Background: an optimization exercise with open tools, aiming at small area. Do not read the settings as production practice.
At most, simulation tests tie the RTL to the original design; equivalence was not proved.
Not every run is shown, and edits may drop behaviour that the tests do not exercise.
Function not checked in runs 1 and 2: the RTL went through the layout flow alone.

==> flow/design.v, too long to show whole: its modules and the start of the top module <==
// module convolution: 5998 lines
// module FA: 4 lines
// module BSEL: 3 lines
// module BSEL0: 3 lines
// module HA: 4 lines
module convolution #(parameter BW1=16, BW2=16)
  (input iCLK, iRSTn, iWren,
   input signed [7:0] iX,
   input [7:0] iWeight,
   input [4:0] iADDR,
   output signed [BW2-1:0] oPsum);
  // ...
==> flow/flow/run.sh <==
#!/bin/bash
# The standard layout with two changes:
#  - after the standard synthesis, every combinational cell is swapped for the
#    smallest variant of its kind (same function and pins); the placement and
#    timing repairs later upsize what timing needs;
#  - clock tree synthesis adds no dummy loads and builds the tree from
#    clkbuf_8 cells over small sink clusters.
set -euo pipefail
export CTS_ARGS="-sink_clustering_enable -repair_clock_nets -dont_use_dummy_load -buf_list sky130_fd_sc_hd__clkbuf_8 -sink_clustering_size 14 -sink_clustering_max_diameter 60"
RES="$PWD/orfs/results/$FLOW_PLATFORM/convolution/base"
bash standard.sh synth > flow_synth.log 2>&1
cp "$RES/1_2_yosys.v" "$RES/1_2_yosys.std.v"
python3 flow/downsize.py "$FLOW_HOME/platforms/$FLOW_PLATFORM/lib/sky130_fd_sc_hd__tt_025C_1v80.lib" \
  "$RES/1_2_yosys.std.v" "$RES/1_2_yosys.v" > flow_downsize.log 2>&1
rm -f "$RES/1_synth.odb" "$RES/1_synth.sdc"
bash standard.sh > flow_standard.log 2>&1
==> flow/flow/downsize.py <==
#!/usr/bin/env python3
"""Rewrite a mapped sky130hd netlist so that every combinational cell uses the
smallest-area variant of its kind (same function and pins). Flip-flops, clock
cells and tie cells are left alone. Usage: downsize.py LIB IN.v OUT.v"""
import re, sys
lib, src, dst = sys.argv[1:4]
area, pins, cur = {}, {}, None
for l in open(lib):
    m = re.match(r'\s*cell\s*\(\s*"?(sky130_fd_sc_hd__\w+)"?\s*\)', l)
    if m:
        cur = m.group(1); pins[cur] = []
        continue
    m = re.match(r'\s*area\s*:\s*([\d.]+)', l)
    if m and cur and cur not in area:
        area[cur] = float(m.group(1))
    m = re.match(r'\s*pin\s*\(\s*"?(\w+)"?\s*\)', l)
    if m and cur:
        pins[cur].append(m.group(1))
skip = re.compile(r'__(df|edf|sdf|sedf|dl|clk|conb|tap|fill|decap|diode|probe|lpflow|ebuf|einv|macro|fa_|fah|ha_)')
best = {}
for c in area:
    m = re.match(r'(sky130_fd_sc_hd__\w+?)_(\d+)$', c)
    if not m or skip.search(c):
        continue
    base = m.group(1)
    if base not in best or area[c] < area[best[base]]:
        best[base] = c
t = open(src).read()
n = [0]
def rep(m):
    c = m.group(1)
    mm = re.match(r'(sky130_fd_sc_hd__\w+?)_(\d+)$', c)
    if mm and mm.group(1) in best and not skip.search(c):
        b = best[mm.group(1)]
        if b != c and sorted(pins[b]) == sorted(pins[c]):
            n[0] += 1
            return b + m.group(2)
    return m.group(0)
t = re.sub(r'^(\s*sky130_fd_sc_hd__\w+)(\s)', lambda m: rep(re.match(r'\s*(sky130_fd_sc_hd__\w+)(\s)', m.group(0))) if False else m.group(0), t, flags=re.M)
out = []
for line in t.split('\n'):
    m = re.match(r'^(\s*)(sky130_fd_sc_hd__\w+)(\s.*)$', line)
    if m:
        c = m.group(2)
        mm = re.match(r'(sky130_fd_sc_hd__\w+?)_(\d+)$', c)
        if mm and mm.group(1) in best and not skip.search(c):
            b = best[mm.group(1)]
            if b != c and sorted(pins[b]) == sorted(pins[c]):
                n[0] += 1
                line = m.group(1) + b + m.group(3)
    out.append(line)
open(dst, 'w').write('\n'.join(out))
print(f'downsized {n[0]} cells', file=sys.stderr)
==> flow/standard.sh <==
#!/bin/bash
# synth_recipe.tcl (not shown) runs the flow's synth.tcl, then flattens the netlist and writes it again
# the make line also repeats each setting of config.mk as NAME=value (left out here)
make -C /OpenROAD-flow-scripts/flow DESIGN_CONFIG=/design/flow/config.mk WORK_HOME=/design/flow/orfs CLKGATE_MAP_FILE= SYNTH_SCRIPT=/design/flow/synth_recipe.tcl "${@:-finish}"
==> flow/config.mk <==
export PLATFORM = sky130hd
export DESIGN_NAME = convolution
export DESIGN_NICKNAME = convolution
export VERILOG_FILES = /design/flow/design.v
export SDC_FILE = /design/flow/constraint.sdc
export NUM_CORES = 4
export LEC_CHECK = 0
export CAP_MARGIN = 20
export CORE_MARGIN = 2
export CORE_UTILIZATION = 40
export SLEW_MARGIN = 20
export SYNTH_HIERARCHICAL = 1
==> flow/constraint.sdc <==
create_clock -name core_clock -period 6.0 [get_ports {iCLK}]
set_input_delay 1.2000 -clock core_clock [delete_from_list [all_inputs] [get_ports {iCLK}]]
set_output_delay 1.2000 -clock core_clock [all_outputs]
set_load 0.01 [all_outputs]
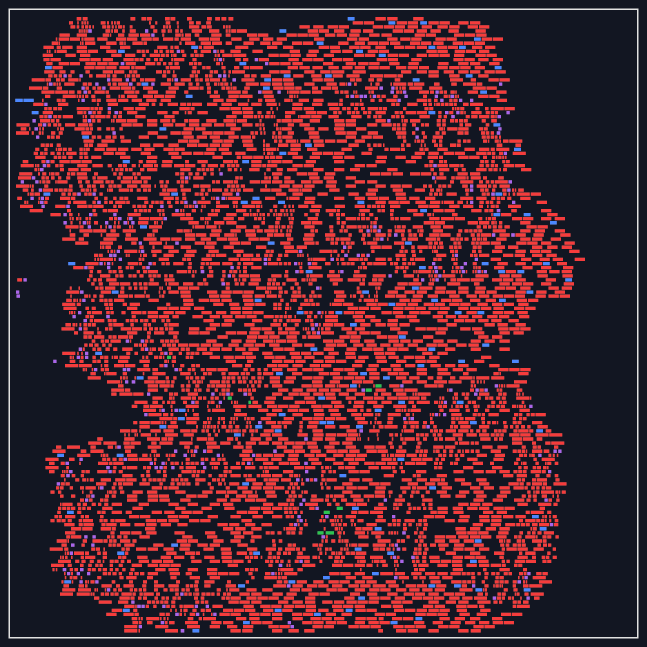
Run 1: drive-strength map
Scale: 1.5 px per um.
legend:
  blue:
    size: _6 and larger
    cells: 136
    most_used: clkbuf_8
  red:
    size: _0 and _1 cells
    cells: 5,214
    most_used: dfxtp_1
  purple:
    size: _3 and _4 cells
    cells: 315
    most_used: buf_4
  green:
    size: _2 cells
    cells: 9

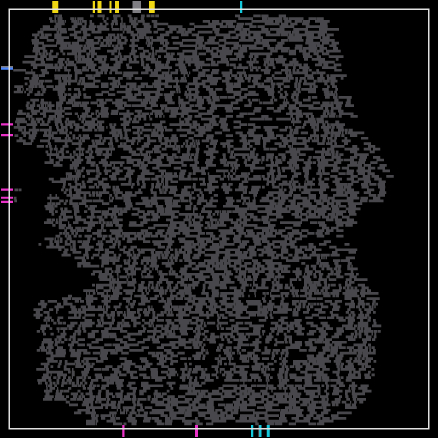
Run 1: ports around the boundary
Scale: 1 px per um. Pins as bars across the die edge, other pins in gray.
legend:
  cyan:
    port: `iADDR`
    pins: 5
    direction: input
    edge: 4 south, 1 north
  yellow:
    port: `oPsum`
    pins: 16
    direction: output
    edge: north
  magenta:
    port: `iWeight`
    pins: 8
    direction: input
    edge: 5 west, 3 south
  blue:
    port: `iRSTn`
    pins: 1
    direction: input
    edge: west
port bufs: 39
die boundary width: 418 um
Chip Height: 418 um

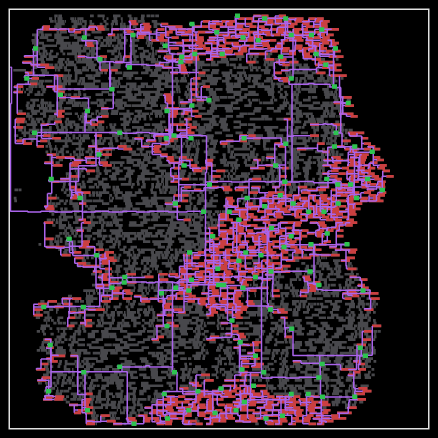
Run 1: clock network drawn from the DEF
Scale: 1 px per um.
legend:
  green:
    item: clock drivers
    count: 134
  purple:
    item: clock wires
    length: 14,900 um
  red:
    item: flip-flops
    count: 1,321
routed clock nets: 135

==> qor.yml, run 1 <==
clock_network:
  clk_pin_slew_worst_paths_ns: 0.09
  postCtsSetupBuffers: 0
  ctsResizeCount: 0
  htree_levels: 4
  clockBufferDepth: 3
  clock_sinks: 1321
  holdBufCountCts: 0
  insertion_delay_ns: 0.90
  ctsRootBufferMaster: "clkbuf_8"
  cts_tree: "done"
  cts_made_buffers: 134
cells_and_area:
  fin_nets: 6728
  multi_input_area_share_pct: 53.5
  clkbuf_count: 134
  multi_input_cells: 3748
  syn_to_final_growth_pct: 10.7
  multi_input_area_sq_mm: 0.0406
  fillers: 15326
  utilization_pct: 44.7
  final_common_cell: "dfxtp_1"
  n_sequential_cell: 1321
  seq_share_pct: 36.2
  diodes: 9
  final-seq-area_sq_mm: 0.0274
  clock_area_share_pct: 2.43
  fin_area_sq_mm: 0.0758
  drive_above_1_share_pct: 8.11
  nonClockBufferCount: 349
  largest_class: "multi-input combinational cells"
  mostFrequentLayoutCells: "dfxtp_1, xor2_1, fa_1"
  buf_share_pct: 3.59
  n_all_inverters: 122
grt:
  grt_max_degree: 53
  track_usage_pct: 22.5
  grt_pass1_vias: 42801
  antenna_found_initial: 15
  met1_usage_pct: 33.2
  grt_use_met2_pct: 33.8
  top_usage_layer: "met2"
  grt_pass1_wl_mm: 288
  grt_remaining_overflow: 0
  use_met3_pct: 4.38
floorplan:
  std_cell_rows: 151
  die_area_sq_mm: 0.175
  core_sq_mm: 0.170
  initial_core_util_pct: 40.3
  io-pin-count: 40
  tapCellCount: 2218
sta:
  max_freq_mhz: 172
  tightest_slew_ns: 1.01
  report.final.slew_viol_count: 0
  hold_viol_final: 0
  finalWorstSetupSlack_ns: 0.202
  setup_tns_ns: 0
  final-setup-viol-count: 0
  period_minus_slack_ns: 5.80
setup_path:
  cp_cell_sequence: "buf_4 > o21ai_0 > a22oi_1 > xor2_1 > fa_1 > fa_1 > fa_1 > fa_1 > fa_1 > fa_1 > fa_1 > fa_1"
  cp.required_ns: 6.74
  crit_path_start_kind: "flop"
  crit_cells: 12
  worstRegToRegCells: 12
  crit_type: "reg2reg"
  crit_buf_inv: 1
  cpMostUsedCell: "fa_1"
  crit_arrival_ns: 6.53
  slowest_delay_ns: 0.80
  cp_max_fo: 11
  cp_top_family: "adder cells"
drt:
  wl_mm: 193
  wl_met1_mm: 87.8
  viasPerCell: 5.35
  wire_per_inst_um: 24.5
  route.top_layer_used: "met5"
  firstDrtPassIters: 8
  drtAntennaViolNets: 0
  first_iter_violations: 3743
  wl_met2_mm: 86.1
  wl_met3_mm: 14.5
yosys:
  yosysWarnings: 7
  netlist_area_sq_mm: 0.0685
  syn-instance-count: 5217
worst_hold_path:
  worstHoldPathType: "reg2reg"
  min_path_cells: 0
placed_design:
  place_area_sq_mm: 0.0739
  preCtsSetupSlack_ns: 0.189
  finalWeightedCongestion: 0.975
  post-dp-hpwl_mm: 150
flow_run:
  drv_cap: 0
run_status:
  status: "no timing/DRC/antenna violations"
Run 1, worst path highlighted:
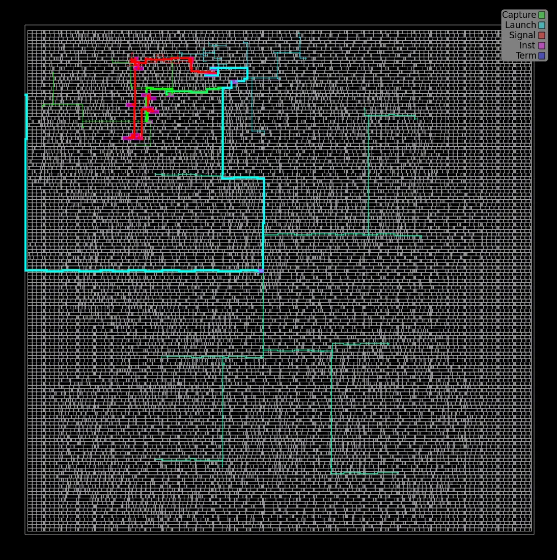

==> run 1 -> run 2 <==
--- a/flow/config.mk
+++ b/flow/config.mk
@@ -9,4 +9,5 @@
 export CORE_MARGIN = 2
 export CORE_UTILIZATION = 40
+export GPL_TIMING_DRIVEN = 0
 export SLEW_MARGIN = 20
 export SYNTH_HIERARCHICAL = 1
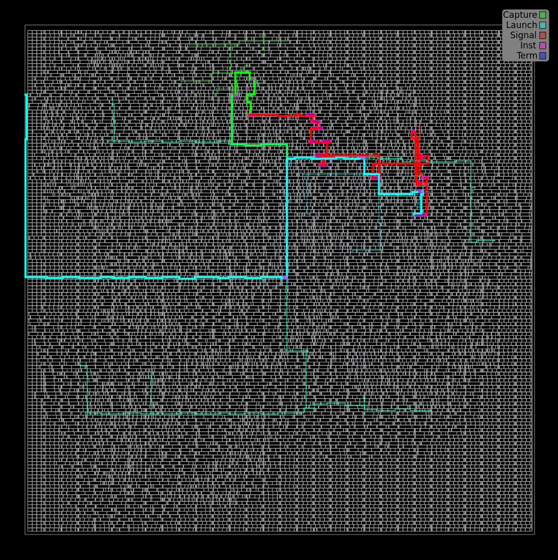
Run 2: worst path highlighted
post-layout util: 44.4%
Setup TNS: 0 ns
setup ws final: 0.113 ns

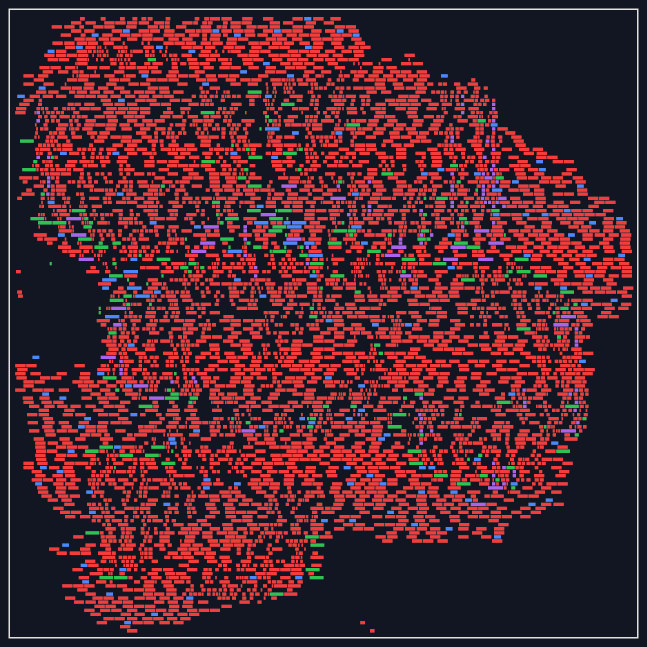
Run 2: drive-strength map
Scale: 1.5 px per um.
legend:
  green:
    size: _2 cells
    cells: 182
    most_used: dfrtp_2
  purple:
    size: _3 and _4 cells
    cells: 123
    most_used: buf_4
  blue:
    size: _6 and larger
    cells: 152
    most_used: clkbuf_8
  red:
    size: _0 and _1 cells
    cells: 5,060
    most_used: dfxtp_1

==> run 2 against run 1 <==
  * Setup slack lost 0.090 ns
  * First-iteration DRC count grew 1.2%
  * Area after synthesis is the same
  * Critical endpoint is now CS4_10_0$_DFF_P_
  * Non-clock buffer count shrank 158
  * Global-route usage shrank 0.81 points
  * Fmax shrank 1.5%
==> qor.yml, run 2 <==
floorplan:
  die_area_sq_mm: 0.175
  die_x_um: 418
  die_h_um: 418
  core_sq_mm: 0.170
  std_cell_rows: 151
  initial_core_util_pct: 40.3
  io-pin-count: 40
drt:
  drcViolationCount: 0
  wire_per_inst_um: 24.2
  drtAntennaViolNets: 0
  route.top_layer_used: "met4"
  first_iter_violations: 3787
  wl_met1_mm: 85.6
  wl_mm: 188
  wl_met2_mm: 84.0
  viasPerCell: 5.42
  firstDrtPassIters: 6
  wl_met3_mm: 12.7
setup_path:
  worstRegToRegCells: 14
  crit_buf_inv: 1
  cp_max_fo: 8
  cp_cell_sequence: "clkinvlp_4 > or3_1 > o21ai_4 > a22oi_1 > xor2_1 > fa_2 > fa_1 > fa_1 > fa_2 > fa_1 > fa_1 > fa_1 > fa_1 > fa_1"
  cp_top_family: "adder cells"
  crit_type: "reg2reg"
  crit_cells: 14
  crit_path_start_kind: "flop"
  cp.required_ns: 6.74
  cpMostUsedCell: "fa_1"
  slowest_delay_ns: 0.57
  crit_arrival_ns: 6.63
cells_and_area:
  clkbuf_count: 135
  final_common_cell: "dfxtp_1"
  seq_share_pct: 36.6
  drive_above_1_share_pct: 8.28
  multi_input_cells: 3748
  fin_area_sq_mm: 0.0754
  fin_nets: 6571
  syn_to_final_growth_pct: 10.1
  n_sequential_cell: 1321
  diodes: 8
  buf_share_pct: 2.19
  final-seq-area_sq_mm: 0.0276
  fillers: 15442
  multi_input_area_share_pct: 54.4
  mostFrequentLayoutCells: "dfxtp_1, xor2_1, fa_1"
  multi_input_area_sq_mm: 0.0410
  n_all_inverters: 122
  clock_area_share_pct: 2.46
  nonClockBufferCount: 191
  largest_class: "multi-input combinational cells"
clock_network:
  htree_levels: 4
  insertion_delay_ns: 0.88
  clockBufferDepth: 3
  clk_pin_slew_worst_paths_ns: 0.09
  ctsResizeCount: 126
  cts_made_buffers: 135
  cts_tree: "done"
  postCtsSetupBuffers: 0
  holdBufCountCts: 0
  ctsRootBufferMaster: "clkbuf_8"
  clock_sinks: 1321
grt:
  antenna_found_initial: 21
  track_usage_pct: 21.7
  grt_pass1_wl_mm: 281
  use_met3_pct: 3.26
  grt_remaining_overflow: 0
  grt_use_met2_pct: 32.6
  grt_max_degree: 91
  grt_pass1_vias: 42498
  top_usage_layer: "met2"
sta:
  final-setup-viol-count: 0
  hold_viol_final: 0
  skew_ns: 0.0947
  max_freq_mhz: 170
  report.final.slew_viol_count: 0
  period_minus_slack_ns: 5.89
  tightest_slew_ns: 1.18
placed_design:
  preCtsSetupSlack_ns: -1.18
  place_area_sq_mm: 0.0721
  post-dp-hpwl_mm: 146
  portBuffers: 36
  placedCellCount: 7507
  finalWeightedCongestion: 0.940
yosys:
  netlist_area_sq_mm: 0.0685
  yosysWarnings: 7
  syn-instance-count: 5217
flow_run:
  drv_cap: 0
worst_hold_path:
  worstHoldPathType: "in2async"
run_status:
  status: "no timing/DRC/antenna violations"
Run 2, nets reached from selected ports:
Scale: 1.5 px per um.
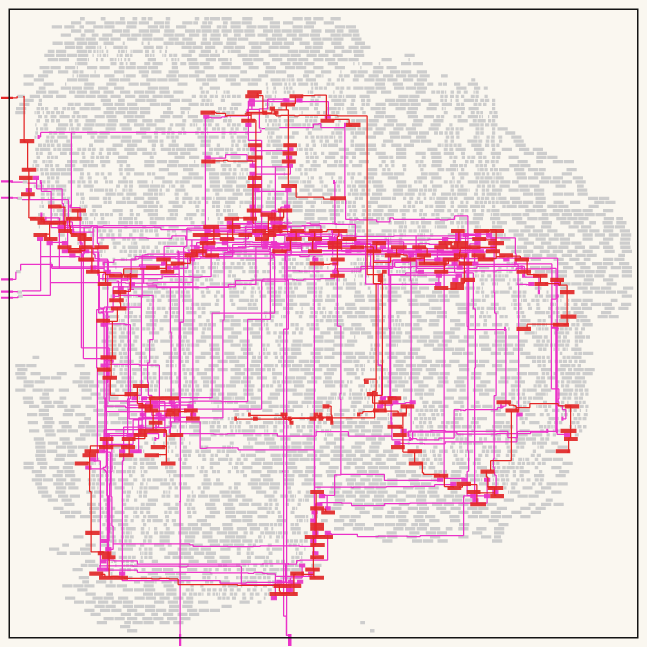

## Run 3: large edit since run 2, in outline
flow/design.v: 6012 -> 8271 lines; modules unchanged: 2
  convolution: edited, 5998 -> 8263 lines
  removed: BSEL, BSEL0
==> flow/run.sh (new file) <==
#!/bin/bash
# synth_recipe.tcl (not shown) runs the flow's synth.tcl, then flattens the netlist and writes it again
# the make line also repeats each setting of config.mk as NAME=value (left out here)
make -C /OpenROAD-flow-scripts/flow DESIGN_CONFIG=/design/flow/config.mk WORK_HOME=/design/flow/orfs CLKGATE_MAP_FILE= SYNTH_SCRIPT=/design/flow/synth_recipe.tcl finish
--- a/flow/config.mk
+++ b/flow/config.mk
@@ -9,5 +9,5 @@
 export CORE_MARGIN = 2
 export CORE_UTILIZATION = 40
-export GPL_TIMING_DRIVEN = 0
+export CTS_BUF_LIST = sky130_fd_sc_hd__clkbuf_4
 export SLEW_MARGIN = 20
 export SYNTH_HIERARCHICAL = 1
removed: flow/flow/run.sh
removed: flow/flow/downsize.py
removed: flow/standard.sh
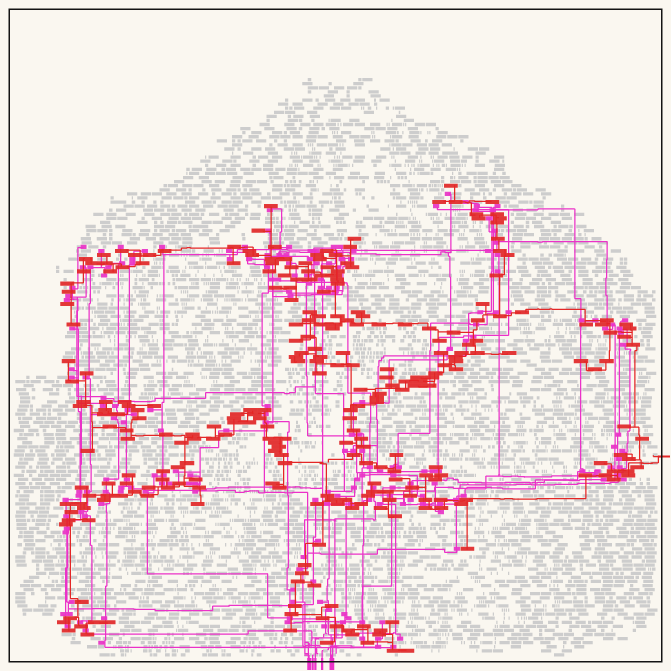
Run 3: nets reached from selected ports
Scale: 1.5 px per um.
legend:
  magenta:
    port: `iWeight`
    bits: 8
    direction: input
    edge: south
    end_cells: 200
    buffers: 16
    wire: 9,080 um
  red:
    port: `iRSTn`
    bits: 1
    direction: input
    edge: east
    end_cells: 284
    buffers: 4
    wire: 2,750 um

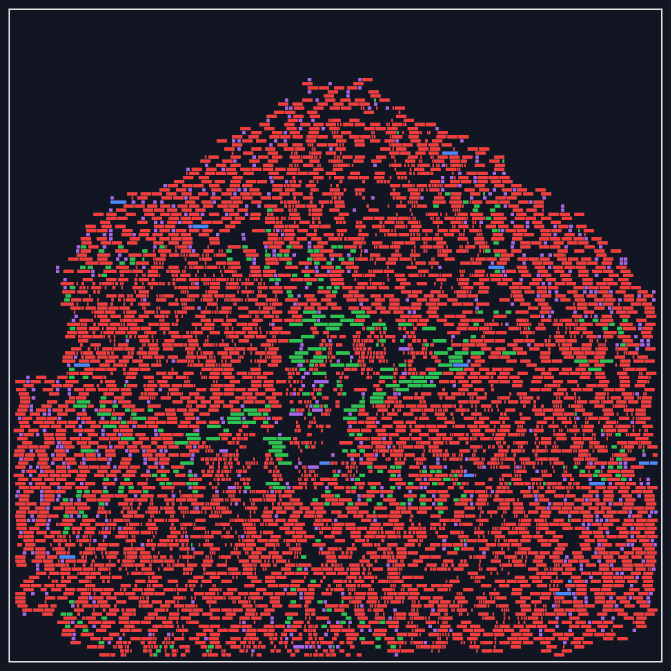
Run 3: drive-strength map
Scale: 1.5 px per um.
legend:
  green:
    size: _2 cells
    cells: 342
    most_used: mux2_2
  purple:
    size: _3 and _4 cells
    cells: 598
    most_used: clkbuf_4
  red:
    size: _0 and _1 cells
    cells: 5,043
    most_used: fa_1
  blue:
    size: _6 and larger
    cells: 14
    most_used: bufinv_16
Non-clk bufs: 117
fin area: 0.0811 sq mm

==> run 3 against run 2 <==
  * Via count rose by 4.2%
  * Global-route usage rose by 0.64 points
  * Wire length rose by 8.4%
  * Fmax rose by 2.7%
  * Utilization fell by 0.23 points
  * Setup slack improved by 0.16 ns
  * Final area rose by 7.5%
  * Highest routed layer is now met5
==> qor.yml, run 3 <==
grt:
  antenna_found_initial: 12
  met1_usage_pct: 29.5
  track_usage_pct: 22.3
  grt_remaining_overflow: 0
  grt_use_met2_pct: 34.9
  top_usage_layer: "met2"
  use_met3_pct: 5.16
  grt_pass1_wl_mm: 309
  grt_max_degree: 132
sta:
  max_freq_mhz: 174
  period_minus_slack_ns: 5.73
  finalWorstSetupSlack_ns: 0.268
  setup_tns_ns: 0
  hold_viol_final: 0
  skew_ns: 0.121
  tightest_slew_ns: 1.10
  final-setup-viol-count: 0
clock_network:
  cts_made_buffers: 351
  clockBufferDepth: 4
  ctsRootBufferMaster: "clkbuf_4"
  clock_sinks: 1339
  insertion_delay_ns: 1.26
  holdBufCountCts: 1
  postCtsSetupBuffers: 2
  cts_tree: "done"
  ctsResizeCount: 4
  clk_pin_slew_worst_paths_ns: 0.06
  htree_levels: 5
drt:
  drcViolationCount: 0
  first_iter_violations: 3851
  drtAntennaViolNets: 0
  wl_mm: 203
  route.top_layer_used: "met5"
  wl_met3_mm: 15.2
  firstDrtPassIters: 6
placed_design:
  place_area_sq_mm: 0.0765
  post-dp-hpwl_mm: 153
  preCtsSetupSlack_ns: 0.189
  finalWeightedCongestion: 0.972
  portBuffers: 39
  placedCellCount: 7844
setup_path:
  crit_cells: 9
  crit_buf_inv: 1
  crit_arrival_ns: 4.53
  cp.required_ns: 4.80
  slowest_delay_ns: 0.54
  crit_path_start_kind: "flop"
  crit_type: "reg2out"
  cp_top_family: "compound AO/OA/AOI/OAI gates"
  cp_max_fo: 4
  cp_cell_sequence: "ha_1 > or4_1 > nor4_4 > o21ai_0 > o31ai_2 > a221oi_1 > a21boi_0 > a211o_1 > clkdlybuf4s50_1"
yosys:
  yosysWarnings: 7
  netlist_area_sq_mm: 0.0740
  syn-instance-count: 5676
cells_and_area:
  fin_nets: 7355
  buf_share_pct: 1.26
  multi_input_area_share_pct: 54.3
  final-seq-area_sq_mm: 0.0283
  syn_to_final_growth_pct: 9.61
  clock_area_share_pct: 5.53
  multi_input_cells: 3914
  final_common_cell: "fa_1"
  n_all_inverters: 18
  utilization_pct: 44.2
  fillers: 16898
  largest_class: "multi-input combinational cells"
  mostFrequentLayoutCells: "fa_1, nand2_1, dfxtp_1"
  clkbuf_count: 510
worst_hold_path:
  min_path_cells: 0
  worstHoldPathType: "reg2reg"
floorplan:
  io-pin-count: 40
  std_cell_rows: 157
  die_x_um: 434
  initial_core_util_pct: 40.3
  tapCellCount: 2464
  die_h_um: 434
  die_area_sq_mm: 0.188
  core_sq_mm: 0.183
run_status:
  status: "no timing/DRC/antenna violations"
flow_run:
  drv_cap: 0
Run 3, clock network drawn from the DEF:
Scale: 1 px per um.
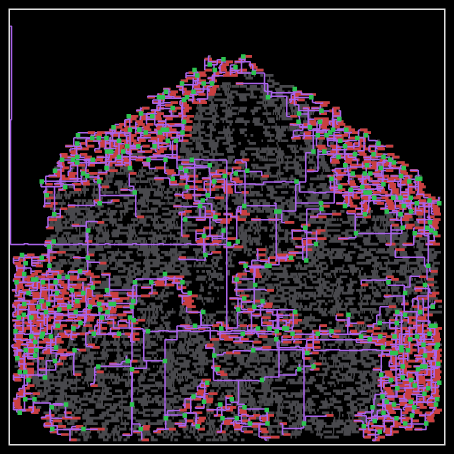

==> run 3 -> run 4 <==
--- a/flow/config.mk
+++ b/flow/config.mk
@@ -9,5 +9,4 @@
 export CORE_MARGIN = 2
 export CORE_UTILIZATION = 40
-export CTS_BUF_LIST = sky130_fd_sc_hd__clkbuf_4
 export SLEW_MARGIN = 20
 export SYNTH_HIERARCHICAL = 1
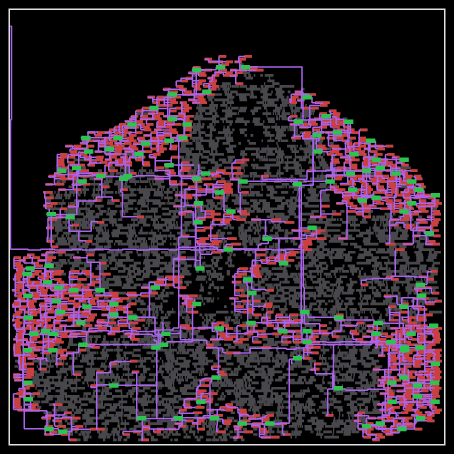
Run 4: clock network drawn from the DEF
Scale: 1 px per um.
Clk Latency, worst-skew pair: 0.81 ns

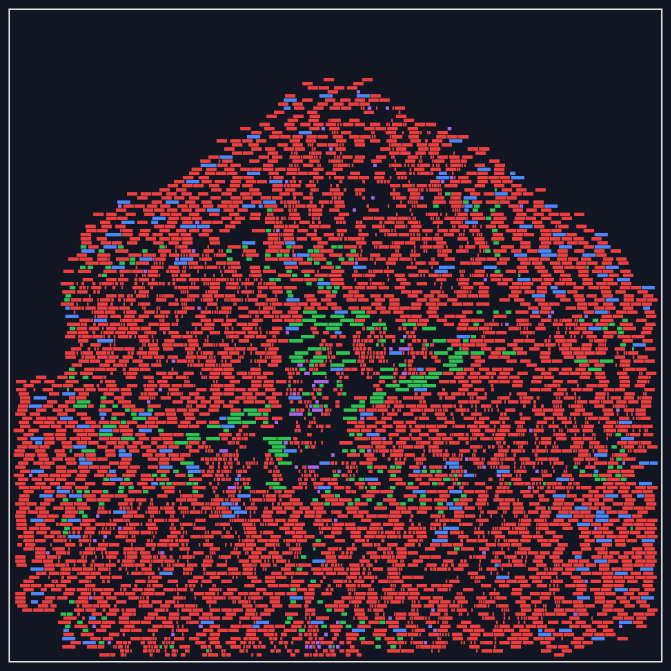
Run 4: drive-strength map
Scale: 1.5 px per um.
setup ws final: 0.239 ns
fin area: 0.0812 sq mm
Layout area overhead: 9.81%
Non-clk bufs: 111

==> run 4 against run 3 <==
  * Setup slack lost 0.029 ns
  * Utilization grew 0.080 points
  * Flip-flop and latch count is the same
  * Count of clock-buffer cells in the layout shrank 330
  * Critical path depth grew 4
  * Clock skew shrank 0.078 ns
  * Global-route usage shrank 0.22 points
  * Final area grew 0.18%
  * Synthesized cell count is the same
  * Non-clock buffer count shrank 6
  * Highest routed layer unchanged
==> qor.yml, run 4 <==
run_status:
  status: "no timing/DRC/antenna violations"
drt:
  wl_met2_mm: 94.4
  firstDrtPassIters: 6
  wire_per_inst_um: 24.8
  drcViolationCount: 0
  wl_met1_mm: 82.5
  wl_met3_mm: 15.0
  viasPerCell: 5.23
  first_iter_violations: 3750
  drtAntennaViolNets: 0
  vias: 42321
  route.top_layer_used: "met5"
  wl_mm: 201
grt:
  grt_max_degree: 132
  use_met3_pct: 4.66
  met1_usage_pct: 29.5
  grt_pass1_vias: 47631
  grt_use_met2_pct: 34.8
  grt_pass1_wl_mm: 305
  track_usage_pct: 22.1
  grt_remaining_overflow: 0
  antenna_found_initial: 12
  top_usage_layer: "met2"
setup_path:
  crit_cells: 13
  worstRegToRegCells: 13
  cp_max_fo: 9
  crit_arrival_ns: 6.45
  slowest_delay_ns: 0.63
  cpMostUsedCell: "fa_1"
  r2r_setup_slack_ns: 0.24
  cp-end-kind: "flop"
  crit_type: "reg2reg"
  crit_buf_inv: 0
  crit_path_start_kind: "flop"
  cp_top_family: "adder cells"
  cp_cell_sequence: "ha_1 > o31a_1 > or4_1 > a22o_1 > nor3_4 > a21oi_1 > o211ai_2 > o21ai_0 > fa_1 > fa_1 > fa_1 > fa_1 > fa_1"
  crit_slowest_cell: "or4_1"
  cp.required_ns: 6.69
worst_hold_path:
  worstHoldPathType: "reg2reg"
  min_path_cells: 0
clock_network:
  holdBufCountCts: 0
  postCtsSetupBuffers: 0
  htree_levels: 4
  ctsRootBufferMaster: "clkbuf_16"
  ctsResizeCount: 1
  cts_made_buffers: 137
  cts_tree: "done"
  clock_sinks: 1339
  clk_pin_slew_worst_paths_ns: 0.06
  clockBufferDepth: 3
cells_and_area:
  fin_nets: 7135
  stdcell_count: 8097
  final-seq-area_sq_mm: 0.0283
  multi_input_area_share_pct: 54.2
  final_common_cell: "fa_1"
  fillers: 16630
  multi_input_area_sq_mm: 0.0440
  buf_share_pct: 1.19
  utilization_pct: 44.3
  mostFrequentLayoutCells: "fa_1, nand2_1, dfxtp_1"
  n_sequential_cell: 1339
  largest_class: "multi-input combinational cells"
  clock_area_share_pct: 5.81
  n_all_inverters: 18
  diodes: 7
  seq_share_pct: 34.9
  drive_above_1_share_pct: 11.2
  multi_input_cells: 3914
  clkbuf_count: 180
yosys:
  synth-adder-area-share_pct: 42.4
  synth_area_leader_cell: "fa_1"
  netlist_top_cells_area: "fa_1, dfxtp_1, dfrtp_1"
  synth_mux_area_share_pct: 3.09
  synth_top_cells_by_count: "fa_1, nand2_1, dfxtp_1"
  synth_most_common_cell: "fa_1"
  synth_top_area_share_pct: 41.3
  async_flop_share_pct: 21.2
  synth-seq-cells: 1339
  synth_top_family_by_area: "adder cells"
  synth_flop_cell: "dfxtp_1"
  syn_avg_cell_area_sq_um: 13.0
  synth_cell_types: 89
  synth_simple_gate_area_share_pct: 10.8
  ys_seq_area_share_pct: 38.3
  netlist_area_sq_mm: 0.0740
  synth-compound-area-share_pct: 2.51
  yosysWarnings: 7
  synth_edf_count: 0
  synth-xor-area-share_pct: 0.661
  syn-instance-count: 5676
sta:
  tightest_slew_ns: 1.12
  period_minus_slack_ns: 5.76
  hold_viol_final: 0
  setup_tns_ns: 0
  slew_headroom_pct: 25.5
  period_share_pct: 96.0
  final-setup-viol-count: 0
  whs_ns: 0.305
  max_freq_mhz: 174
  skew_ns: 0.0428
  report.final.slew_viol_count: 0
  rsz0062_at_grt: "false"
placed_design:
  preCtsSetupSlack_ns: 0.189
  post-dp-hpwl_mm: 153
  finalWeightedCongestion: 0.972
  placedCellCount: 7844
  place_area_sq_mm: 0.0765
  portBuffers: 39
floorplan:
  die_h_um: 434
  std_cell_rows: 157
  io-pin-count: 40
  tapCellCount: 2464
  die_x_um: 434
  initial_core_util_pct: 40.3
  core_sq_mm: 0.183
  die_area_sq_mm: 0.188
flow_run:
  drv_cap: 0
Run 4, worst path highlighted:
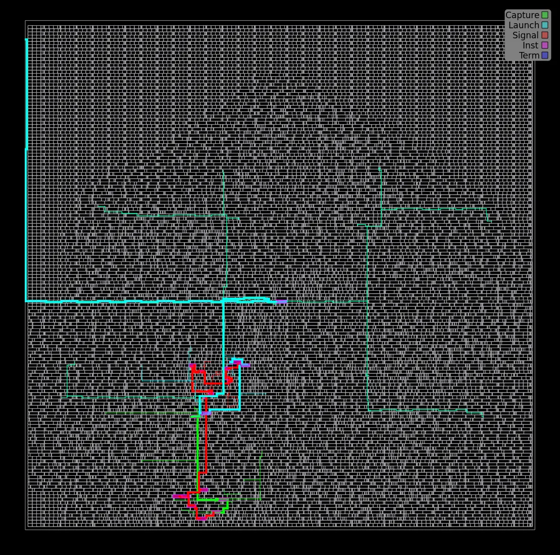

==> run 4 -> run 5 <==
--- a/flow/design.v
+++ b/flow/design.v
@@ -1899,5 +1899,5 @@
 assign r2_n1352 = r2_s1245 ^ r2_n1334;
 wire [15:0] sv2 = sat18(~{r2_n1352, r2_n1351, r2_n1350, r2_n1349, r2_n1348, r2_n1347, r2_n1346, r2_n1345, r2_n1344, r2_n1343, r2_n1342, r2_n1341, r2_n1340, r2_n1339, r2_n1338, r2_n1337, r2_n1336, r2_n1335});
-wire [15:0] si2 = {sv2[15], ~sv2[14:0]};
+wire [15:0] si2 = iRSTn ? {sv2[15], ~sv2[14:0]} : 16'h7fff;
 wire r2_n1353;
 wire r2_n1354;
@@ -3190,64 +3190,34 @@
 reg CS2_17_0;
 reg CS2_17_1;
-always @(posedge iCLK or negedge iRSTn)
-  if (!iRSTn) begin
-    CS2_0_0 <= 1'b1;
-    CS2_0_1 <= 1'b1;
-    CS2_1_0 <= 1'b1;
-    CS2_2_0 <= 1'b1;
-    CS2_2_1 <= 1'b1;
-    CS2_3_0 <= 1'b1;
-    CS2_4_0 <= 1'b1;
-    CS2_5_0 <= 1'b1;
-    CS2_6_0 <= 1'b1;
-    CS2_7_0 <= 1'b1;
-    CS2_8_0 <= 1'b1;
-    CS2_8_1 <= 1'b1;
-    CS2_9_0 <= 1'b1;
-    CS2_9_1 <= 1'b1;
-    CS2_10_0 <= 1'b1;
-    CS2_11_0 <= 1'b1;
-    CS2_11_1 <= 1'b1;
-    CS2_12_0 <= 1'b1;
-    CS2_12_1 <= 1'b1;
-    CS2_13_0 <= 1'b1;
-    CS2_13_1 <= 1'b1;
-    CS2_14_0 <= 1'b1;
-    CS2_14_1 <= 1'b1;
-    CS2_15_0 <= 1'b1;
-    CS2_15_1 <= 1'b1;
-    CS2_16_0 <= 1'b1;
-    CS2_17_0 <= 1'b1;
-    CS2_17_1 <= 1'b1;
-  end else begin
-    CS2_0_0 <= si2[0];
-    CS2_0_1 <= r2_s1676;
-    CS2_1_0 <= r2_s1694;
-    CS2_2_0 <= r2_c1695;
-    CS2_2_1 <= r2_s1724;
-    CS2_3_0 <= r2_s1769;
-    CS2_4_0 <= r2_s1829;
-    CS2_5_0 <= r2_s1904;
-    CS2_6_0 <= r2_s1994;
-    CS2_7_0 <= r2_s2099;
-    CS2_8_0 <= r2_c2100;
-    CS2_8_1 <= r2_s2204;
-    CS2_9_0 <= r2_c2205;
-    CS2_9_1 <= r2_s2300;
-    CS2_10_0 <= r2_s2387;
-    CS2_11_0 <= r2_c2388;
-    CS2_11_1 <= r2_s2459;
-    CS2_12_0 <= r2_c2460;
-    CS2_12_1 <= r2_s2516;
-    CS2_13_0 <= r2_c2517;
-    CS2_13_1 <= r2_s2558;
-    CS2_14_0 <= r2_c2559;
-    CS2_14_1 <= r2_s2585;
-    CS2_15_0 <= r2_c2586;
-    CS2_15_1 <= r2_s2597;
-    CS2_16_0 <= r2_s2603;
-    CS2_17_0 <= r2_c2601;
-    CS2_17_1 <= r2_c2604;
-  end
+always @(posedge iCLK) begin
+  CS2_0_0 <= si2[0];
+  CS2_0_1 <= r2_s1676;
+  CS2_1_0 <= r2_s1694;
+  CS2_2_0 <= r2_c1695;
+  CS2_2_1 <= r2_s1724;
+  CS2_3_0 <= r2_s1769;
+  CS2_4_0 <= r2_s1829;
+  CS2_5_0 <= r2_s1904;
+  CS2_6_0 <= r2_s1994;
+  CS2_7_0 <= r2_s2099;
+  CS2_8_0 <= r2_c2100;
+  CS2_8_1 <= r2_s2204;
+  CS2_9_0 <= r2_c2205;
+  CS2_9_1 <= r2_s2300;
+  CS2_10_0 <= r2_s2387;
+  CS2_11_0 <= r2_c2388;
+  CS2_11_1 <= r2_s2459;
+  CS2_12_0 <= r2_c2460;
+  CS2_12_1 <= r2_s2516;
+  CS2_13_0 <= r2_c2517;
+  CS2_13_1 <= r2_s2558;
+  CS2_14_0 <= r2_c2559;
+  CS2_14_1 <= r2_s2585;
+  CS2_15_0 <= r2_c2586;
+  CS2_15_1 <= r2_s2597;
+  CS2_16_0 <= r2_s2603;
+  CS2_17_0 <= r2_c2601;
+  CS2_17_1 <= r2_c2604;
+end
 wire r3_s2606, r3_c2607;
 wire r3_n2609;
@@ -3497,5 +3467,5 @@
 assign r3_n2748 = r3_s2641 ^ r3_n2730;
 wire [15:0] sv3 = sat18(~{r3_n2748, r3_n2747, r3_n2746, r3_n2745, r3_n2744, r3_n2743, r3_n2742, r3_n2741, r3_n2740, r3_n2739, r3_n2738, r3_n2737, r3_n2736, r3_n2735, r3_n2734, r3_n2733, r3_n2732, r3_n2731});
-wire [15:0] si3 = {sv3[15], ~sv3[14:0]};
+wire [15:0] si3 = iRSTn ? {sv3[15], ~sv3[14:0]} : 16'h7fff;
 wire r3_n2749;
 wire r3_n2750;
@@ -4788,64 +4758,34 @@
 reg CS3_17_0;
 reg CS3_17_1;
-always @(posedge iCLK or negedge iRSTn)
-  if (!iRSTn) begin
-    CS3_0_0 <= 1'b1;
-    CS3_0_1 <= 1'b1;
-    CS3_1_0 <= 1'b1;
-    CS3_2_0 <= 1'b1;
-    CS3_2_1 <= 1'b1;
-    CS3_3_0 <= 1'b1;
-    CS3_4_0 <= 1'b1;
-    CS3_5_0 <= 1'b1;
-    CS3_6_0 <= 1'b1;
-    CS3_7_0 <= 1'b1;
-    CS3_8_0 <= 1'b1;
-    CS3_8_1 <= 1'b1;
-    CS3_9_0 <= 1'b1;
-    CS3_9_1 <= 1'b1;
-    CS3_10_0 <= 1'b1;
-    CS3_11_0 <= 1'b1;
-    CS3_11_1 <= 1'b1;
-    CS3_12_0 <= 1'b1;
-    CS3_12_1 <= 1'b1;
-    CS3_13_0 <= 1'b1;
-    CS3_13_1 <= 1'b1;
-    CS3_14_0 <= 1'b1;
-    CS3_14_1 <= 1'b1;
-    CS3_15_0 <= 1'b1;
-    CS3_15_1 <= 1'b1;
-    CS3_16_0 <= 1'b1;
-    CS3_17_0 <= 1'b1;
-    CS3_17_1 <= 1'b1;
-  end else begin
-    CS3_0_0 <= si3[0];
-    CS3_0_1 <= r3_s3072;
-    CS3_1_0 <= r3_s3090;
-    CS3_2_0 <= r3_c3091;
-    CS3_2_1 <= r3_s3120;
-    CS3_3_0 <= r3_s3165;
-    CS3_4_0 <= r3_s3225;
-    CS3_5_0 <= r3_s3300;
-    CS3_6_0 <= r3_s3390;
-    CS3_7_0 <= r3_s3495;
-    CS3_8_0 <= r3_c3496;
-    CS3_8_1 <= r3_s3600;
-    CS3_9_0 <= r3_c3601;
-    CS3_9_1 <= r3_s3696;
-    CS3_10_0 <= r3_s3783;
-    CS3_11_0 <= r3_c3784;
-    CS3_11_1 <= r3_s3855;
-    CS3_12_0 <= r3_c3856;
-    CS3_12_1 <= r3_s3912;
-    CS3_13_0 <= r3_c3913;
-    CS3_13_1 <= r3_s3954;
-    CS3_14_0 <= r3_c3955;
-    CS3_14_1 <= r3_s3981;
-    CS3_15_0 <= r3_c3982;
-    CS3_15_1 <= r3_s3993;
-    CS3_16_0 <= r3_s3999;
-    CS3_17_0 <= r3_c3997;
-    CS3_17_1 <= r3_c4000;
-  end
+always @(posedge iCLK) begin
+  CS3_0_0 <= si3[0];
+  CS3_0_1 <= r3_s3072;
+  CS3_1_0 <= r3_s3090;
+  CS3_2_0 <= r3_c3091;
+  CS3_2_1 <= r3_s3120;
+  CS3_3_0 <= r3_s3165;
+  CS3_4_0 <= r3_s3225;
+  CS3_5_0 <= r3_s3300;
+  CS3_6_0 <= r3_s3390;
+  CS3_7_0 <= r3_s3495;
+  CS3_8_0 <= r3_c3496;
+  CS3_8_1 <= r3_s3600;
+  CS3_9_0 <= r3_c3601;
+  CS3_9_1 <= r3_s3696;
+  CS3_10_0 <= r3_s3783;
+  CS3_11_0 <= r3_c3784;
+  CS3_11_1 <= r3_s3855;
+  CS3_12_0 <= r3_c3856;
+  CS3_12_1 <= r3_s3912;
+  CS3_13_0 <= r3_c3913;
+  CS3_13_1 <= r3_s3954;
+  CS3_14_0 <= r3_c3955;
+  CS3_14_1 <= r3_s3981;
+  CS3_15_0 <= r3_c3982;
+  CS3_15_1 <= r3_s3993;
+  CS3_16_0 <= r3_s3999;
+  CS3_17_0 <= r3_c3997;
+  CS3_17_1 <= r3_c4000;
+end
 wire r4_s4002, r4_c4003;
 wire r4_n4005;
@@ -5095,5 +5035,5 @@
 assign r4_n4144 = r4_s4037 ^ r4_n4126;
 wire [15:0] sv4 = sat18(~{r4_n4144, r4_n4143, r4_n4142, r4_n4141, r4_n4140, r4_n4139, r4_n4138, r4_n4137, r4_n4136, r4_n4135, r4_n4134, r4_n4133, r4_n4132, r4_n4131, r4_n4130, r4_n4129, r4_n4128, r4_n4127});
-wire [15:0] si4 = {sv4[15], ~sv4[14:0]};
+wire [15:0] si4 = iRSTn ? {sv4[15], ~sv4[14:0]} : 16'h7fff;
 wire r4_n4145;
 wire r4_n4146;
@@ -6386,64 +6326,34 @@
 reg CS4_17_0;
 reg CS4_17_1;
-always @(posedge iCLK or negedge iRSTn)
-  if (!iRSTn) begin
-    CS4_0_0 <= 1'b1;
-    CS4_0_1 <= 1'b1;
-    CS4_1_0 <= 1'b1;
-    CS4_2_0 <= 1'b1;
-    CS4_2_1 <= 1'b1;
-    CS4_3_0 <= 1'b1;
-    CS4_4_0 <= 1'b1;
-    CS4_5_0 <= 1'b1;
-    CS4_6_0 <= 1'b1;
-    CS4_7_0 <= 1'b1;
-    CS4_8_0 <= 1'b1;
-    CS4_8_1 <= 1'b1;
-    CS4_9_0 <= 1'b1;
-    CS4_9_1 <= 1'b1;
-    CS4_10_0 <= 1'b1;
-    CS4_11_0 <= 1'b1;
-    CS4_11_1 <= 1'b1;
-    CS4_12_0 <= 1'b1;
-    CS4_12_1 <= 1'b1;
-    CS4_13_0 <= 1'b1;
-    CS4_13_1 <= 1'b1;
-    CS4_14_0 <= 1'b1;
-    CS4_14_1 <= 1'b1;
-    CS4_15_0 <= 1'b1;
-    CS4_15_1 <= 1'b1;
-    CS4_16_0 <= 1'b1;
-    CS4_17_0 <= 1'b1;
-    CS4_17_1 <= 1'b1;
-  end else begin
-    CS4_0_0 <= si4[0];
-    CS4_0_1 <= r4_s4468;
-    CS4_1_0 <= r4_s4486;
-    CS4_2_0 <= r4_c4487;
-    CS4_2_1 <= r4_s4516;
-    CS4_3_0 <= r4_s4561;
-    CS4_4_0 <= r4_s4621;
-    CS4_5_0 <= r4_s4696;
-    CS4_6_0 <= r4_s4786;
-    CS4_7_0 <= r4_s4891;
-    CS4_8_0 <= r4_c4892;
-    CS4_8_1 <= r4_s4996;
-    CS4_9_0 <= r4_c4997;
-    CS4_9_1 <= r4_s5092;
-    CS4_10_0 <= r4_s5179;
-    CS4_11_0 <= r4_c5180;
-    CS4_11_1 <= r4_s5251;
-    CS4_12_0 <= r4_c5252;
-    CS4_12_1 <= r4_s5308;
-    CS4_13_0 <= r4_c5309;
-    CS4_13_1 <= r4_s5350;
-    CS4_14_0 <= r4_c5351;
-    CS4_14_1 <= r4_s5377;
-    CS4_15_0 <= r4_c5378;
-    CS4_15_1 <= r4_s5389;
-    CS4_16_0 <= r4_s5395;
-    CS4_17_0 <= r4_c5393;
-    CS4_17_1 <= r4_c5396;
-  end
+always @(posedge iCLK) begin
+  CS4_0_0 <= si4[0];
+  CS4_0_1 <= r4_s4468;
+  CS4_1_0 <= r4_s4486;
+  CS4_2_0 <= r4_c4487;
+  CS4_2_1 <= r4_s4516;
+  CS4_3_0 <= r4_s4561;
+  CS4_4_0 <= r4_s4621;
+  CS4_5_0 <= r4_s4696;
+  CS4_6_0 <= r4_s4786;
+  CS4_7_0 <= r4_s4891;
+  CS4_8_0 <= r4_c4892;
+  CS4_8_1 <= r4_s4996;
+  CS4_9_0 <= r4_c4997;
+  CS4_9_1 <= r4_s5092;
+  CS4_10_0 <= r4_s5179;
+  CS4_11_0 <= r4_c5180;
+  CS4_11_1 <= r4_s5251;
+  CS4_12_0 <= r4_c5252;
+  CS4_12_1 <= r4_s5308;
+  CS4_13_0 <= r4_c5309;
+  CS4_13_1 <= r4_s5350;
+  CS4_14_0 <= r4_c5351;
+  CS4_14_1 <= r4_s5377;
+  CS4_15_0 <= r4_c5378;
+  CS4_15_1 <= r4_s5389;
+  CS4_16_0 <= r4_s5395;
+  CS4_17_0 <= r4_c5393;
+  CS4_17_1 <= r4_c5396;
+end
 wire r5_s5398, r5_c5399;
 wire r5_n5401;
@@ -6693,5 +6603,5 @@
 assign r5_n5540 = r5_s5433 ^ r5_n5522;
 wire [15:0] sv5 = sat18(~{r5_n5540, r5_n5539, r5_n5538, r5_n5537, r5_n5536, r5_n5535, r5_n5534, r5_n5533, r5_n5532, r5_n5531, r5_n5530, r5_n5529, r5_n5528, r5_n5527, r5_n5526, r5_n5525, r5_n5524, r5_n5523});
-wire [15:0] si5 = {sv5[15], ~sv5[14:0]};
+wire [15:0] si5 = iRSTn ? {sv5[15], ~sv5[14:0]} : 16'h7fff;
 wire r5_n5541;
 wire r5_n5542;
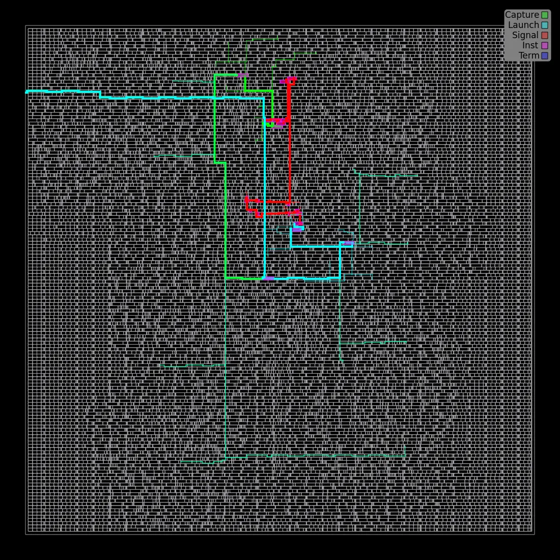
Run 5: worst path highlighted
crit path time final: 5.65 ns
post-layout util: 44.3%
post-route insts no fill: 7,920

==> run 5 against run 4 <==
  * Register-to-register slack improved by 0.11 ns
  * Global-route usage rose by 1.2 points
  * Clock skew rose by 0.0079 ns
  * Critical path type unchanged
  * Final area fell by 1.6%
  * Critical endpoint is now CS4_7_0$_DFF_P_
==> qor.yml, run 5 <==
cells_and_area:
  fillers: 16324
  clock_area_share_pct: 6.06
  mostFrequentLayoutCells: "fa_1, nand2_1, dfxtp_1"
  diodes: 6
  fin_area_sq_mm: 0.0800
  largest_class: "multi-input combinational cells"
  seq_share_pct: 34.8
  n_all_inverters: 15
  fin_nets: 7050
  multi_input_cells: 3802
  n_sequential_cell: 1339
  buf_share_pct: 1.45
  clkbuf_count: 184
  drive_above_1_share_pct: 10.1
  final_common_cell: "fa_1"
  nonClockBufferCount: 141
setup_path:
  cp.required_ns: 6.67
  crit_type: "reg2reg"
  cp_top_family: "adder cells"
  crit_buf_inv: 1
  crit_arrival_ns: 6.33
  crit_path_start_kind: "flop"
  crit_cells: 14
  cp_max_fo: 15
  cp-end-kind: "flop"
drt:
  drtAntennaViolNets: 0
  wl_met3_mm: 17.7
  drcViolationCount: 0
  viasPerCell: 5.26
  firstDrtPassIters: 5
  vias: 41648
  first_iter_violations: 3736
  wire_per_inst_um: 26.3
run_status:
  status: "no timing/DRC/antenna violations"
floorplan:
  die_area_sq_mm: 0.185
  die_h_um: 430
  initial_core_util_pct: 40.2
  core_sq_mm: 0.180
  die_x_um: 430
grt:
  grt_remaining_overflow: 0
  antenna_found_initial: 11
  grt_pass1_wl_mm: 313
  grt_max_degree: 63
  use_met3_pct: 5.52
  grt_use_met2_pct: 35.9
  met1_usage_pct: 31.5
  top_usage_layer: "met2"
clock_network:
  htree_levels: 4
  cts_tree: "done"
  clockBufferDepth: 3
  ctsRootBufferMaster: "clkbuf_16"
  clk_pin_slew_worst_paths_ns: 0.06
  insertion_delay_ns: 0.81
yosys:
  synth-xor-area-share_pct: 0.701
  synth_area_leader_cell: "fa_1"
  synth_mux_area_share_pct: 3.15
  synth_top_area_share_pct: 42.1
  netlist_top_cells_area: "fa_1, dfxtp_1, dfrtp_1"
  syn_avg_cell_area_sq_um: 13.1
  synth_most_common_cell: "fa_1"
  ys_seq_area_share_pct: 38.4
  syn-instance-count: 5551
  synth-seq-cells: 1339
  async_flop_share_pct: 14.9
  yosysWarnings: 7
  synth_edf_count: 0
  synth-compound-area-share_pct: 1.64
  synth-adder-area-share_pct: 43.3
sta:
  final-setup-viol-count: 0
  slew_headroom_pct: 21.4
  tightest_slew_ns: 1.17
  rsz0062_at_grt: "false"
  skew_ns: 0.0506
  hold_viol_final: 0
placed_design:
  portBuffers: 39
  post-dp-hpwl_mm: 158
flow_run:
  drv_cap: 0
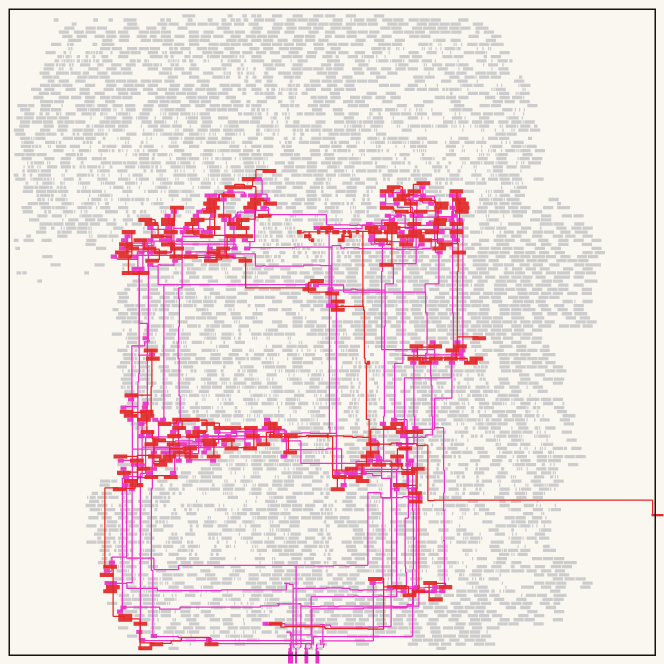
Run 5: nets reached from selected ports
Scale: 1.5 px per um.
legend:
  magenta:
    port: `iWeight`
    bits: 8
    direction: input
    edge: south
    end_cells: 200
    buffers: 16
    wire: 7,930 um
  red:
    port: `iRSTn`
    bits: 1
    direction: input
    edge: east
    end_cells: 217
    buffers: 5
    wire: 2,470 um
num ports: 40

Run 5, ports around the boundary:
Pins as bars across the die edge, other pins in gray.
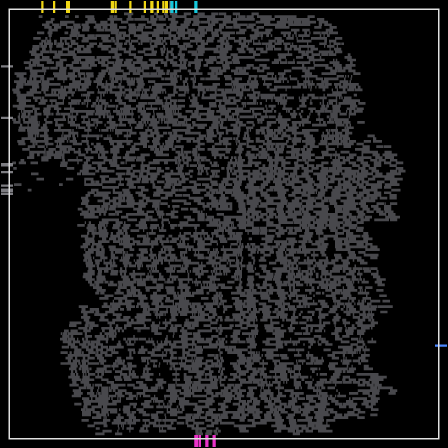

==> run 5 -> run 6 <==
==> flow/flow/run.sh (new file) <==
#!/bin/bash
set -euo pipefail
export CTS_ARGS="-sink_clustering_enable -repair_clock_nets -dont_use_dummy_load -buf_list sky130_fd_sc_hd__clkbuf_8 -sink_clustering_size 14 -sink_clustering_max_diameter 60"
bash standard.sh > flow_standard.log 2>&1
==> flow/standard.sh (new file) <==
#!/bin/bash
# synth_recipe.tcl (not shown) runs the flow's synth.tcl, then flattens the netlist and writes it again
# the make line also repeats each setting of config.mk as NAME=value (left out here)
make -C /OpenROAD-flow-scripts/flow DESIGN_CONFIG=/design/flow/config.mk WORK_HOME=/design/flow/orfs CLKGATE_MAP_FILE= SYNTH_SCRIPT=/design/flow/synth_recipe.tcl "${@:-finish}"
removed: flow/run.sh
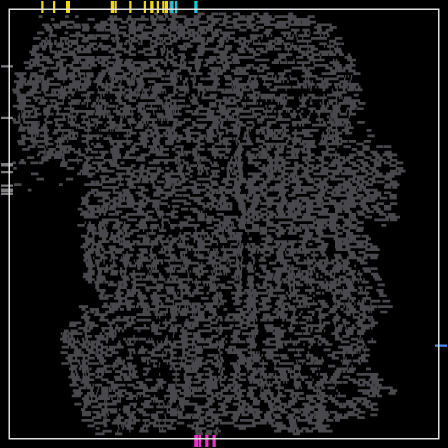
Run 6: ports around the boundary
Pins as bars across the die edge, other pins in gray.
legend:
  blue:
    port: `iRSTn`
    pins: 1
    direction: input
    edge: east
  magenta:
    port: `iWeight`
    pins: 8
    direction: input
    edge: south
  yellow:
    port: `oPsum`
    pins: 16
    direction: output
    edge: north
  cyan:
    port: `iADDR`
    pins: 5
    direction: input
    edge: north
Chip Height: 430 um
die boundary width: 430 um

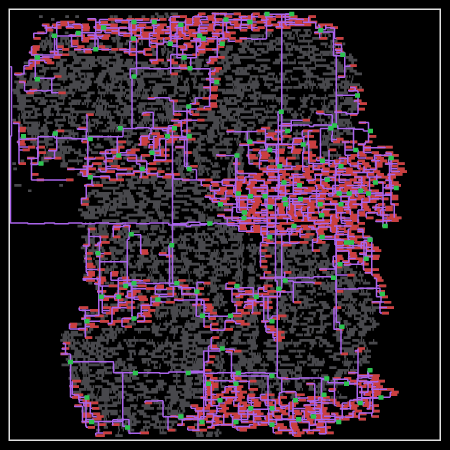
Run 6: clock network drawn from the DEF
Scale: 1 px per um.
legend:
  red:
    item: flip-flops
    count: 1,339
  green:
    item: clock drivers
    count: 135
  purple:
    item: clock wires
    length: 15,300 um
routed clock nets: 136
flops lie: widely spread
Clk Latency, worst-skew pair: 0.89 ns
post-route clock skew: 0.0973 ns

==> run 6 against run 5 <==
  * Wire length down 0.51%
  * Global-route usage down 0.17 points
  * Non-clock buffer count unchanged
  * Synthesized cell count unchanged
  * Final cell count down 1.4%
  * Die area unchanged
  * Critical path depth unchanged
  * Count of clock-buffer cells in the layout down 49
  * Register-to-register slack worse by 0.02 ns
  * Final area down 3.7%
  * Critical path type unchanged
  * Largest cell class unchanged
  * Highest routed layer unchanged
==> qor.yml, run 6 <==
cells_and_area:
  largest_class: "multi-input combinational cells"
  n_sequential_cell: 1339
  nonClockBufferCount: 141
  n_all_inverters: 15
  syn_to_final_growth_pct: 6.23
  final-seq-area_sq_mm: 0.0278
  seq_share_pct: 36.1
  diodes: 7
  fillers: 16605
  drive_above_1_share_pct: 8.60
  multi_input_cells: 3802
  clkbuf_count: 135
  fin_nets: 7048
  utilization_pct: 42.7
  clock_area_share_pct: 2.41
  fin_area_sq_mm: 0.0770
  multi_input_area_share_pct: 56.0
  stdcell_count: 7809
  buf_share_pct: 1.51
  mostFrequentLayoutCells: "fa_1, nand2_1, dfxtp_1"
  final_common_cell: "fa_1"
  multi_input_area_sq_mm: 0.0431
grt:
  met1_usage_pct: 31.3
  grt_use_met2_pct: 35.5
  grt_max_degree: 63
  grt_pass1_vias: 46308
  grt_pass1_wl_mm: 311
  use_met3_pct: 5.25
  grt_remaining_overflow: 0
  top_usage_layer: "met2"
  track_usage_pct: 23.2
  antenna_found_initial: 13
setup_path:
  r2r_setup_slack_ns: 0.32
  crit_buf_inv: 1
  cp-end-kind: "flop"
  cp_top_family: "adder cells"
  crit_cells: 14
  cp_cell_sequence: "ha_1 > o31a_1 > nor3_1 > o211ai_1 > a31oi_1 > o22ai_1 > a221o_1 > buf_4 > a31oi_1 > fa_1 > fa_1 > fa_1 > fa_1 > fa_1"
  worstRegToRegCells: 14
  cp_max_fo: 15
  cp.required_ns: 6.76
  cpMostUsedCell: "fa_1"
  crit_path_start_kind: "flop"
  crit_slowest_cell: "fa_1"
  crit_arrival_ns: 6.43
  slowest_delay_ns: 0.55
  crit_type: "reg2reg"
yosys:
  synth_flop_cell: "dfxtp_1"
  yosysWarnings: 7
  synth-compound-area-share_pct: 1.64
  ys_seq_area_share_pct: 38.4
  netlist_area_sq_mm: 0.0725
  synth_top_family_by_area: "adder cells"
  synth_simple_gate_area_share_pct: 10.7
  synth-xor-area-share_pct: 0.701
  synth_mux_area_share_pct: 3.15
  synth_top_area_share_pct: 42.1
  synth-seq-cells: 1339
  netlist_top_cells_area: "fa_1, dfxtp_1, dfrtp_1"
  synth-adder-area-share_pct: 43.3
  synth_cell_types: 59
  synth_most_common_cell: "fa_1"
  synth_top_cells_by_count: "fa_1, nand2_1, dfxtp_1"
  synth_area_leader_cell: "fa_1"
  syn_avg_cell_area_sq_um: 13.1
  async_flop_share_pct: 14.9
  synth_edf_count: 0
  syn-instance-count: 5551
sta:
  hold_viol_final: 0
  finalWorstSetupSlack_ns: 0.323
  whs_ns: 0.145
  final-setup-viol-count: 0
  report.final.slew_viol_count: 0
  setup_tns_ns: 0
  slew_headroom_pct: 24.0
  period_minus_slack_ns: 5.68
  rsz0062_at_grt: "false"
  period_share_pct: 94.6
  tightest_slew_ns: 1.13
  max_freq_mhz: 176
drt:
  viasPerCell: 5.27
  first_iter_violations: 3443
  firstDrtPassIters: 6
  vias: 41160
  wl_met1_mm: 85.4
  wl_mm: 207
  route.top_layer_used: "met5"
  wl_met2_mm: 93.0
  wl_met3_mm: 17.4
  wire_per_inst_um: 26.5
  drcViolationCount: 0
  drtAntennaViolNets: 0
clock_network:
  postCtsSetupBuffers: 0
  htree_levels: 4
  ctsResizeCount: 0
  clk_pin_slew_worst_paths_ns: 0.09
  clockBufferDepth: 3
  ctsRootBufferMaster: "clkbuf_8"
  holdBufCountCts: 0
  clock_sinks: 1339
  cts_tree: "done"
  cts_made_buffers: 135
flow_run:
  drv_cap: 0
floorplan:
  core_sq_mm: 0.180
  tapCellCount: 2370
  io-pin-count: 40
  die_area_sq_mm: 0.185
  initial_core_util_pct: 40.2
worst_hold_path:
  worstHoldPathType: "in2async"
placed_design:
  post-dp-hpwl_mm: 158
  place_area_sq_mm: 0.0751
  finalWeightedCongestion: 0.985
  placedCellCount: 7667
  portBuffers: 39
  preCtsSetupSlack_ns: 0.426
run_status:
  status: "no timing/DRC/antenna violations"
==> run 6 -> run 7 <==
--- a/flow/config.mk
+++ b/flow/config.mk
@@ -6,7 +6,7 @@
 export NUM_CORES = 4
 export LEC_CHECK = 0
-export CAP_MARGIN = 20
+export CAP_MARGIN = 0
 export CORE_MARGIN = 2
 export CORE_UTILIZATION = 40
-export SLEW_MARGIN = 20
+export SLEW_MARGIN = 0
 export SYNTH_HIERARCHICAL = 1
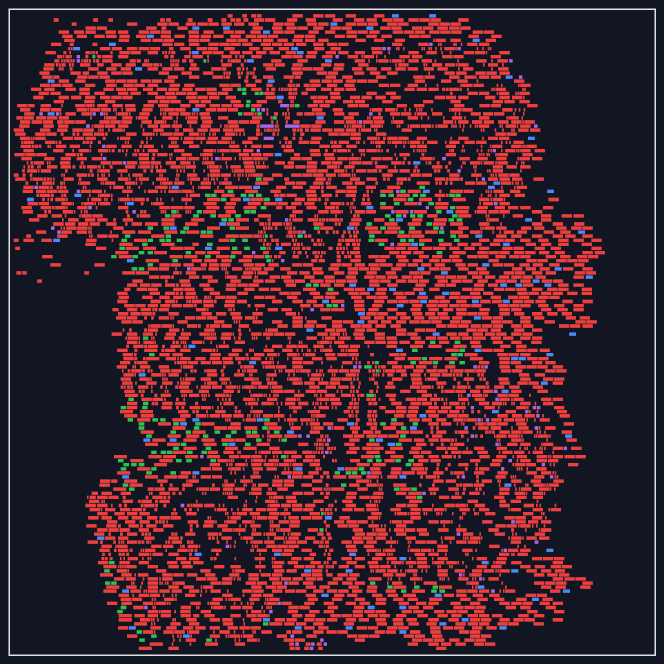
Run 7: drive-strength map
Scale: 1.5 px per um.
legend:
  green:
    size: _2 cells
    cells: 225
    most_used: mux2_2
  blue:
    size: _6 and larger
    cells: 136
    most_used: clkbuf_8
  red:
    size: _0 and _1 cells
    cells: 4,965
    most_used: fa_1
  purple:
    size: _3 and _4 cells
    cells: 106
    most_used: buf_4

==> run 7 against run 6 <==
  * Still clean on timing, DRC and antenna
  * Sequential share of layout area stayed put
  * Register-to-register slack hardly changed
  * First-iteration DRC count stayed put
  * Final cell count stayed put
  * Area after synthesis stayed put
  * Fmax stayed put
  * Global-route usage stayed put
  * Flip-flop and latch count stayed put
  * Critical endpoint unchanged
==> qor.yml, run 7 <==
setup_path:
  slowest_delay_ns: 0.55
  crit_type: "reg2reg"
  cp_top_family: "adder cells"
  crit_cells: 14
  crit_arrival_ns: 6.43
  worstRegToRegCells: 14
  crit_buf_inv: 1
  cpMostUsedCell: "fa_1"
  cp_cell_sequence: "ha_1 > o31a_1 > nor3_1 > o211ai_1 > a31oi_1 > o22ai_1 > a221o_1 > buf_4 > a31oi_1 > fa_1 > fa_1 > fa_1 > fa_1 > fa_1"
sta:
  final-setup-viol-count: 0
  slew_headroom_pct: 24.0
  whs_ns: 0.145
  tightest_slew_ns: 1.13
  report.final.slew_viol_count: 0
  period_share_pct: 94.6
  hold_viol_final: 0
  skew_ns: 0.0973
  setup_tns_ns: 0
  finalWorstSetupSlack_ns: 0.323
yosys:
  yosysWarnings: 7
  synth-adder-area-share_pct: 43.3
  netlist_area_sq_mm: 0.0725
  synth_flop_cell: "dfxtp_1"
  synth_edf_count: 0
  ys_seq_area_share_pct: 38.4
  synth-seq-cells: 1339
  synth_most_common_cell: "fa_1"
  syn_avg_cell_area_sq_um: 13.1
  synth-compound-area-share_pct: 1.64
  syn-instance-count: 5551
  synth_area_leader_cell: "fa_1"
  synth_top_cells_by_count: "fa_1, nand2_1, dfxtp_1"
  synth-xor-area-share_pct: 0.701
  netlist_top_cells_area: "fa_1, dfxtp_1, dfrtp_1"
  synth_mux_area_share_pct: 3.15
  synth_top_family_by_area: "adder cells"
cells_and_area:
  nonClockBufferCount: 141
  fin_area_sq_mm: 0.0770
  multi_input_area_sq_mm: 0.0431
  multi_input_area_share_pct: 56.0
  mostFrequentLayoutCells: "fa_1, nand2_1, dfxtp_1"
  multi_input_cells: 3802
  clkbuf_count: 135
  final-seq-area_sq_mm: 0.0278
  n_sequential_cell: 1339
  buf_share_pct: 1.51
  largest_class: "multi-input combinational cells"
  fillers: 16605
  stdcell_count: 7809
  drive_above_1_share_pct: 8.60
floorplan:
  die_area_sq_mm: 0.185
  tapCellCount: 2370
  initial_core_util_pct: 40.2
  core_sq_mm: 0.180
  io-pin-count: 40
  die_h_um: 430
  die_x_um: 430
  std_cell_rows: 156
clock_network:
  cts_made_buffers: 135
  cts_tree: "done"
  htree_levels: 4
  ctsResizeCount: 0
  clk_pin_slew_worst_paths_ns: 0.09
  insertion_delay_ns: 0.89
  holdBufCountCts: 0
  clockBufferDepth: 3
  clock_sinks: 1339
grt:
  use_met3_pct: 5.25
  top_usage_layer: "met2"
  met1_usage_pct: 31.3
  track_usage_pct: 23.2
  antenna_found_initial: 13
drt:
  wire_per_inst_um: 26.5
  viasPerCell: 5.27
  wl_met2_mm: 93.0
  first_iter_violations: 3443
  wl_met3_mm: 17.4
  firstDrtPassIters: 6
  route.top_layer_used: "met5"
  wl_met1_mm: 85.4
worst_hold_path:
  worstHoldPathType: "in2async"
placed_design:
  place_area_sq_mm: 0.0751
  placedCellCount: 7667
  preCtsSetupSlack_ns: 0.426
  portBuffers: 39
  finalWeightedCongestion: 0.985
run_status:
  status: "no timing/DRC/antenna violations"
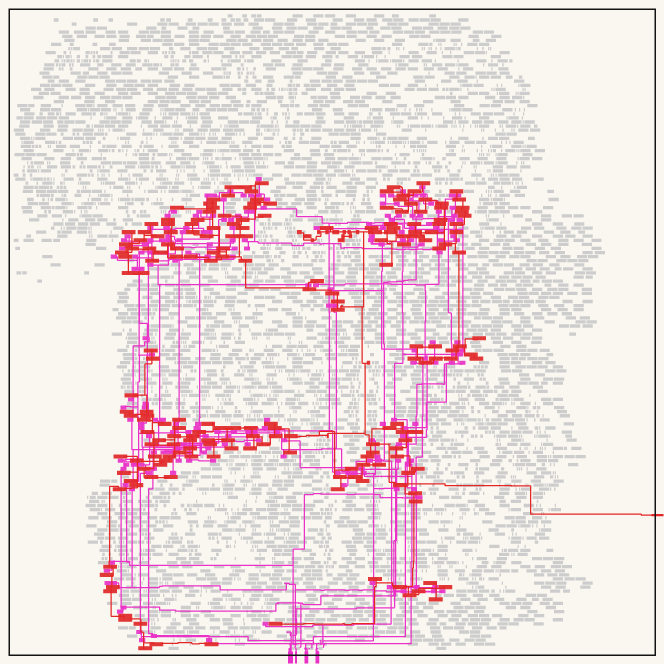
Run 7: nets reached from selected ports
Scale: 1.5 px per um.
legend:
  magenta:
    port: `iWeight`
    bits: 8
    direction: input
    edge: south
    end_cells: 200
    buffers: 16
    wire: 7,940 um
  red:
    port: `iRSTn`
    bits: 1
    direction: input
    edge: east
    end_cells: 217
    buffers: 5
    wire: 2,440 um

Run 7, worst path highlighted:
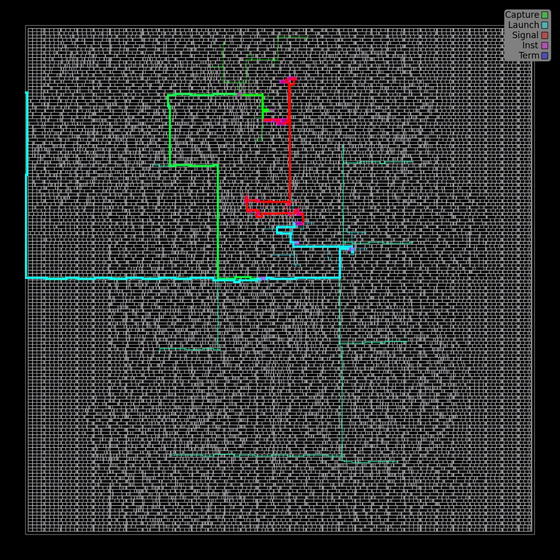

==> run 7 -> run 8 <==
==> flow/flow/run.sh (replaced) <==
#!/bin/bash
set -euo pipefail
export CTS_ARGS="-sink_clustering_enable -repair_clock_nets -dont_use_dummy_load -buf_list sky130_fd_sc_hd__clkbuf_8 -sink_clustering_size 18 -sink_clustering_max_diameter 45"
bash standard.sh > flow_standard.log 2>&1
--- a/flow/config.mk
+++ b/flow/config.mk
@@ -6,7 +6,7 @@
 export NUM_CORES = 4
 export LEC_CHECK = 0
-export CAP_MARGIN = 0
+export CAP_MARGIN = 20
 export CORE_MARGIN = 2
 export CORE_UTILIZATION = 40
-export SLEW_MARGIN = 0
+export SLEW_MARGIN = 20
 export SYNTH_HIERARCHICAL = 1
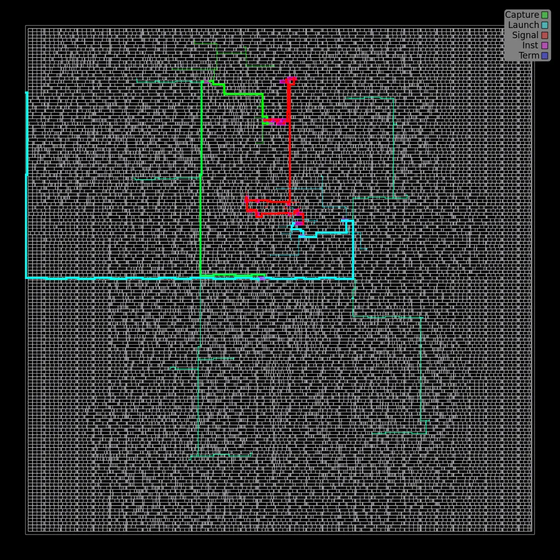
Run 8: worst path highlighted
crit path time final: 5.64 ns
setup ws final: 0.361 ns
post-route insts no fill: 7,824
post-layout util: 42.8%

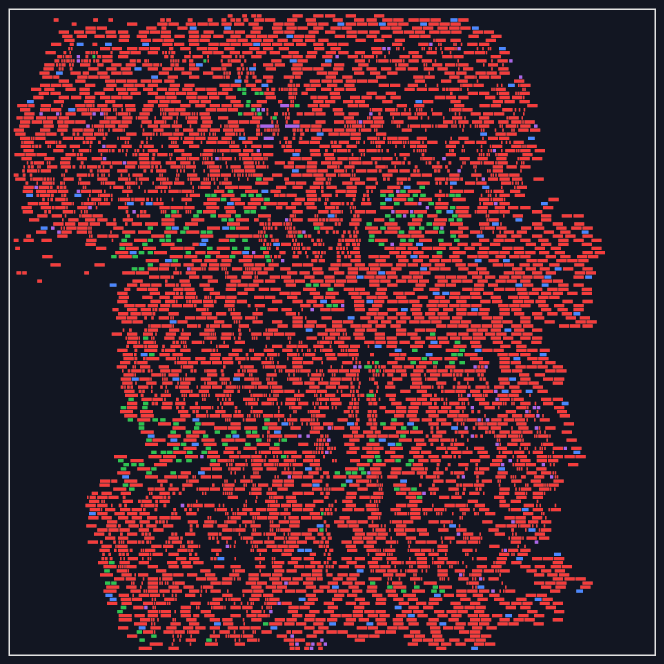
Run 8: drive-strength map
Scale: 1.5 px per um.
Layout area overhead: 6.45%
fin area: 0.0771 sq mm
Non-clk bufs: 142

==> run 8 against run 7 <==
  * Global-route usage about the same
  * Still clean
  * Utilization increased by 0.087 points
  * Area after synthesis unchanged
  * Flip-flop and latch count unchanged
  * Register-to-register slack improved by 0.04 ns
  * Final cell count increased by 0.19%
==> qor.yml, run 8 <==
run_status:
  status: "no timing/DRC/antenna violations"
yosys:
  synth_most_common_cell: "fa_1"
  synth_flop_cell: "dfxtp_1"
  synth-compound-area-share_pct: 1.64
  yosysWarnings: 7
  synth-adder-area-share_pct: 43.3
  synth_cell_types: 59
  syn-instance-count: 5551
  synth_top_cells_by_count: "fa_1, nand2_1, dfxtp_1"
  ys_seq_area_share_pct: 38.4
  syn_avg_cell_area_sq_um: 13.1
  synth_simple_gate_area_share_pct: 10.7
  synth_area_leader_cell: "fa_1"
  synth_mux_area_share_pct: 3.15
  async_flop_share_pct: 14.9
setup_path:
  cp-end-kind: "flop"
  r2r_setup_slack_ns: 0.36
  crit_slowest_cell: "fa_1"
  cp_max_fo: 15
  cp_cell_sequence: "ha_1 > o31a_1 > nor3_1 > o211ai_1 > a31oi_1 > o22ai_1 > a221o_1 > buf_4 > a31oi_1 > fa_1 > fa_1 > fa_1 > fa_1 > fa_1"
  crit_buf_inv: 1
  cp.required_ns: 6.78
  worstRegToRegCells: 14
  crit_path_start_kind: "flop"
  crit_type: "reg2reg"
  cpMostUsedCell: "fa_1"
  slowest_delay_ns: 0.55
  cp_top_family: "adder cells"
grt:
  grt_remaining_overflow: 0
  top_usage_layer: "met2"
  grt_use_met2_pct: 35.5
  grt_max_degree: 63
  antenna_found_initial: 16
  met1_usage_pct: 31.2
  grt_pass1_wl_mm: 311
cells_and_area:
  multi_input_cells: 3802
  buf_share_pct: 1.52
  fillers: 16580
  multi_input_area_sq_mm: 0.0431
  fin_nets: 7059
  multi_input_area_share_pct: 55.9
  drive_above_1_share_pct: 8.76
  seq_share_pct: 36.0
  final_common_cell: "fa_1"
  diodes: 11
  largest_class: "multi-input combinational cells"
  clkbuf_count: 145
  n_all_inverters: 15
  mostFrequentLayoutCells: "fa_1, nand2_1, dfxtp_1"
  n_sequential_cell: 1339
placed_design:
  placedCellCount: 7667
  finalWeightedCongestion: 0.985
  preCtsSetupSlack_ns: 0.426
  post-dp-hpwl_mm: 158
floorplan:
  std_cell_rows: 156
  die_area_sq_mm: 0.185
  io-pin-count: 40
  tapCellCount: 2370
drt:
  wl_met3_mm: 17.4
  first_iter_violations: 3425
  wl_met1_mm: 85.2
  route.top_layer_used: "met5"
  firstDrtPassIters: 5
  wl_mm: 207
  wire_per_inst_um: 26.5
  viasPerCell: 5.28
  drcViolationCount: 0
  drtAntennaViolNets: 0
sta:
  report.final.slew_viol_count: 0
  skew_ns: 0.0915
  setup_tns_ns: 0
  whs_ns: 0.271
  final-setup-viol-count: 0
  period_share_pct: 94.0
  hold_viol_final: 0
  tightest_slew_ns: 1.11
clock_network:
  clock_sinks: 1339
  insertion_delay_ns: 0.93
  clk_pin_slew_worst_paths_ns: 0.09
  cts_made_buffers: 145
  htree_levels: 4
  clockBufferDepth: 3
  ctsResizeCount: 0
  holdBufCountCts: 1
  postCtsSetupBuffers: 0
flow_run:
  drv_cap: 0
worst_hold_path:
  min_path_cells: 0
Run 8, nets reached from selected ports:
Scale: 1.5 px per um.
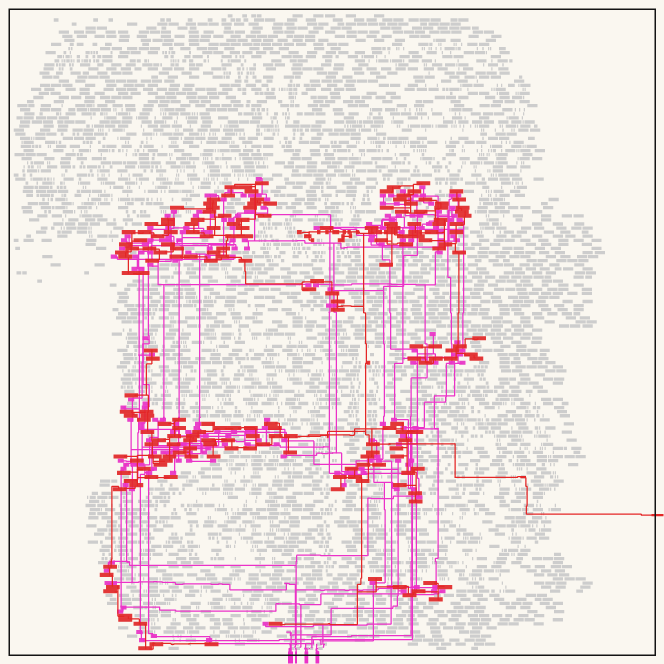

==> run 8 -> run 9 <==
==> flow/flow/run.sh (replaced) <==
#!/bin/bash
set -euo pipefail
export CTS_ARGS="-sink_clustering_enable -repair_clock_nets -dont_use_dummy_load -buf_list sky130_fd_sc_hd__clkbuf_4"
bash standard.sh > flow_standard.log 2>&1
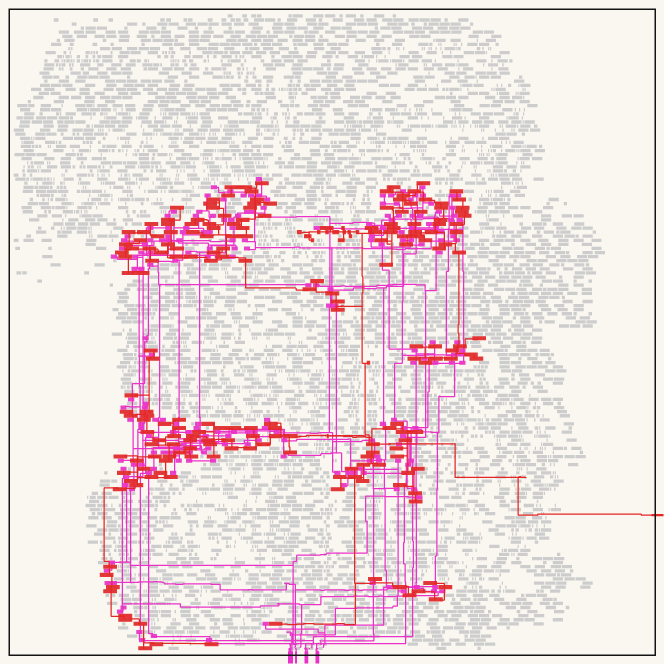
Run 9: nets reached from selected ports
Scale: 1.5 px per um.
legend:
  red:
    port: `iRSTn`
    bits: 1
    direction: input
    edge: east
    end_cells: 217
    buffers: 6
    wire: 2,430 um
  magenta:
    port: `iWeight`
    bits: 8
    direction: input
    edge: south
    end_cells: 200
    buffers: 16
    wire: 7,890 um

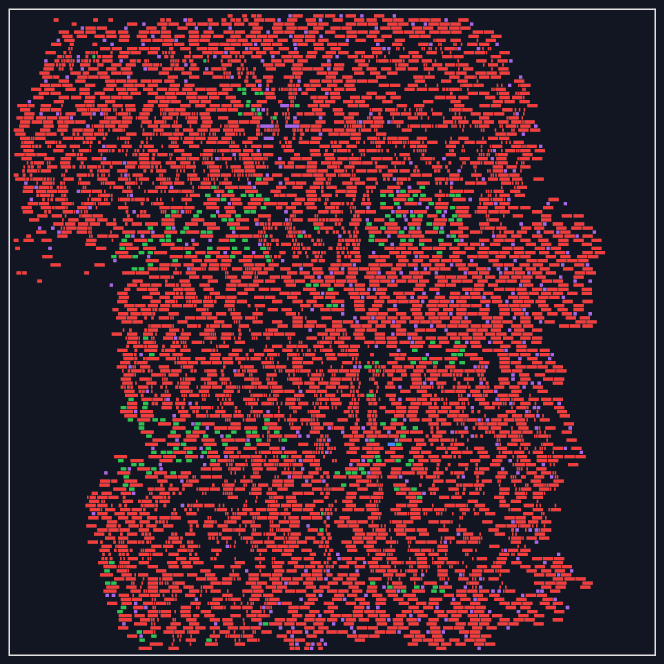
Run 9: drive-strength map
Scale: 1.5 px per um.
legend:
  purple:
    size: _3 and _4 cells
    cells: 454
    most_used: clkbuf_4
  blue:
    size: _6 and larger
    cells: 1
    most_used: buf_8
  red:
    size: _0 and _1 cells
    cells: 4,966
    most_used: fa_1
  green:
    size: _2 cells
    cells: 225
    most_used: mux2_2

==> run 9 against run 8 <==
  * Still clean on timing, DRC and antenna
  * Sequential share of layout area fell by 0.29 points
  * Final area rose by 0.81%
  * Critical path depth did not move
  * Utilization rose by 0.34 points
  * Register-to-register slack got worse by 0.05 ns
  * Critical path type unchanged
  * Critical endpoint is now CS4_10_0$_DFF_P_
==> qor.yml, run 9 <==
cells_and_area:
  drive_above_1_share_pct: 12.0
  multi_input_cells: 3802
  fin_nets: 7262
  mostFrequentLayoutCells: "fa_1, nand2_1, dfxtp_1"
  buf_share_pct: 1.51
  diodes: 13
  multi_input_area_share_pct: 55.4
  n_all_inverters: 15
  fin_area_sq_mm: 0.0778
  fillers: 16655
  final_common_cell: "fa_1"
  largest_class: "multi-input combinational cells"
  nonClockBufferCount: 142
  multi_input_area_sq_mm: 0.0431
  utilization_pct: 43.1
  stdcell_count: 8029
  final-seq-area_sq_mm: 0.0278
  clock_area_share_pct: 3.36
  seq_share_pct: 35.8
  n_sequential_cell: 1339
  syn_to_final_growth_pct: 7.31
  clkbuf_count: 348
yosys:
  ys_seq_area_share_pct: 38.4
  synth-xor-area-share_pct: 0.701
  netlist_top_cells_area: "fa_1, dfxtp_1, dfrtp_1"
  yosysWarnings: 7
  async_flop_share_pct: 14.9
  synth_cell_types: 59
  synth_flop_cell: "dfxtp_1"
  synth_area_leader_cell: "fa_1"
  syn_avg_cell_area_sq_um: 13.1
  synth_simple_gate_area_share_pct: 10.7
  synth-adder-area-share_pct: 43.3
  synth_top_cells_by_count: "fa_1, nand2_1, dfxtp_1"
  synth-compound-area-share_pct: 1.64
  synth_mux_area_share_pct: 3.15
  syn-instance-count: 5551
  netlist_area_sq_mm: 0.0725
  synth_most_common_cell: "fa_1"
  synth-seq-cells: 1339
  synth_top_family_by_area: "adder cells"
  synth_top_area_share_pct: 42.1
  synth_edf_count: 0
drt:
  firstDrtPassIters: 5
  viasPerCell: 5.29
  wl_met2_mm: 94.5
  wl_met3_mm: 18.5
  vias: 42471
  wl_met1_mm: 85.3
  drcViolationCount: 0
  first_iter_violations: 3485
  route.top_layer_used: "met5"
  wire_per_inst_um: 26.1
  wl_mm: 210
  drtAntennaViolNets: 0
grt:
  met1_usage_pct: 31.3
  track_usage_pct: 23.5
  grt_use_met2_pct: 35.8
  antenna_found_initial: 16
  grt_remaining_overflow: 0
  top_usage_layer: "met2"
  use_met3_pct: 6.03
  grt_pass1_wl_mm: 316
  grt_max_degree: 63
  grt_pass1_vias: 48187
clock_network:
  clockBufferDepth: 4
  insertion_delay_ns: 1.38
  cts_made_buffers: 348
  ctsRootBufferMaster: "clkbuf_4"
  holdBufCountCts: 1
  htree_levels: 5
  ctsResizeCount: 0
  postCtsSetupBuffers: 0
  clock_sinks: 1339
  clk_pin_slew_worst_paths_ns: 0.06
  cts_tree: "done"
sta:
  slew_headroom_pct: 26.2
  skew_ns: 0.148
  report.final.slew_viol_count: 0
  whs_ns: 0.274
  finalWorstSetupSlack_ns: 0.311
  setup_tns_ns: 0
  hold_viol_final: 0
  period_minus_slack_ns: 5.69
  max_freq_mhz: 176
  rsz0062_at_grt: "false"
  tightest_slew_ns: 1.10
  period_share_pct: 94.8
  final-setup-viol-count: 0
setup_path:
  crit_cells: 14
  r2r_setup_slack_ns: 0.31
  cp_top_family: "adder cells"
  cp-end-kind: "flop"
  crit_type: "reg2reg"
  crit_buf_inv: 1
  crit_slowest_cell: "a31oi_1"
  cp_max_fo: 15
  cp.required_ns: 7.16
  crit_arrival_ns: 6.84
  worstRegToRegCells: 14
  cpMostUsedCell: "fa_1"
  crit_path_start_kind: "flop"
  cp_cell_sequence: "ha_1 > o31a_1 > nor3_1 > o211ai_1 > a31oi_1 > o22ai_1 > a221o_1 > buf_4 > a31oi_1 > fa_1 > fa_1 > fa_1 > fa_1 > fa_1"
  slowest_delay_ns: 0.60
flow_run:
  drv_cap: 0
floorplan:
  die_x_um: 430
  die_area_sq_mm: 0.185
  initial_core_util_pct: 40.2
  std_cell_rows: 156
  die_h_um: 430
  core_sq_mm: 0.180
  tapCellCount: 2370
  io-pin-count: 40
worst_hold_path:
  worstHoldPathType: "reg2reg"
  min_path_cells: 0
placed_design:
  portBuffers: 39
  preCtsSetupSlack_ns: 0.426
  post-dp-hpwl_mm: 158
  placedCellCount: 7667
  place_area_sq_mm: 0.0751
  finalWeightedCongestion: 0.985
run_status:
  status: "no timing/DRC/antenna violations"
Run 9, clock network drawn from the DEF:
Scale: 1 px per um.
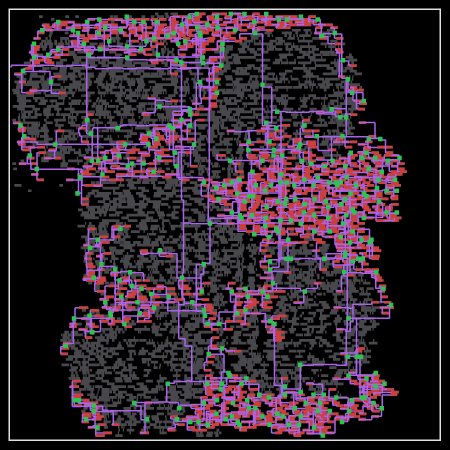

==> run 9 -> run 10 <==
==> flow/flow/run.sh (replaced) <==
#!/bin/bash
set -euo pipefail
export CTS_ARGS="-sink_clustering_enable -repair_clock_nets -dont_use_dummy_load -buf_list {sky130_fd_sc_hd__clkbuf_4 sky130_fd_sc_hd__clkbuf_8} -sink_clustering_size 10 -sink_clustering_max_diameter 50"
bash standard.sh > flow_standard.log 2>&1
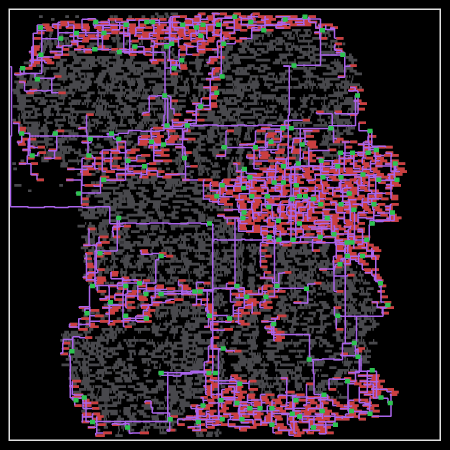
Run 10: clock network drawn from the DEF
Scale: 1 px per um.
legend:
  purple:
    item: clock wires
    length: 15,700 um
  green:
    item: clock drivers
    count: 176
  red:
    item: flip-flops
    count: 1,339
flops lie: widely spread
routed clock nets: 177

==> run 10 against run 9 <==
  * Wire length is 1.0% lower
  * Fmax is 0.68% higher
  * Utilization is 0.12 points lower
  * Clock skew is 0.063 ns lower
  * Final cell count is 2.2% lower
  * Area after synthesis stayed put
  * Synthesized cell count stayed put
  * Critical path type unchanged
==> qor.yml, run 10 <==
drt:
  viasPerCell: 5.27
  drcViolationCount: 0
  route.top_layer_used: "met5"
  wl_mm: 208
  wl_met2_mm: 93.6
  wl_met1_mm: 85.2
  firstDrtPassIters: 5
  wire_per_inst_um: 26.4
  wl_met3_mm: 17.8
  vias: 41412
  first_iter_violations: 3640
setup_path:
  r2r_setup_slack_ns: 0.35
  crit_type: "reg2reg"
  cp_top_family: "adder cells"
  crit_path_start_kind: "flop"
  crit_buf_inv: 1
  crit_slowest_cell: "fa_1"
  cp_max_fo: 15
  worstRegToRegCells: 15
  cp-end-kind: "flop"
cells_and_area:
  fillers: 16570
  mostFrequentLayoutCells: "fa_1, nand2_1, dfxtp_1"
  diodes: 8
  drive_above_1_share_pct: 9.28
  final-seq-area_sq_mm: 0.0278
  final_common_cell: "fa_1"
  utilization_pct: 43.0
  seq_share_pct: 35.9
  n_all_inverters: 15
  buf_share_pct: 1.50
  multi_input_area_share_pct: 55.6
  multi_input_cells: 3802
  largest_class: "multi-input combinational cells"
grt:
  grt_pass1_wl_mm: 312
  top_usage_layer: "met2"
  grt_use_met2_pct: 35.6
  met1_usage_pct: 31.3
  track_usage_pct: 23.3
  antenna_found_initial: 16
  grt_pass1_vias: 46805
  grt_remaining_overflow: 0
  grt_max_degree: 63
clock_network:
  postCtsSetupBuffers: 0
  cts_made_buffers: 176
  ctsResizeCount: 0
  clk_pin_slew_worst_paths_ns: 0.07
  holdBufCountCts: 0
  ctsRootBufferMaster: "clkbuf_8"
  htree_levels: 4
placed_design:
  portBuffers: 39
  post-dp-hpwl_mm: 158
  preCtsSetupSlack_ns: 0.426
  placedCellCount: 7667
  place_area_sq_mm: 0.0751
yosys:
  synth_top_cells_by_count: "fa_1, nand2_1, dfxtp_1"
  syn_avg_cell_area_sq_um: 13.1
  synth_flop_cell: "dfxtp_1"
  netlist_top_cells_area: "fa_1, dfxtp_1, dfrtp_1"
  synth_simple_gate_area_share_pct: 10.7
  async_flop_share_pct: 14.9
  netlist_area_sq_mm: 0.0725
  synth_top_area_share_pct: 42.1
  synth-adder-area-share_pct: 43.3
  syn-instance-count: 5551
  synth_edf_count: 0
  synth_most_common_cell: "fa_1"
  synth-xor-area-share_pct: 0.701
flow_run:
  drv_cap: 0
sta:
  max_freq_mhz: 177
  period_minus_slack_ns: 5.65
  report.final.slew_viol_count: 0
  slew_headroom_pct: 24.7
  setup_tns_ns: 0
  tightest_slew_ns: 1.12
  whs_ns: 0.127
  rsz0062_at_grt: "false"
  hold_viol_final: 0
  final-setup-viol-count: 0
floorplan:
  io-pin-count: 40
  tapCellCount: 2370
  die_h_um: 430
run_status:
  status: "no timing/DRC/antenna violations"
worst_hold_path:
  worstHoldPathType: "in2async"
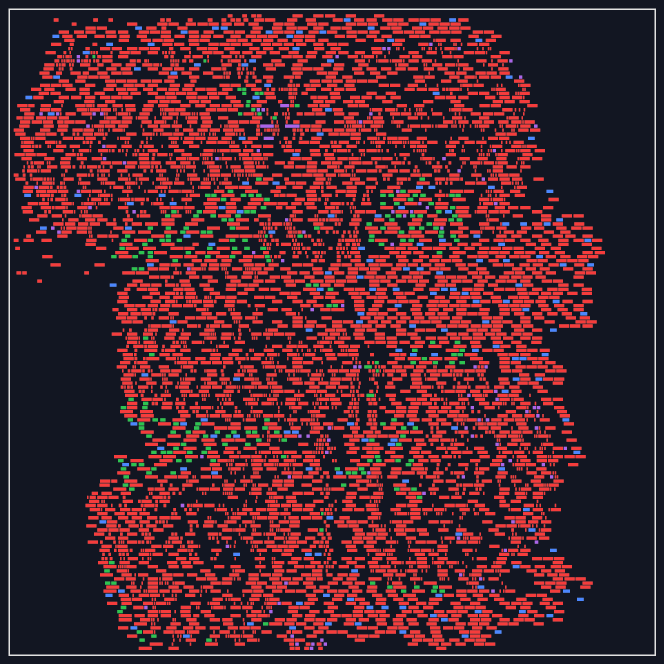
Run 10: drive-strength map
Scale: 1.5 px per um.
Non-clk bufs: 141
fin area: 0.0775 sq mm
setup ws final: 0.349 ns
Layout area overhead: 7.02%

Run 10, ports around the boundary:
Pins as bars across the die edge, other pins in gray.
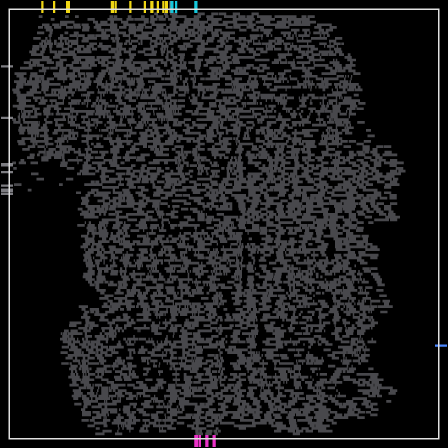

--- run 11: outline of the changes from run 10 ---
flow/design.v: 8181 -> 8213 lines; modules unchanged: 2
  convolution: edited, 8173 -> 8205 lines
==> flow/flow/run.sh (replaced) <==
#!/bin/bash
set -euo pipefail
export CTS_ARGS="-sink_clustering_enable -repair_clock_nets -dont_use_dummy_load -buf_list sky130_fd_sc_hd__clkbuf_8 -sink_clustering_size 14 -sink_clustering_max_diameter 60"
bash standard.sh > flow_standard.log 2>&1
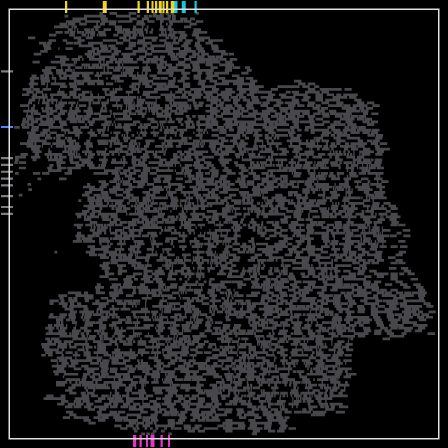
Run 11: ports around the boundary
Pins as bars across the die edge, other pins in gray.
legend:
  magenta:
    port: `iWeight`
    pins: 8
    direction: input
    edge: south
  blue:
    port: `iRSTn`
    pins: 1
    direction: input
    edge: west
  cyan:
    port: `iADDR`
    pins: 5
    direction: input
    edge: north
  yellow:
    port: `oPsum`
    pins: 16
    direction: output
    edge: north
all pins by edge: 22 north, 10 west, 8 south

==> run 11 against run 10 <==
  * Register-to-register slack better by 0.11 ns
  * Critical path depth is 6 lower
  * Worst hold slack better by 0.065 ns
  * First-iteration DRC count fell by 9.2%
  * Final cell count decreased by 1.3%
  * Fmax increased by 1.1%
==> qor.yml, run 11 <==
run_status:
  status: "no timing/DRC/antenna violations"
sta:
  max_freq_mhz: 179
  rsz0062_at_grt: "false"
  tightest_slew_ns: 1.15
  period_share_pct: 93.1
  period_minus_slack_ns: 5.59
  hold_viol_final: 0
  report.final.slew_viol_count: 0
  final-setup-viol-count: 0
  skew_ns: 0.0942
  slew_headroom_pct: 23.3
  setup_tns_ns: 0
  whs_ns: 0.192
  finalWorstSetupSlack_ns: 0.413
setup_path:
  r2r_setup_slack_ns: 0.46
  crit_arrival_ns: 4.39
  cp.required_ns: 4.80
  crit_type: "reg2out"
  cp_top_family: "compound AO/OA/AOI/OAI gates"
  cp-end-kind: "output port"
  worstRegToRegCells: 16
  crit_path_start_kind: "flop"
  crit_cells: 9
  crit_slowest_cell: "clkdlybuf4s50_1"
  crit_buf_inv: 1
  slowest_delay_ns: 0.57
  cp_max_fo: 15
  cp_cell_sequence: "ha_1 > o31ai_1 > nand3_1 > a221o_1 > a311o_1 > a2111oi_0 > a21oi_2 > a21oi_1 > clkdlybuf4s50_1"
floorplan:
  tapCellCount: 2370
  initial_core_util_pct: 40.1
  die_area_sq_mm: 0.184
  die_x_um: 429
  std_cell_rows: 156
  io-pin-count: 40
  core_sq_mm: 0.180
  die_h_um: 429
cells_and_area:
  largest_class: "multi-input combinational cells"
  nonClockBufferCount: 97
  stdcell_count: 7750
  fin_area_sq_mm: 0.0764
  fin_nets: 6989
  multi_input_area_share_pct: 56.4
  fillers: 16420
  buf_share_pct: 1.09
  multi_input_area_sq_mm: 0.0431
  mostFrequentLayoutCells: "fa_1, nand2_1, dfxtp_1"
  n_sequential_cell: 1329
  final_common_cell: "fa_1"
  clock_area_share_pct: 2.34
  n_all_inverters: 31
  final-seq-area_sq_mm: 0.0276
  diodes: 9
  utilization_pct: 42.4
  multi_input_cells: 3784
  seq_share_pct: 36.1
  syn_to_final_growth_pct: 5.74
  drive_above_1_share_pct: 7.82
  clkbuf_count: 130
grt:
  use_met3_pct: 4.51
  met1_usage_pct: 27.8
  grt_use_met2_pct: 34.4
  grt_max_degree: 59
  antenna_found_initial: 15
  grt_pass1_wl_mm: 295
  grt_remaining_overflow: 0
  grt_pass1_vias: 46000
  top_usage_layer: "met2"
  track_usage_pct: 21.6
yosys:
  synth_area_leader_cell: "fa_1"
  synth-seq-cells: 1329
  ys_seq_area_share_pct: 38.2
  synth-compound-area-share_pct: 1.52
  synth_flop_cell: "dfxtp_1"
  async_flop_share_pct: 15.0
  synth_most_common_cell: "fa_1"
  synth-adder-area-share_pct: 43.5
  synth_simple_gate_area_share_pct: 10.8
  synth-xor-area-share_pct: 0.630
  netlist_area_sq_mm: 0.0723
  synth_cell_types: 66
  netlist_top_cells_area: "fa_1, dfxtp_1, dfrtp_1"
  syn-instance-count: 5535
  synth_top_family_by_area: "adder cells"
  syn_avg_cell_area_sq_um: 13.1
  synth_mux_area_share_pct: 3.15
  yosysWarnings: 7
  synth_top_cells_by_count: "fa_1, nand2_1, dfxtp_1"
  synth_top_area_share_pct: 42.4
  synth_edf_count: 0
drt:
  vias: 40736
  firstDrtPassIters: 7
  route.top_layer_used: "met5"
  viasPerCell: 5.26
  wire_per_inst_um: 24.9
  drtAntennaViolNets: 0
  wl_met3_mm: 14.6
  first_iter_violations: 3306
  drcViolationCount: 0
  wl_met2_mm: 90.8
  wl_mm: 193
  wl_met1_mm: 75.2
clock_network:
  clock_sinks: 1329
  clk_pin_slew_worst_paths_ns: 0.08
  insertion_delay_ns: 0.90
  ctsResizeCount: 0
  htree_levels: 4
  ctsRootBufferMaster: "clkbuf_8"
  cts_made_buffers: 130
  clockBufferDepth: 3
  postCtsSetupBuffers: 0
  holdBufCountCts: 0
  cts_tree: "done"
placed_design:
  portBuffers: 39
  finalWeightedCongestion: 0.976
  place_area_sq_mm: 0.0746
  placedCellCount: 7611
  preCtsSetupSlack_ns: 0.472
  post-dp-hpwl_mm: 148
flow_run:
  drv_cap: 0
worst_hold_path:
  worstHoldPathType: "in2async"
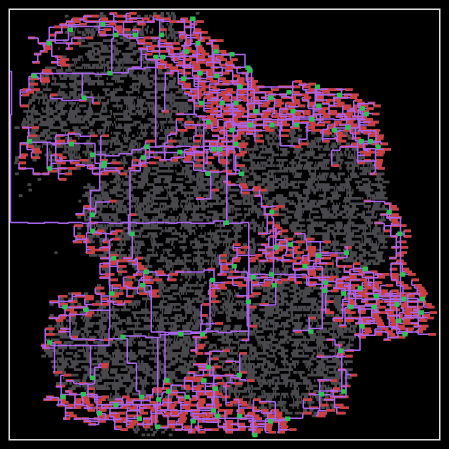
Run 11: clock network drawn from the DEF
Scale: 1 px per um.
legend:
  red:
    item: flip-flops
    count: 1,329
  green:
    item: clock drivers
    count: 130
  purple:
    item: clock wires
    length: 15,000 um
routed clock nets: 131
flops lie: widely spread

Run 11, drive-strength map:
Scale: 1.5 px per um.
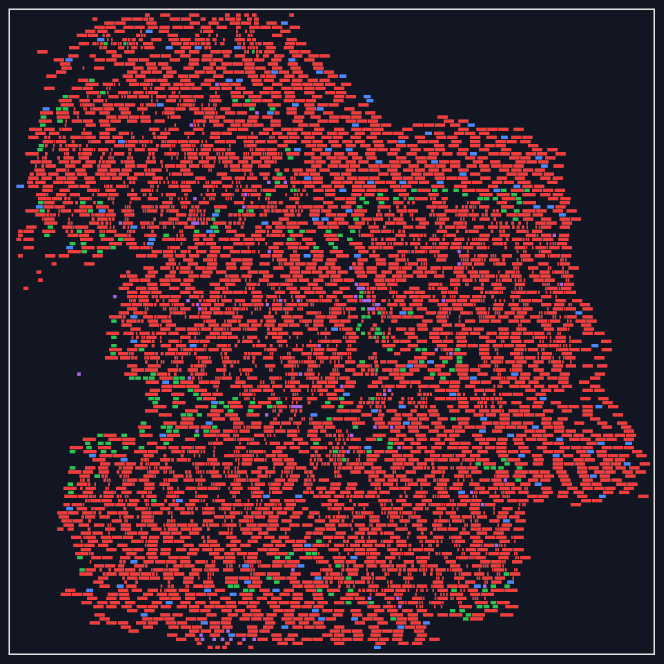

==> run 11 -> run 12 <==
==> flow/flow/run.sh (replaced) <==
#!/bin/bash
set -euo pipefail
export CTS_ARGS="-sink_clustering_enable -repair_clock_nets -dont_use_dummy_load -buf_list sky130_fd_sc_hd__clkbuf_8 -sink_clustering_size 16 -sink_clustering_max_diameter 70"
bash standard.sh > flow_standard.log 2>&1
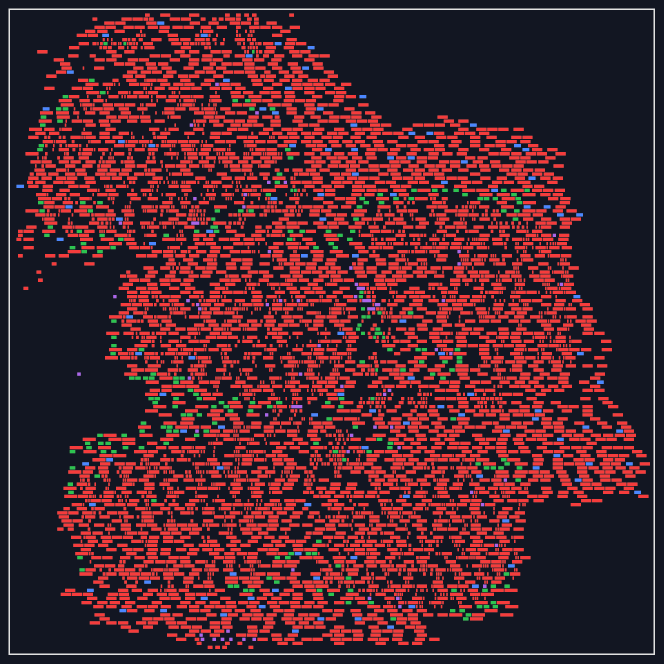
Run 12: drive-strength map
Scale: 1.5 px per um.
legend:
  red:
    size: _0 and _1 cells
    cells: 4,951
    most_used: fa_1
  blue:
    size: _6 and larger
    cells: 110
    most_used: clkbuf_8
  purple:
    size: _3 and _4 cells
    cells: 64
    most_used: buf_4
  green:
    size: _2 cells
    cells: 225
    most_used: mux2_2

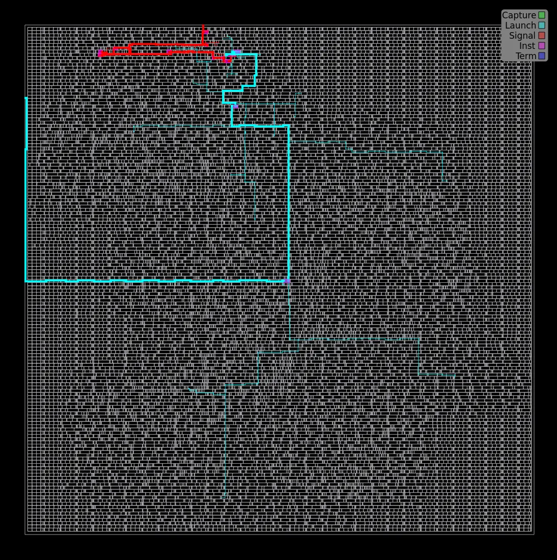
Run 12: worst path highlighted
crit path time final: 5.60 ns
setup ws final: 0.400 ns

==> run 12 against run 11 <==
  * Final area shrank 0.37%
  * Die area unchanged
  * Final cell count is 0.22% lower
  * Synthesized cell count is the same
  * Flip-flop and latch count did not move
  * Setup slack worse by 0.013 ns
  * Utilization is 0.15 points lower
  * Critical endpoint unchanged
==> qor.yml, run 12 <==
drt:
  drcViolationCount: 0
  route.top_layer_used: "met5"
  drtAntennaViolNets: 0
  first_iter_violations: 3230
  vias: 40710
  viasPerCell: 5.26
  wl_met2_mm: 91.0
  wire_per_inst_um: 24.9
  wl_met1_mm: 75.8
  wl_mm: 192
  firstDrtPassIters: 7
  wl_met3_mm: 13.8
floorplan:
  tapCellCount: 2370
  core_sq_mm: 0.180
  std_cell_rows: 156
  die_h_um: 429
  die_area_sq_mm: 0.184
  initial_core_util_pct: 40.1
  die_x_um: 429
  io-pin-count: 40
yosys:
  netlist_area_sq_mm: 0.0723
  syn_avg_cell_area_sq_um: 13.1
  netlist_top_cells_area: "fa_1, dfxtp_1, dfrtp_1"
  synth-seq-cells: 1329
  syn-instance-count: 5535
  ys_seq_area_share_pct: 38.2
  synth_simple_gate_area_share_pct: 10.8
  synth_top_cells_by_count: "fa_1, nand2_1, dfxtp_1"
  synth_top_family_by_area: "adder cells"
  synth_area_leader_cell: "fa_1"
  synth_edf_count: 0
  synth-compound-area-share_pct: 1.52
  synth_most_common_cell: "fa_1"
  async_flop_share_pct: 15.0
  synth-adder-area-share_pct: 43.5
  synth-xor-area-share_pct: 0.630
  synth_top_area_share_pct: 42.4
  synth_flop_cell: "dfxtp_1"
  synth_mux_area_share_pct: 3.15
  synth_cell_types: 66
  yosysWarnings: 7
grt:
  antenna_found_initial: 11
  use_met3_pct: 4.10
  grt_pass1_wl_mm: 294
  grt_use_met2_pct: 34.4
  grt_max_degree: 59
  met1_usage_pct: 28.0
  grt_remaining_overflow: 0
  track_usage_pct: 21.6
  top_usage_layer: "met2"
  grt_pass1_vias: 45743
cells_and_area:
  final-seq-area_sq_mm: 0.0276
  fin_nets: 6968
  stdcell_count: 7733
  n_all_inverters: 31
  largest_class: "multi-input combinational cells"
  utilization_pct: 42.3
  syn_to_final_growth_pct: 5.35
  multi_input_area_share_pct: 56.6
  mostFrequentLayoutCells: "fa_1, nand2_1, dfxtp_1"
  drive_above_1_share_pct: 7.46
  n_sequential_cell: 1329
  seq_share_pct: 36.3
  multi_input_cells: 3784
  fin_area_sq_mm: 0.0761
  fillers: 16415
  multi_input_area_sq_mm: 0.0431
  clkbuf_count: 109
  buf_share_pct: 1.09
  diodes: 13
  final_common_cell: "fa_1"
  clock_area_share_pct: 1.97
  nonClockBufferCount: 97
setup_path:
  slowest_delay_ns: 0.56
  cp_cell_sequence: "ha_1 > o31ai_1 > nand3_1 > a221o_1 > a311o_1 > a2111oi_0 > a21oi_2 > a21oi_1 > clkdlybuf4s50_1"
  worstRegToRegCells: 14
  crit_type: "reg2out"
  cp.required_ns: 4.80
  crit_path_start_kind: "flop"
  cp_max_fo: 15
  crit_cells: 9
  cp_top_family: "compound AO/OA/AOI/OAI gates"
  cp-end-kind: "output port"
  crit_slowest_cell: "clkdlybuf4s50_1"
  crit_arrival_ns: 4.40
  crit_buf_inv: 1
  r2r_setup_slack_ns: 0.46
worst_hold_path:
  worstHoldPathType: "in2async"
sta:
  skew_ns: 0.142
  tightest_slew_ns: 1.16
  whs_ns: 0.156
  max_freq_mhz: 179
  report.final.slew_viol_count: 0
  period_share_pct: 93.3
  hold_viol_final: 0
  rsz0062_at_grt: "false"
  slew_headroom_pct: 22.3
  setup_tns_ns: 0
  final-setup-viol-count: 0
placed_design:
  place_area_sq_mm: 0.0746
  placedCellCount: 7611
  finalWeightedCongestion: 0.976
  preCtsSetupSlack_ns: 0.472
  post-dp-hpwl_mm: 148
  portBuffers: 39
clock_network:
  clk_pin_slew_worst_paths_ns: 0.11
  cts_tree: "done"
  ctsResizeCount: 0
  htree_levels: 3
  holdBufCountCts: 0
  postCtsSetupBuffers: 0
  clock_sinks: 1329
  cts_made_buffers: 109
  ctsRootBufferMaster: "clkbuf_8"
  clockBufferDepth: 3
  insertion_delay_ns: 0.89
flow_run:
  drv_cap: 0
run_status:
  status: "no timing/DRC/antenna violations"
Run 12, nets reached from selected ports:
Scale: 1.5 px per um.
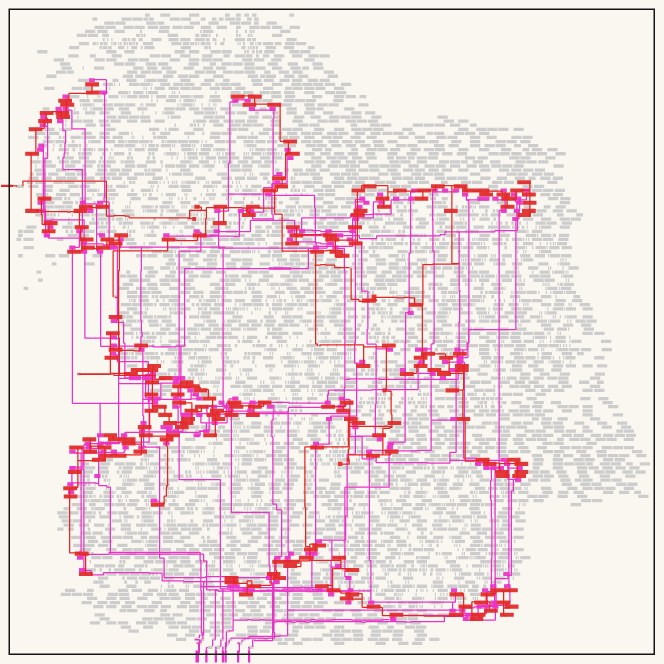

==> run 12 -> run 13 <==
==> flow/flow/run.sh (replaced) <==
#!/bin/bash
# The standard layout with two changes:
#  - after the standard synthesis, every combinational cell is swapped for the
#    smallest variant of its kind (same function and pins); the placement and
#    timing repairs later upsize what timing needs;
#  - clock tree synthesis adds no dummy loads and builds the tree from
#    clkbuf_8 cells over small sink clusters.
set -euo pipefail
export CTS_ARGS="-sink_clustering_enable -repair_clock_nets -dont_use_dummy_load -buf_list sky130_fd_sc_hd__clkbuf_8 -sink_clustering_size 14 -sink_clustering_max_diameter 60"
RES="$PWD/orfs/results/$FLOW_PLATFORM/convolution/base"
bash standard.sh synth > flow_synth.log 2>&1
cp "$RES/1_2_yosys.v" "$RES/1_2_yosys.std.v"
python3 flow/downsize.py "$FLOW_HOME/platforms/$FLOW_PLATFORM/lib/sky130_fd_sc_hd__tt_025C_1v80.lib" \
  "$RES/1_2_yosys.std.v" "$RES/1_2_yosys.v" > flow_downsize.log 2>&1
rm -f "$RES/1_synth.odb" "$RES/1_synth.sdc"
bash standard.sh > flow_standard.log 2>&1
==> flow/flow/downsize.py (new file) <==
#!/usr/bin/env python3
"""Rewrite a mapped sky130hd netlist so that every combinational cell uses the
smallest-area variant of its kind (same function and pins). Flip-flops, clock
cells and tie cells are left alone. Usage: downsize.py LIB IN.v OUT.v"""
import re, sys
lib, src, dst = sys.argv[1:4]
area, pins, cur = {}, {}, None
for l in open(lib):
    m = re.match(r'\s*cell\s*\(\s*"?(sky130_fd_sc_hd__\w+)"?\s*\)', l)
    if m:
        cur = m.group(1); pins[cur] = []
        continue
    m = re.match(r'\s*area\s*:\s*([\d.]+)', l)
    if m and cur and cur not in area:
        area[cur] = float(m.group(1))
    m = re.match(r'\s*pin\s*\(\s*"?(\w+)"?\s*\)', l)
    if m and cur:
        pins[cur].append(m.group(1))
skip = re.compile(r'__(df|edf|sdf|sedf|dl|clk|conb|tap|fill|decap|diode|probe|lpflow|ebuf|einv|macro|fa_|fah|ha_)')
best = {}
for c in area:
    m = re.match(r'(sky130_fd_sc_hd__\w+?)_(\d+)$', c)
    if not m or skip.search(c):
        continue
    base = m.group(1)
    if base not in best or area[c] < area[best[base]]:
        best[base] = c
t = open(src).read()
n = [0]
def rep(m):
    c = m.group(1)
    mm = re.match(r'(sky130_fd_sc_hd__\w+?)_(\d+)$', c)
    if mm and mm.group(1) in best and not skip.search(c):
        b = best[mm.group(1)]
        if b != c and sorted(pins[b]) == sorted(pins[c]):
            n[0] += 1
            return b + m.group(2)
    return m.group(0)
t = re.sub(r'^(\s*sky130_fd_sc_hd__\w+)(\s)', lambda m: rep(re.match(r'\s*(sky130_fd_sc_hd__\w+)(\s)', m.group(0))) if False else m.group(0), t, flags=re.M)
out = []
for line in t.split('\n'):
    m = re.match(r'^(\s*)(sky130_fd_sc_hd__\w+)(\s.*)$', line)
    if m:
        c = m.group(2)
        mm = re.match(r'(sky130_fd_sc_hd__\w+?)_(\d+)$', c)
        if mm and mm.group(1) in best and not skip.search(c):
            b = best[mm.group(1)]
            if b != c and sorted(pins[b]) == sorted(pins[c]):
                n[0] += 1
                line = m.group(1) + b + m.group(3)
    out.append(line)
open(dst, 'w').write('\n'.join(out))
print(f'downsized {n[0]} cells', file=sys.stderr)
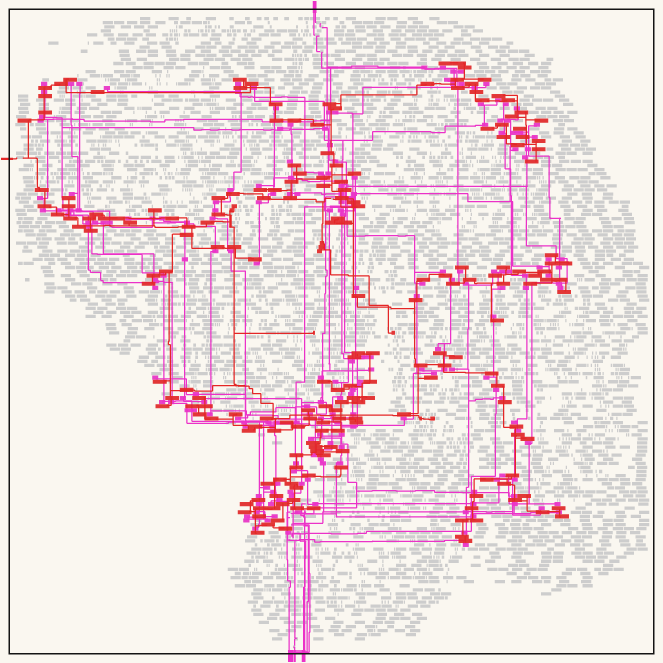
Run 13: nets reached from selected ports
Scale: 1.5 px per um.

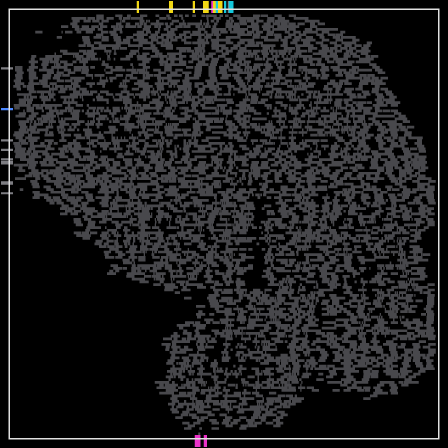
Run 13: ports around the boundary
Pins as bars across the die edge, other pins in gray.
legend:
  blue:
    port: `iRSTn`
    pins: 1
    direction: input
    edge: west
  yellow:
    port: `oPsum`
    pins: 16
    direction: output
    edge: north
  magenta:
    port: `iWeight`
    pins: 8
    direction: input
    edge: 6 south, 2 north
  cyan:
    port: `iADDR`
    pins: 5
    direction: input
    edge: north
all pins by edge: 24 north, 10 west, 6 south

==> run 13 against run 12 <==
  * Still clean on timing, DRC and antenna
  * Sequential share of layout area decreased by 0.12 points
  * Global-route usage increased by 1.1 points
  * Highest routed layer unchanged
  * Register-to-register slack got worse by 0.15 ns
  * Critical path type unchanged
==> qor.yml, run 13 <==
run_status:
  status: "no timing/DRC/antenna violations"
yosys:
  synth_edf_count: 0
  synth-adder-area-share_pct: 43.5
  synth_area_leader_cell: "fa_1"
  synth_top_area_share_pct: 42.4
  synth_most_common_cell: "fa_1"
  synth-seq-cells: 1329
  synth-xor-area-share_pct: 0.630
  syn_avg_cell_area_sq_um: 13.0
  synth_flop_cell: "dfxtp_1"
  synth_top_cells_by_count: "fa_1, nand2_1, dfxtp_1"
  netlist_area_sq_mm: 0.0722
  netlist_top_cells_area: "fa_1, dfxtp_1, dfrtp_1"
  syn-instance-count: 5535
  synth_mux_area_share_pct: 3.15
  synth-compound-area-share_pct: 1.52
  async_flop_share_pct: 15.0
  yosysWarnings: 7
  ys_seq_area_share_pct: 38.2
  synth_top_family_by_area: "adder cells"
  synth_cell_types: 66
  synth_simple_gate_area_share_pct: 10.8
setup_path:
  crit_type: "reg2out"
  crit_buf_inv: 1
  slowest_delay_ns: 0.64
  crit_cells: 9
  r2r_setup_slack_ns: 0.31
  cp.required_ns: 4.80
  cp_cell_sequence: "ha_1 > o31ai_1 > nand3_1 > a221o_1 > a311o_1 > a2111oi_0 > a21oi_2 > a21oi_1 > clkdlybuf4s50_1"
  cp_top_family: "compound AO/OA/AOI/OAI gates"
  worstRegToRegCells: 14
  crit_path_start_kind: "flop"
  cp_max_fo: 15
  cp-end-kind: "output port"
  crit_slowest_cell: "a2111oi_0"
  crit_arrival_ns: 4.52
worst_hold_path:
  worstHoldPathType: "in2async"
drt:
  viasPerCell: 5.29
  first_iter_violations: 3398
  wl_met2_mm: 92.8
  drcViolationCount: 0
  vias: 40987
  route.top_layer_used: "met5"
  wl_met1_mm: 81.4
  wire_per_inst_um: 26.1
  firstDrtPassIters: 7
  wl_mm: 202
  drtAntennaViolNets: 0
grt:
  top_usage_layer: "met2"
  antenna_found_initial: 14
  track_usage_pct: 22.6
  grt_use_met2_pct: 34.8
  met1_usage_pct: 29.9
  grt_max_degree: 63
  use_met3_pct: 5.59
  grt_pass1_vias: 45841
  grt_pass1_wl_mm: 304
  grt_remaining_overflow: 0
clock_network:
  postCtsSetupBuffers: 0
  cts_tree: "done"
  holdBufCountCts: 0
  clockBufferDepth: 3
  clk_pin_slew_worst_paths_ns: 0.08
  insertion_delay_ns: 0.90
  ctsRootBufferMaster: "clkbuf_8"
  ctsResizeCount: 0
  cts_made_buffers: 136
  clock_sinks: 1329
  htree_levels: 4
placed_design:
  finalWeightedCongestion: 0.984
  portBuffers: 39
  post-dp-hpwl_mm: 154
  placedCellCount: 7599
  preCtsSetupSlack_ns: 0.390
  place_area_sq_mm: 0.0745
cells_and_area:
  drive_above_1_share_pct: 3.90
  fillers: 16488
  clkbuf_count: 136
  final-seq-area_sq_mm: 0.0276
  multi_input_area_share_pct: 56.3
  stdcell_count: 7741
  syn_to_final_growth_pct: 5.85
  largest_class: "multi-input combinational cells"
  diodes: 6
  fin_nets: 6998
  clock_area_share_pct: 2.45
  final_common_cell: "fa_1"
  mostFrequentLayoutCells: "fa_1, nand2_1, dfxtp_1"
  multi_input_area_sq_mm: 0.0430
  multi_input_cells: 3784
  n_all_inverters: 31
  seq_share_pct: 36.1
  nonClockBufferCount: 100
  buf_share_pct: 1.08
  utilization_pct: 42.7
  n_sequential_cell: 1329
floorplan:
  tapCellCount: 2355
  std_cell_rows: 155
  die_h_um: 429
  die_area_sq_mm: 0.184
  die_x_um: 429
  initial_core_util_pct: 40.4
  core_sq_mm: 0.179
  io-pin-count: 40
sta:
  final-setup-viol-count: 0
  max_freq_mhz: 175
  period_share_pct: 95.4
  rsz0062_at_grt: "false"
  period_minus_slack_ns: 5.72
  tightest_slew_ns: 1.22
  setup_tns_ns: 0
  slew_headroom_pct: 18.4
  finalWorstSetupSlack_ns: 0.277
  skew_ns: 0.110
  report.final.slew_viol_count: 0
  hold_viol_final: 0
  whs_ns: 0.154
flow_run:
  drv_cap: 0

==> gallery <==
Ports around the boundary.
picture 1
Pins as bars across the die edge, other pins in gray.
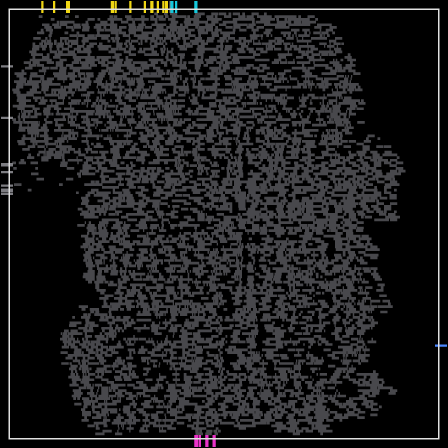
picture 2
Pins as bars across the die edge, other pins in gray.
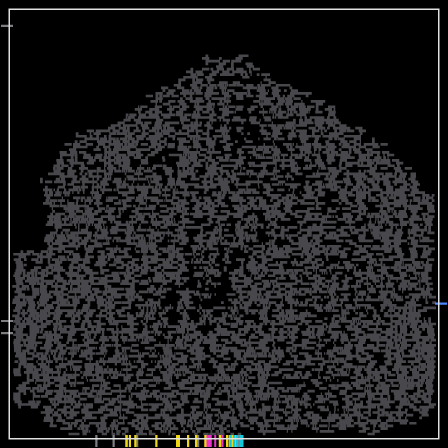
picture 3
Scale: 1 px per um. Pins as bars across the die edge, other pins in gray.
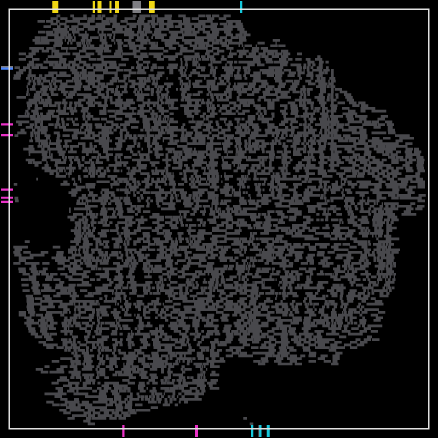
For run 3, see picture 2.
For run 2, see picture 3.
For run 9, see picture 1.


==> notes/layouts.md <==
Pictures saved along the way, in no particular order.

Worst path highlighted.
Plate I
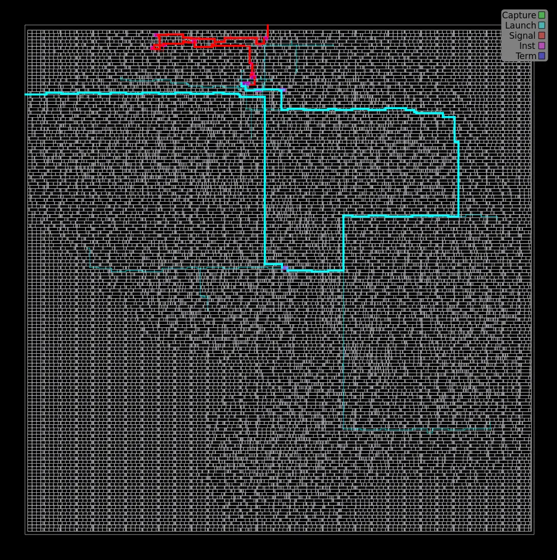
Plate II
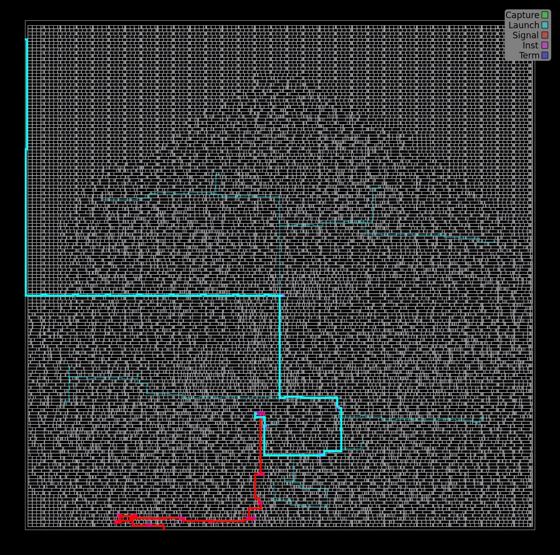
Run 3 is Plate II.
Run 13 is Plate I.

re-timing with driven ports:
The results above use ideal ports. As a check the final layouts listed here were re-extracted and re-timed, cells and wires unchanged. Step 1 (the two cells are an assumption about what drives the block):
set clk [get_ports {iCLK}]
set_driving_cell -lib_cell sky130_fd_sc_hd__clkbuf_16 $clk
set_driving_cell -lib_cell sky130_fd_sc_hd__buf_2 [delete_from_list [all_inputs] $clk]
Step 2 times the ports against the registers' clock, not the clock port: input delays grow and output delays shrink by t, the midpoint of the rising clock arrivals with the driver on. Three values: no drivers, after step 1, after step 2; two values: the first two.
run	t, ns	setup WS [ns]	worst setup path at the end	worst data-port slew with drivers (ns)
run 1	0.925	0.202 / 0.202 / 0.202	register to register	0.16
run 2	0.916	0.113 / 0.113 / -0.418	input to register	0.24
run 3	1.290	0.268 / 0.192 / 0.279	register to register	0.13
run 4	0.869	0.239 / 0.239 / 0.239	register to register	0.14
run 5	0.871	0.346 / 0.346 / 0.346	register to register	0.23
run 6	0.919	0.323 / 0.323 / 0.323	register to register	0.21
run 7	0.919	0.323 / 0.323 / 0.323	register to register	0.21
run 8	0.951	0.361 / 0.361 / 0.243	input to register	0.15
run 9	1.383	0.311 / 0.311 / 0.242	input to register	0.13
run 10	0.950	0.349 / 0.349 / 0.349	register to register	0.22
run 11	0.930	0.413 / 0.342 / 0.461	register to register	0.12
run 12	0.875	0.400 / 0.329 / 0.461	register to register	0.12
run 13	0.932	0.277 / 0.194 / 0.309	register to register	0.11
With both steps, setup timing fails in run 2, where it was met with ideal ports. The setup slack of run 2, which loses most, moves by 0.000 ns with the drivers and by -0.531 ns with both steps.
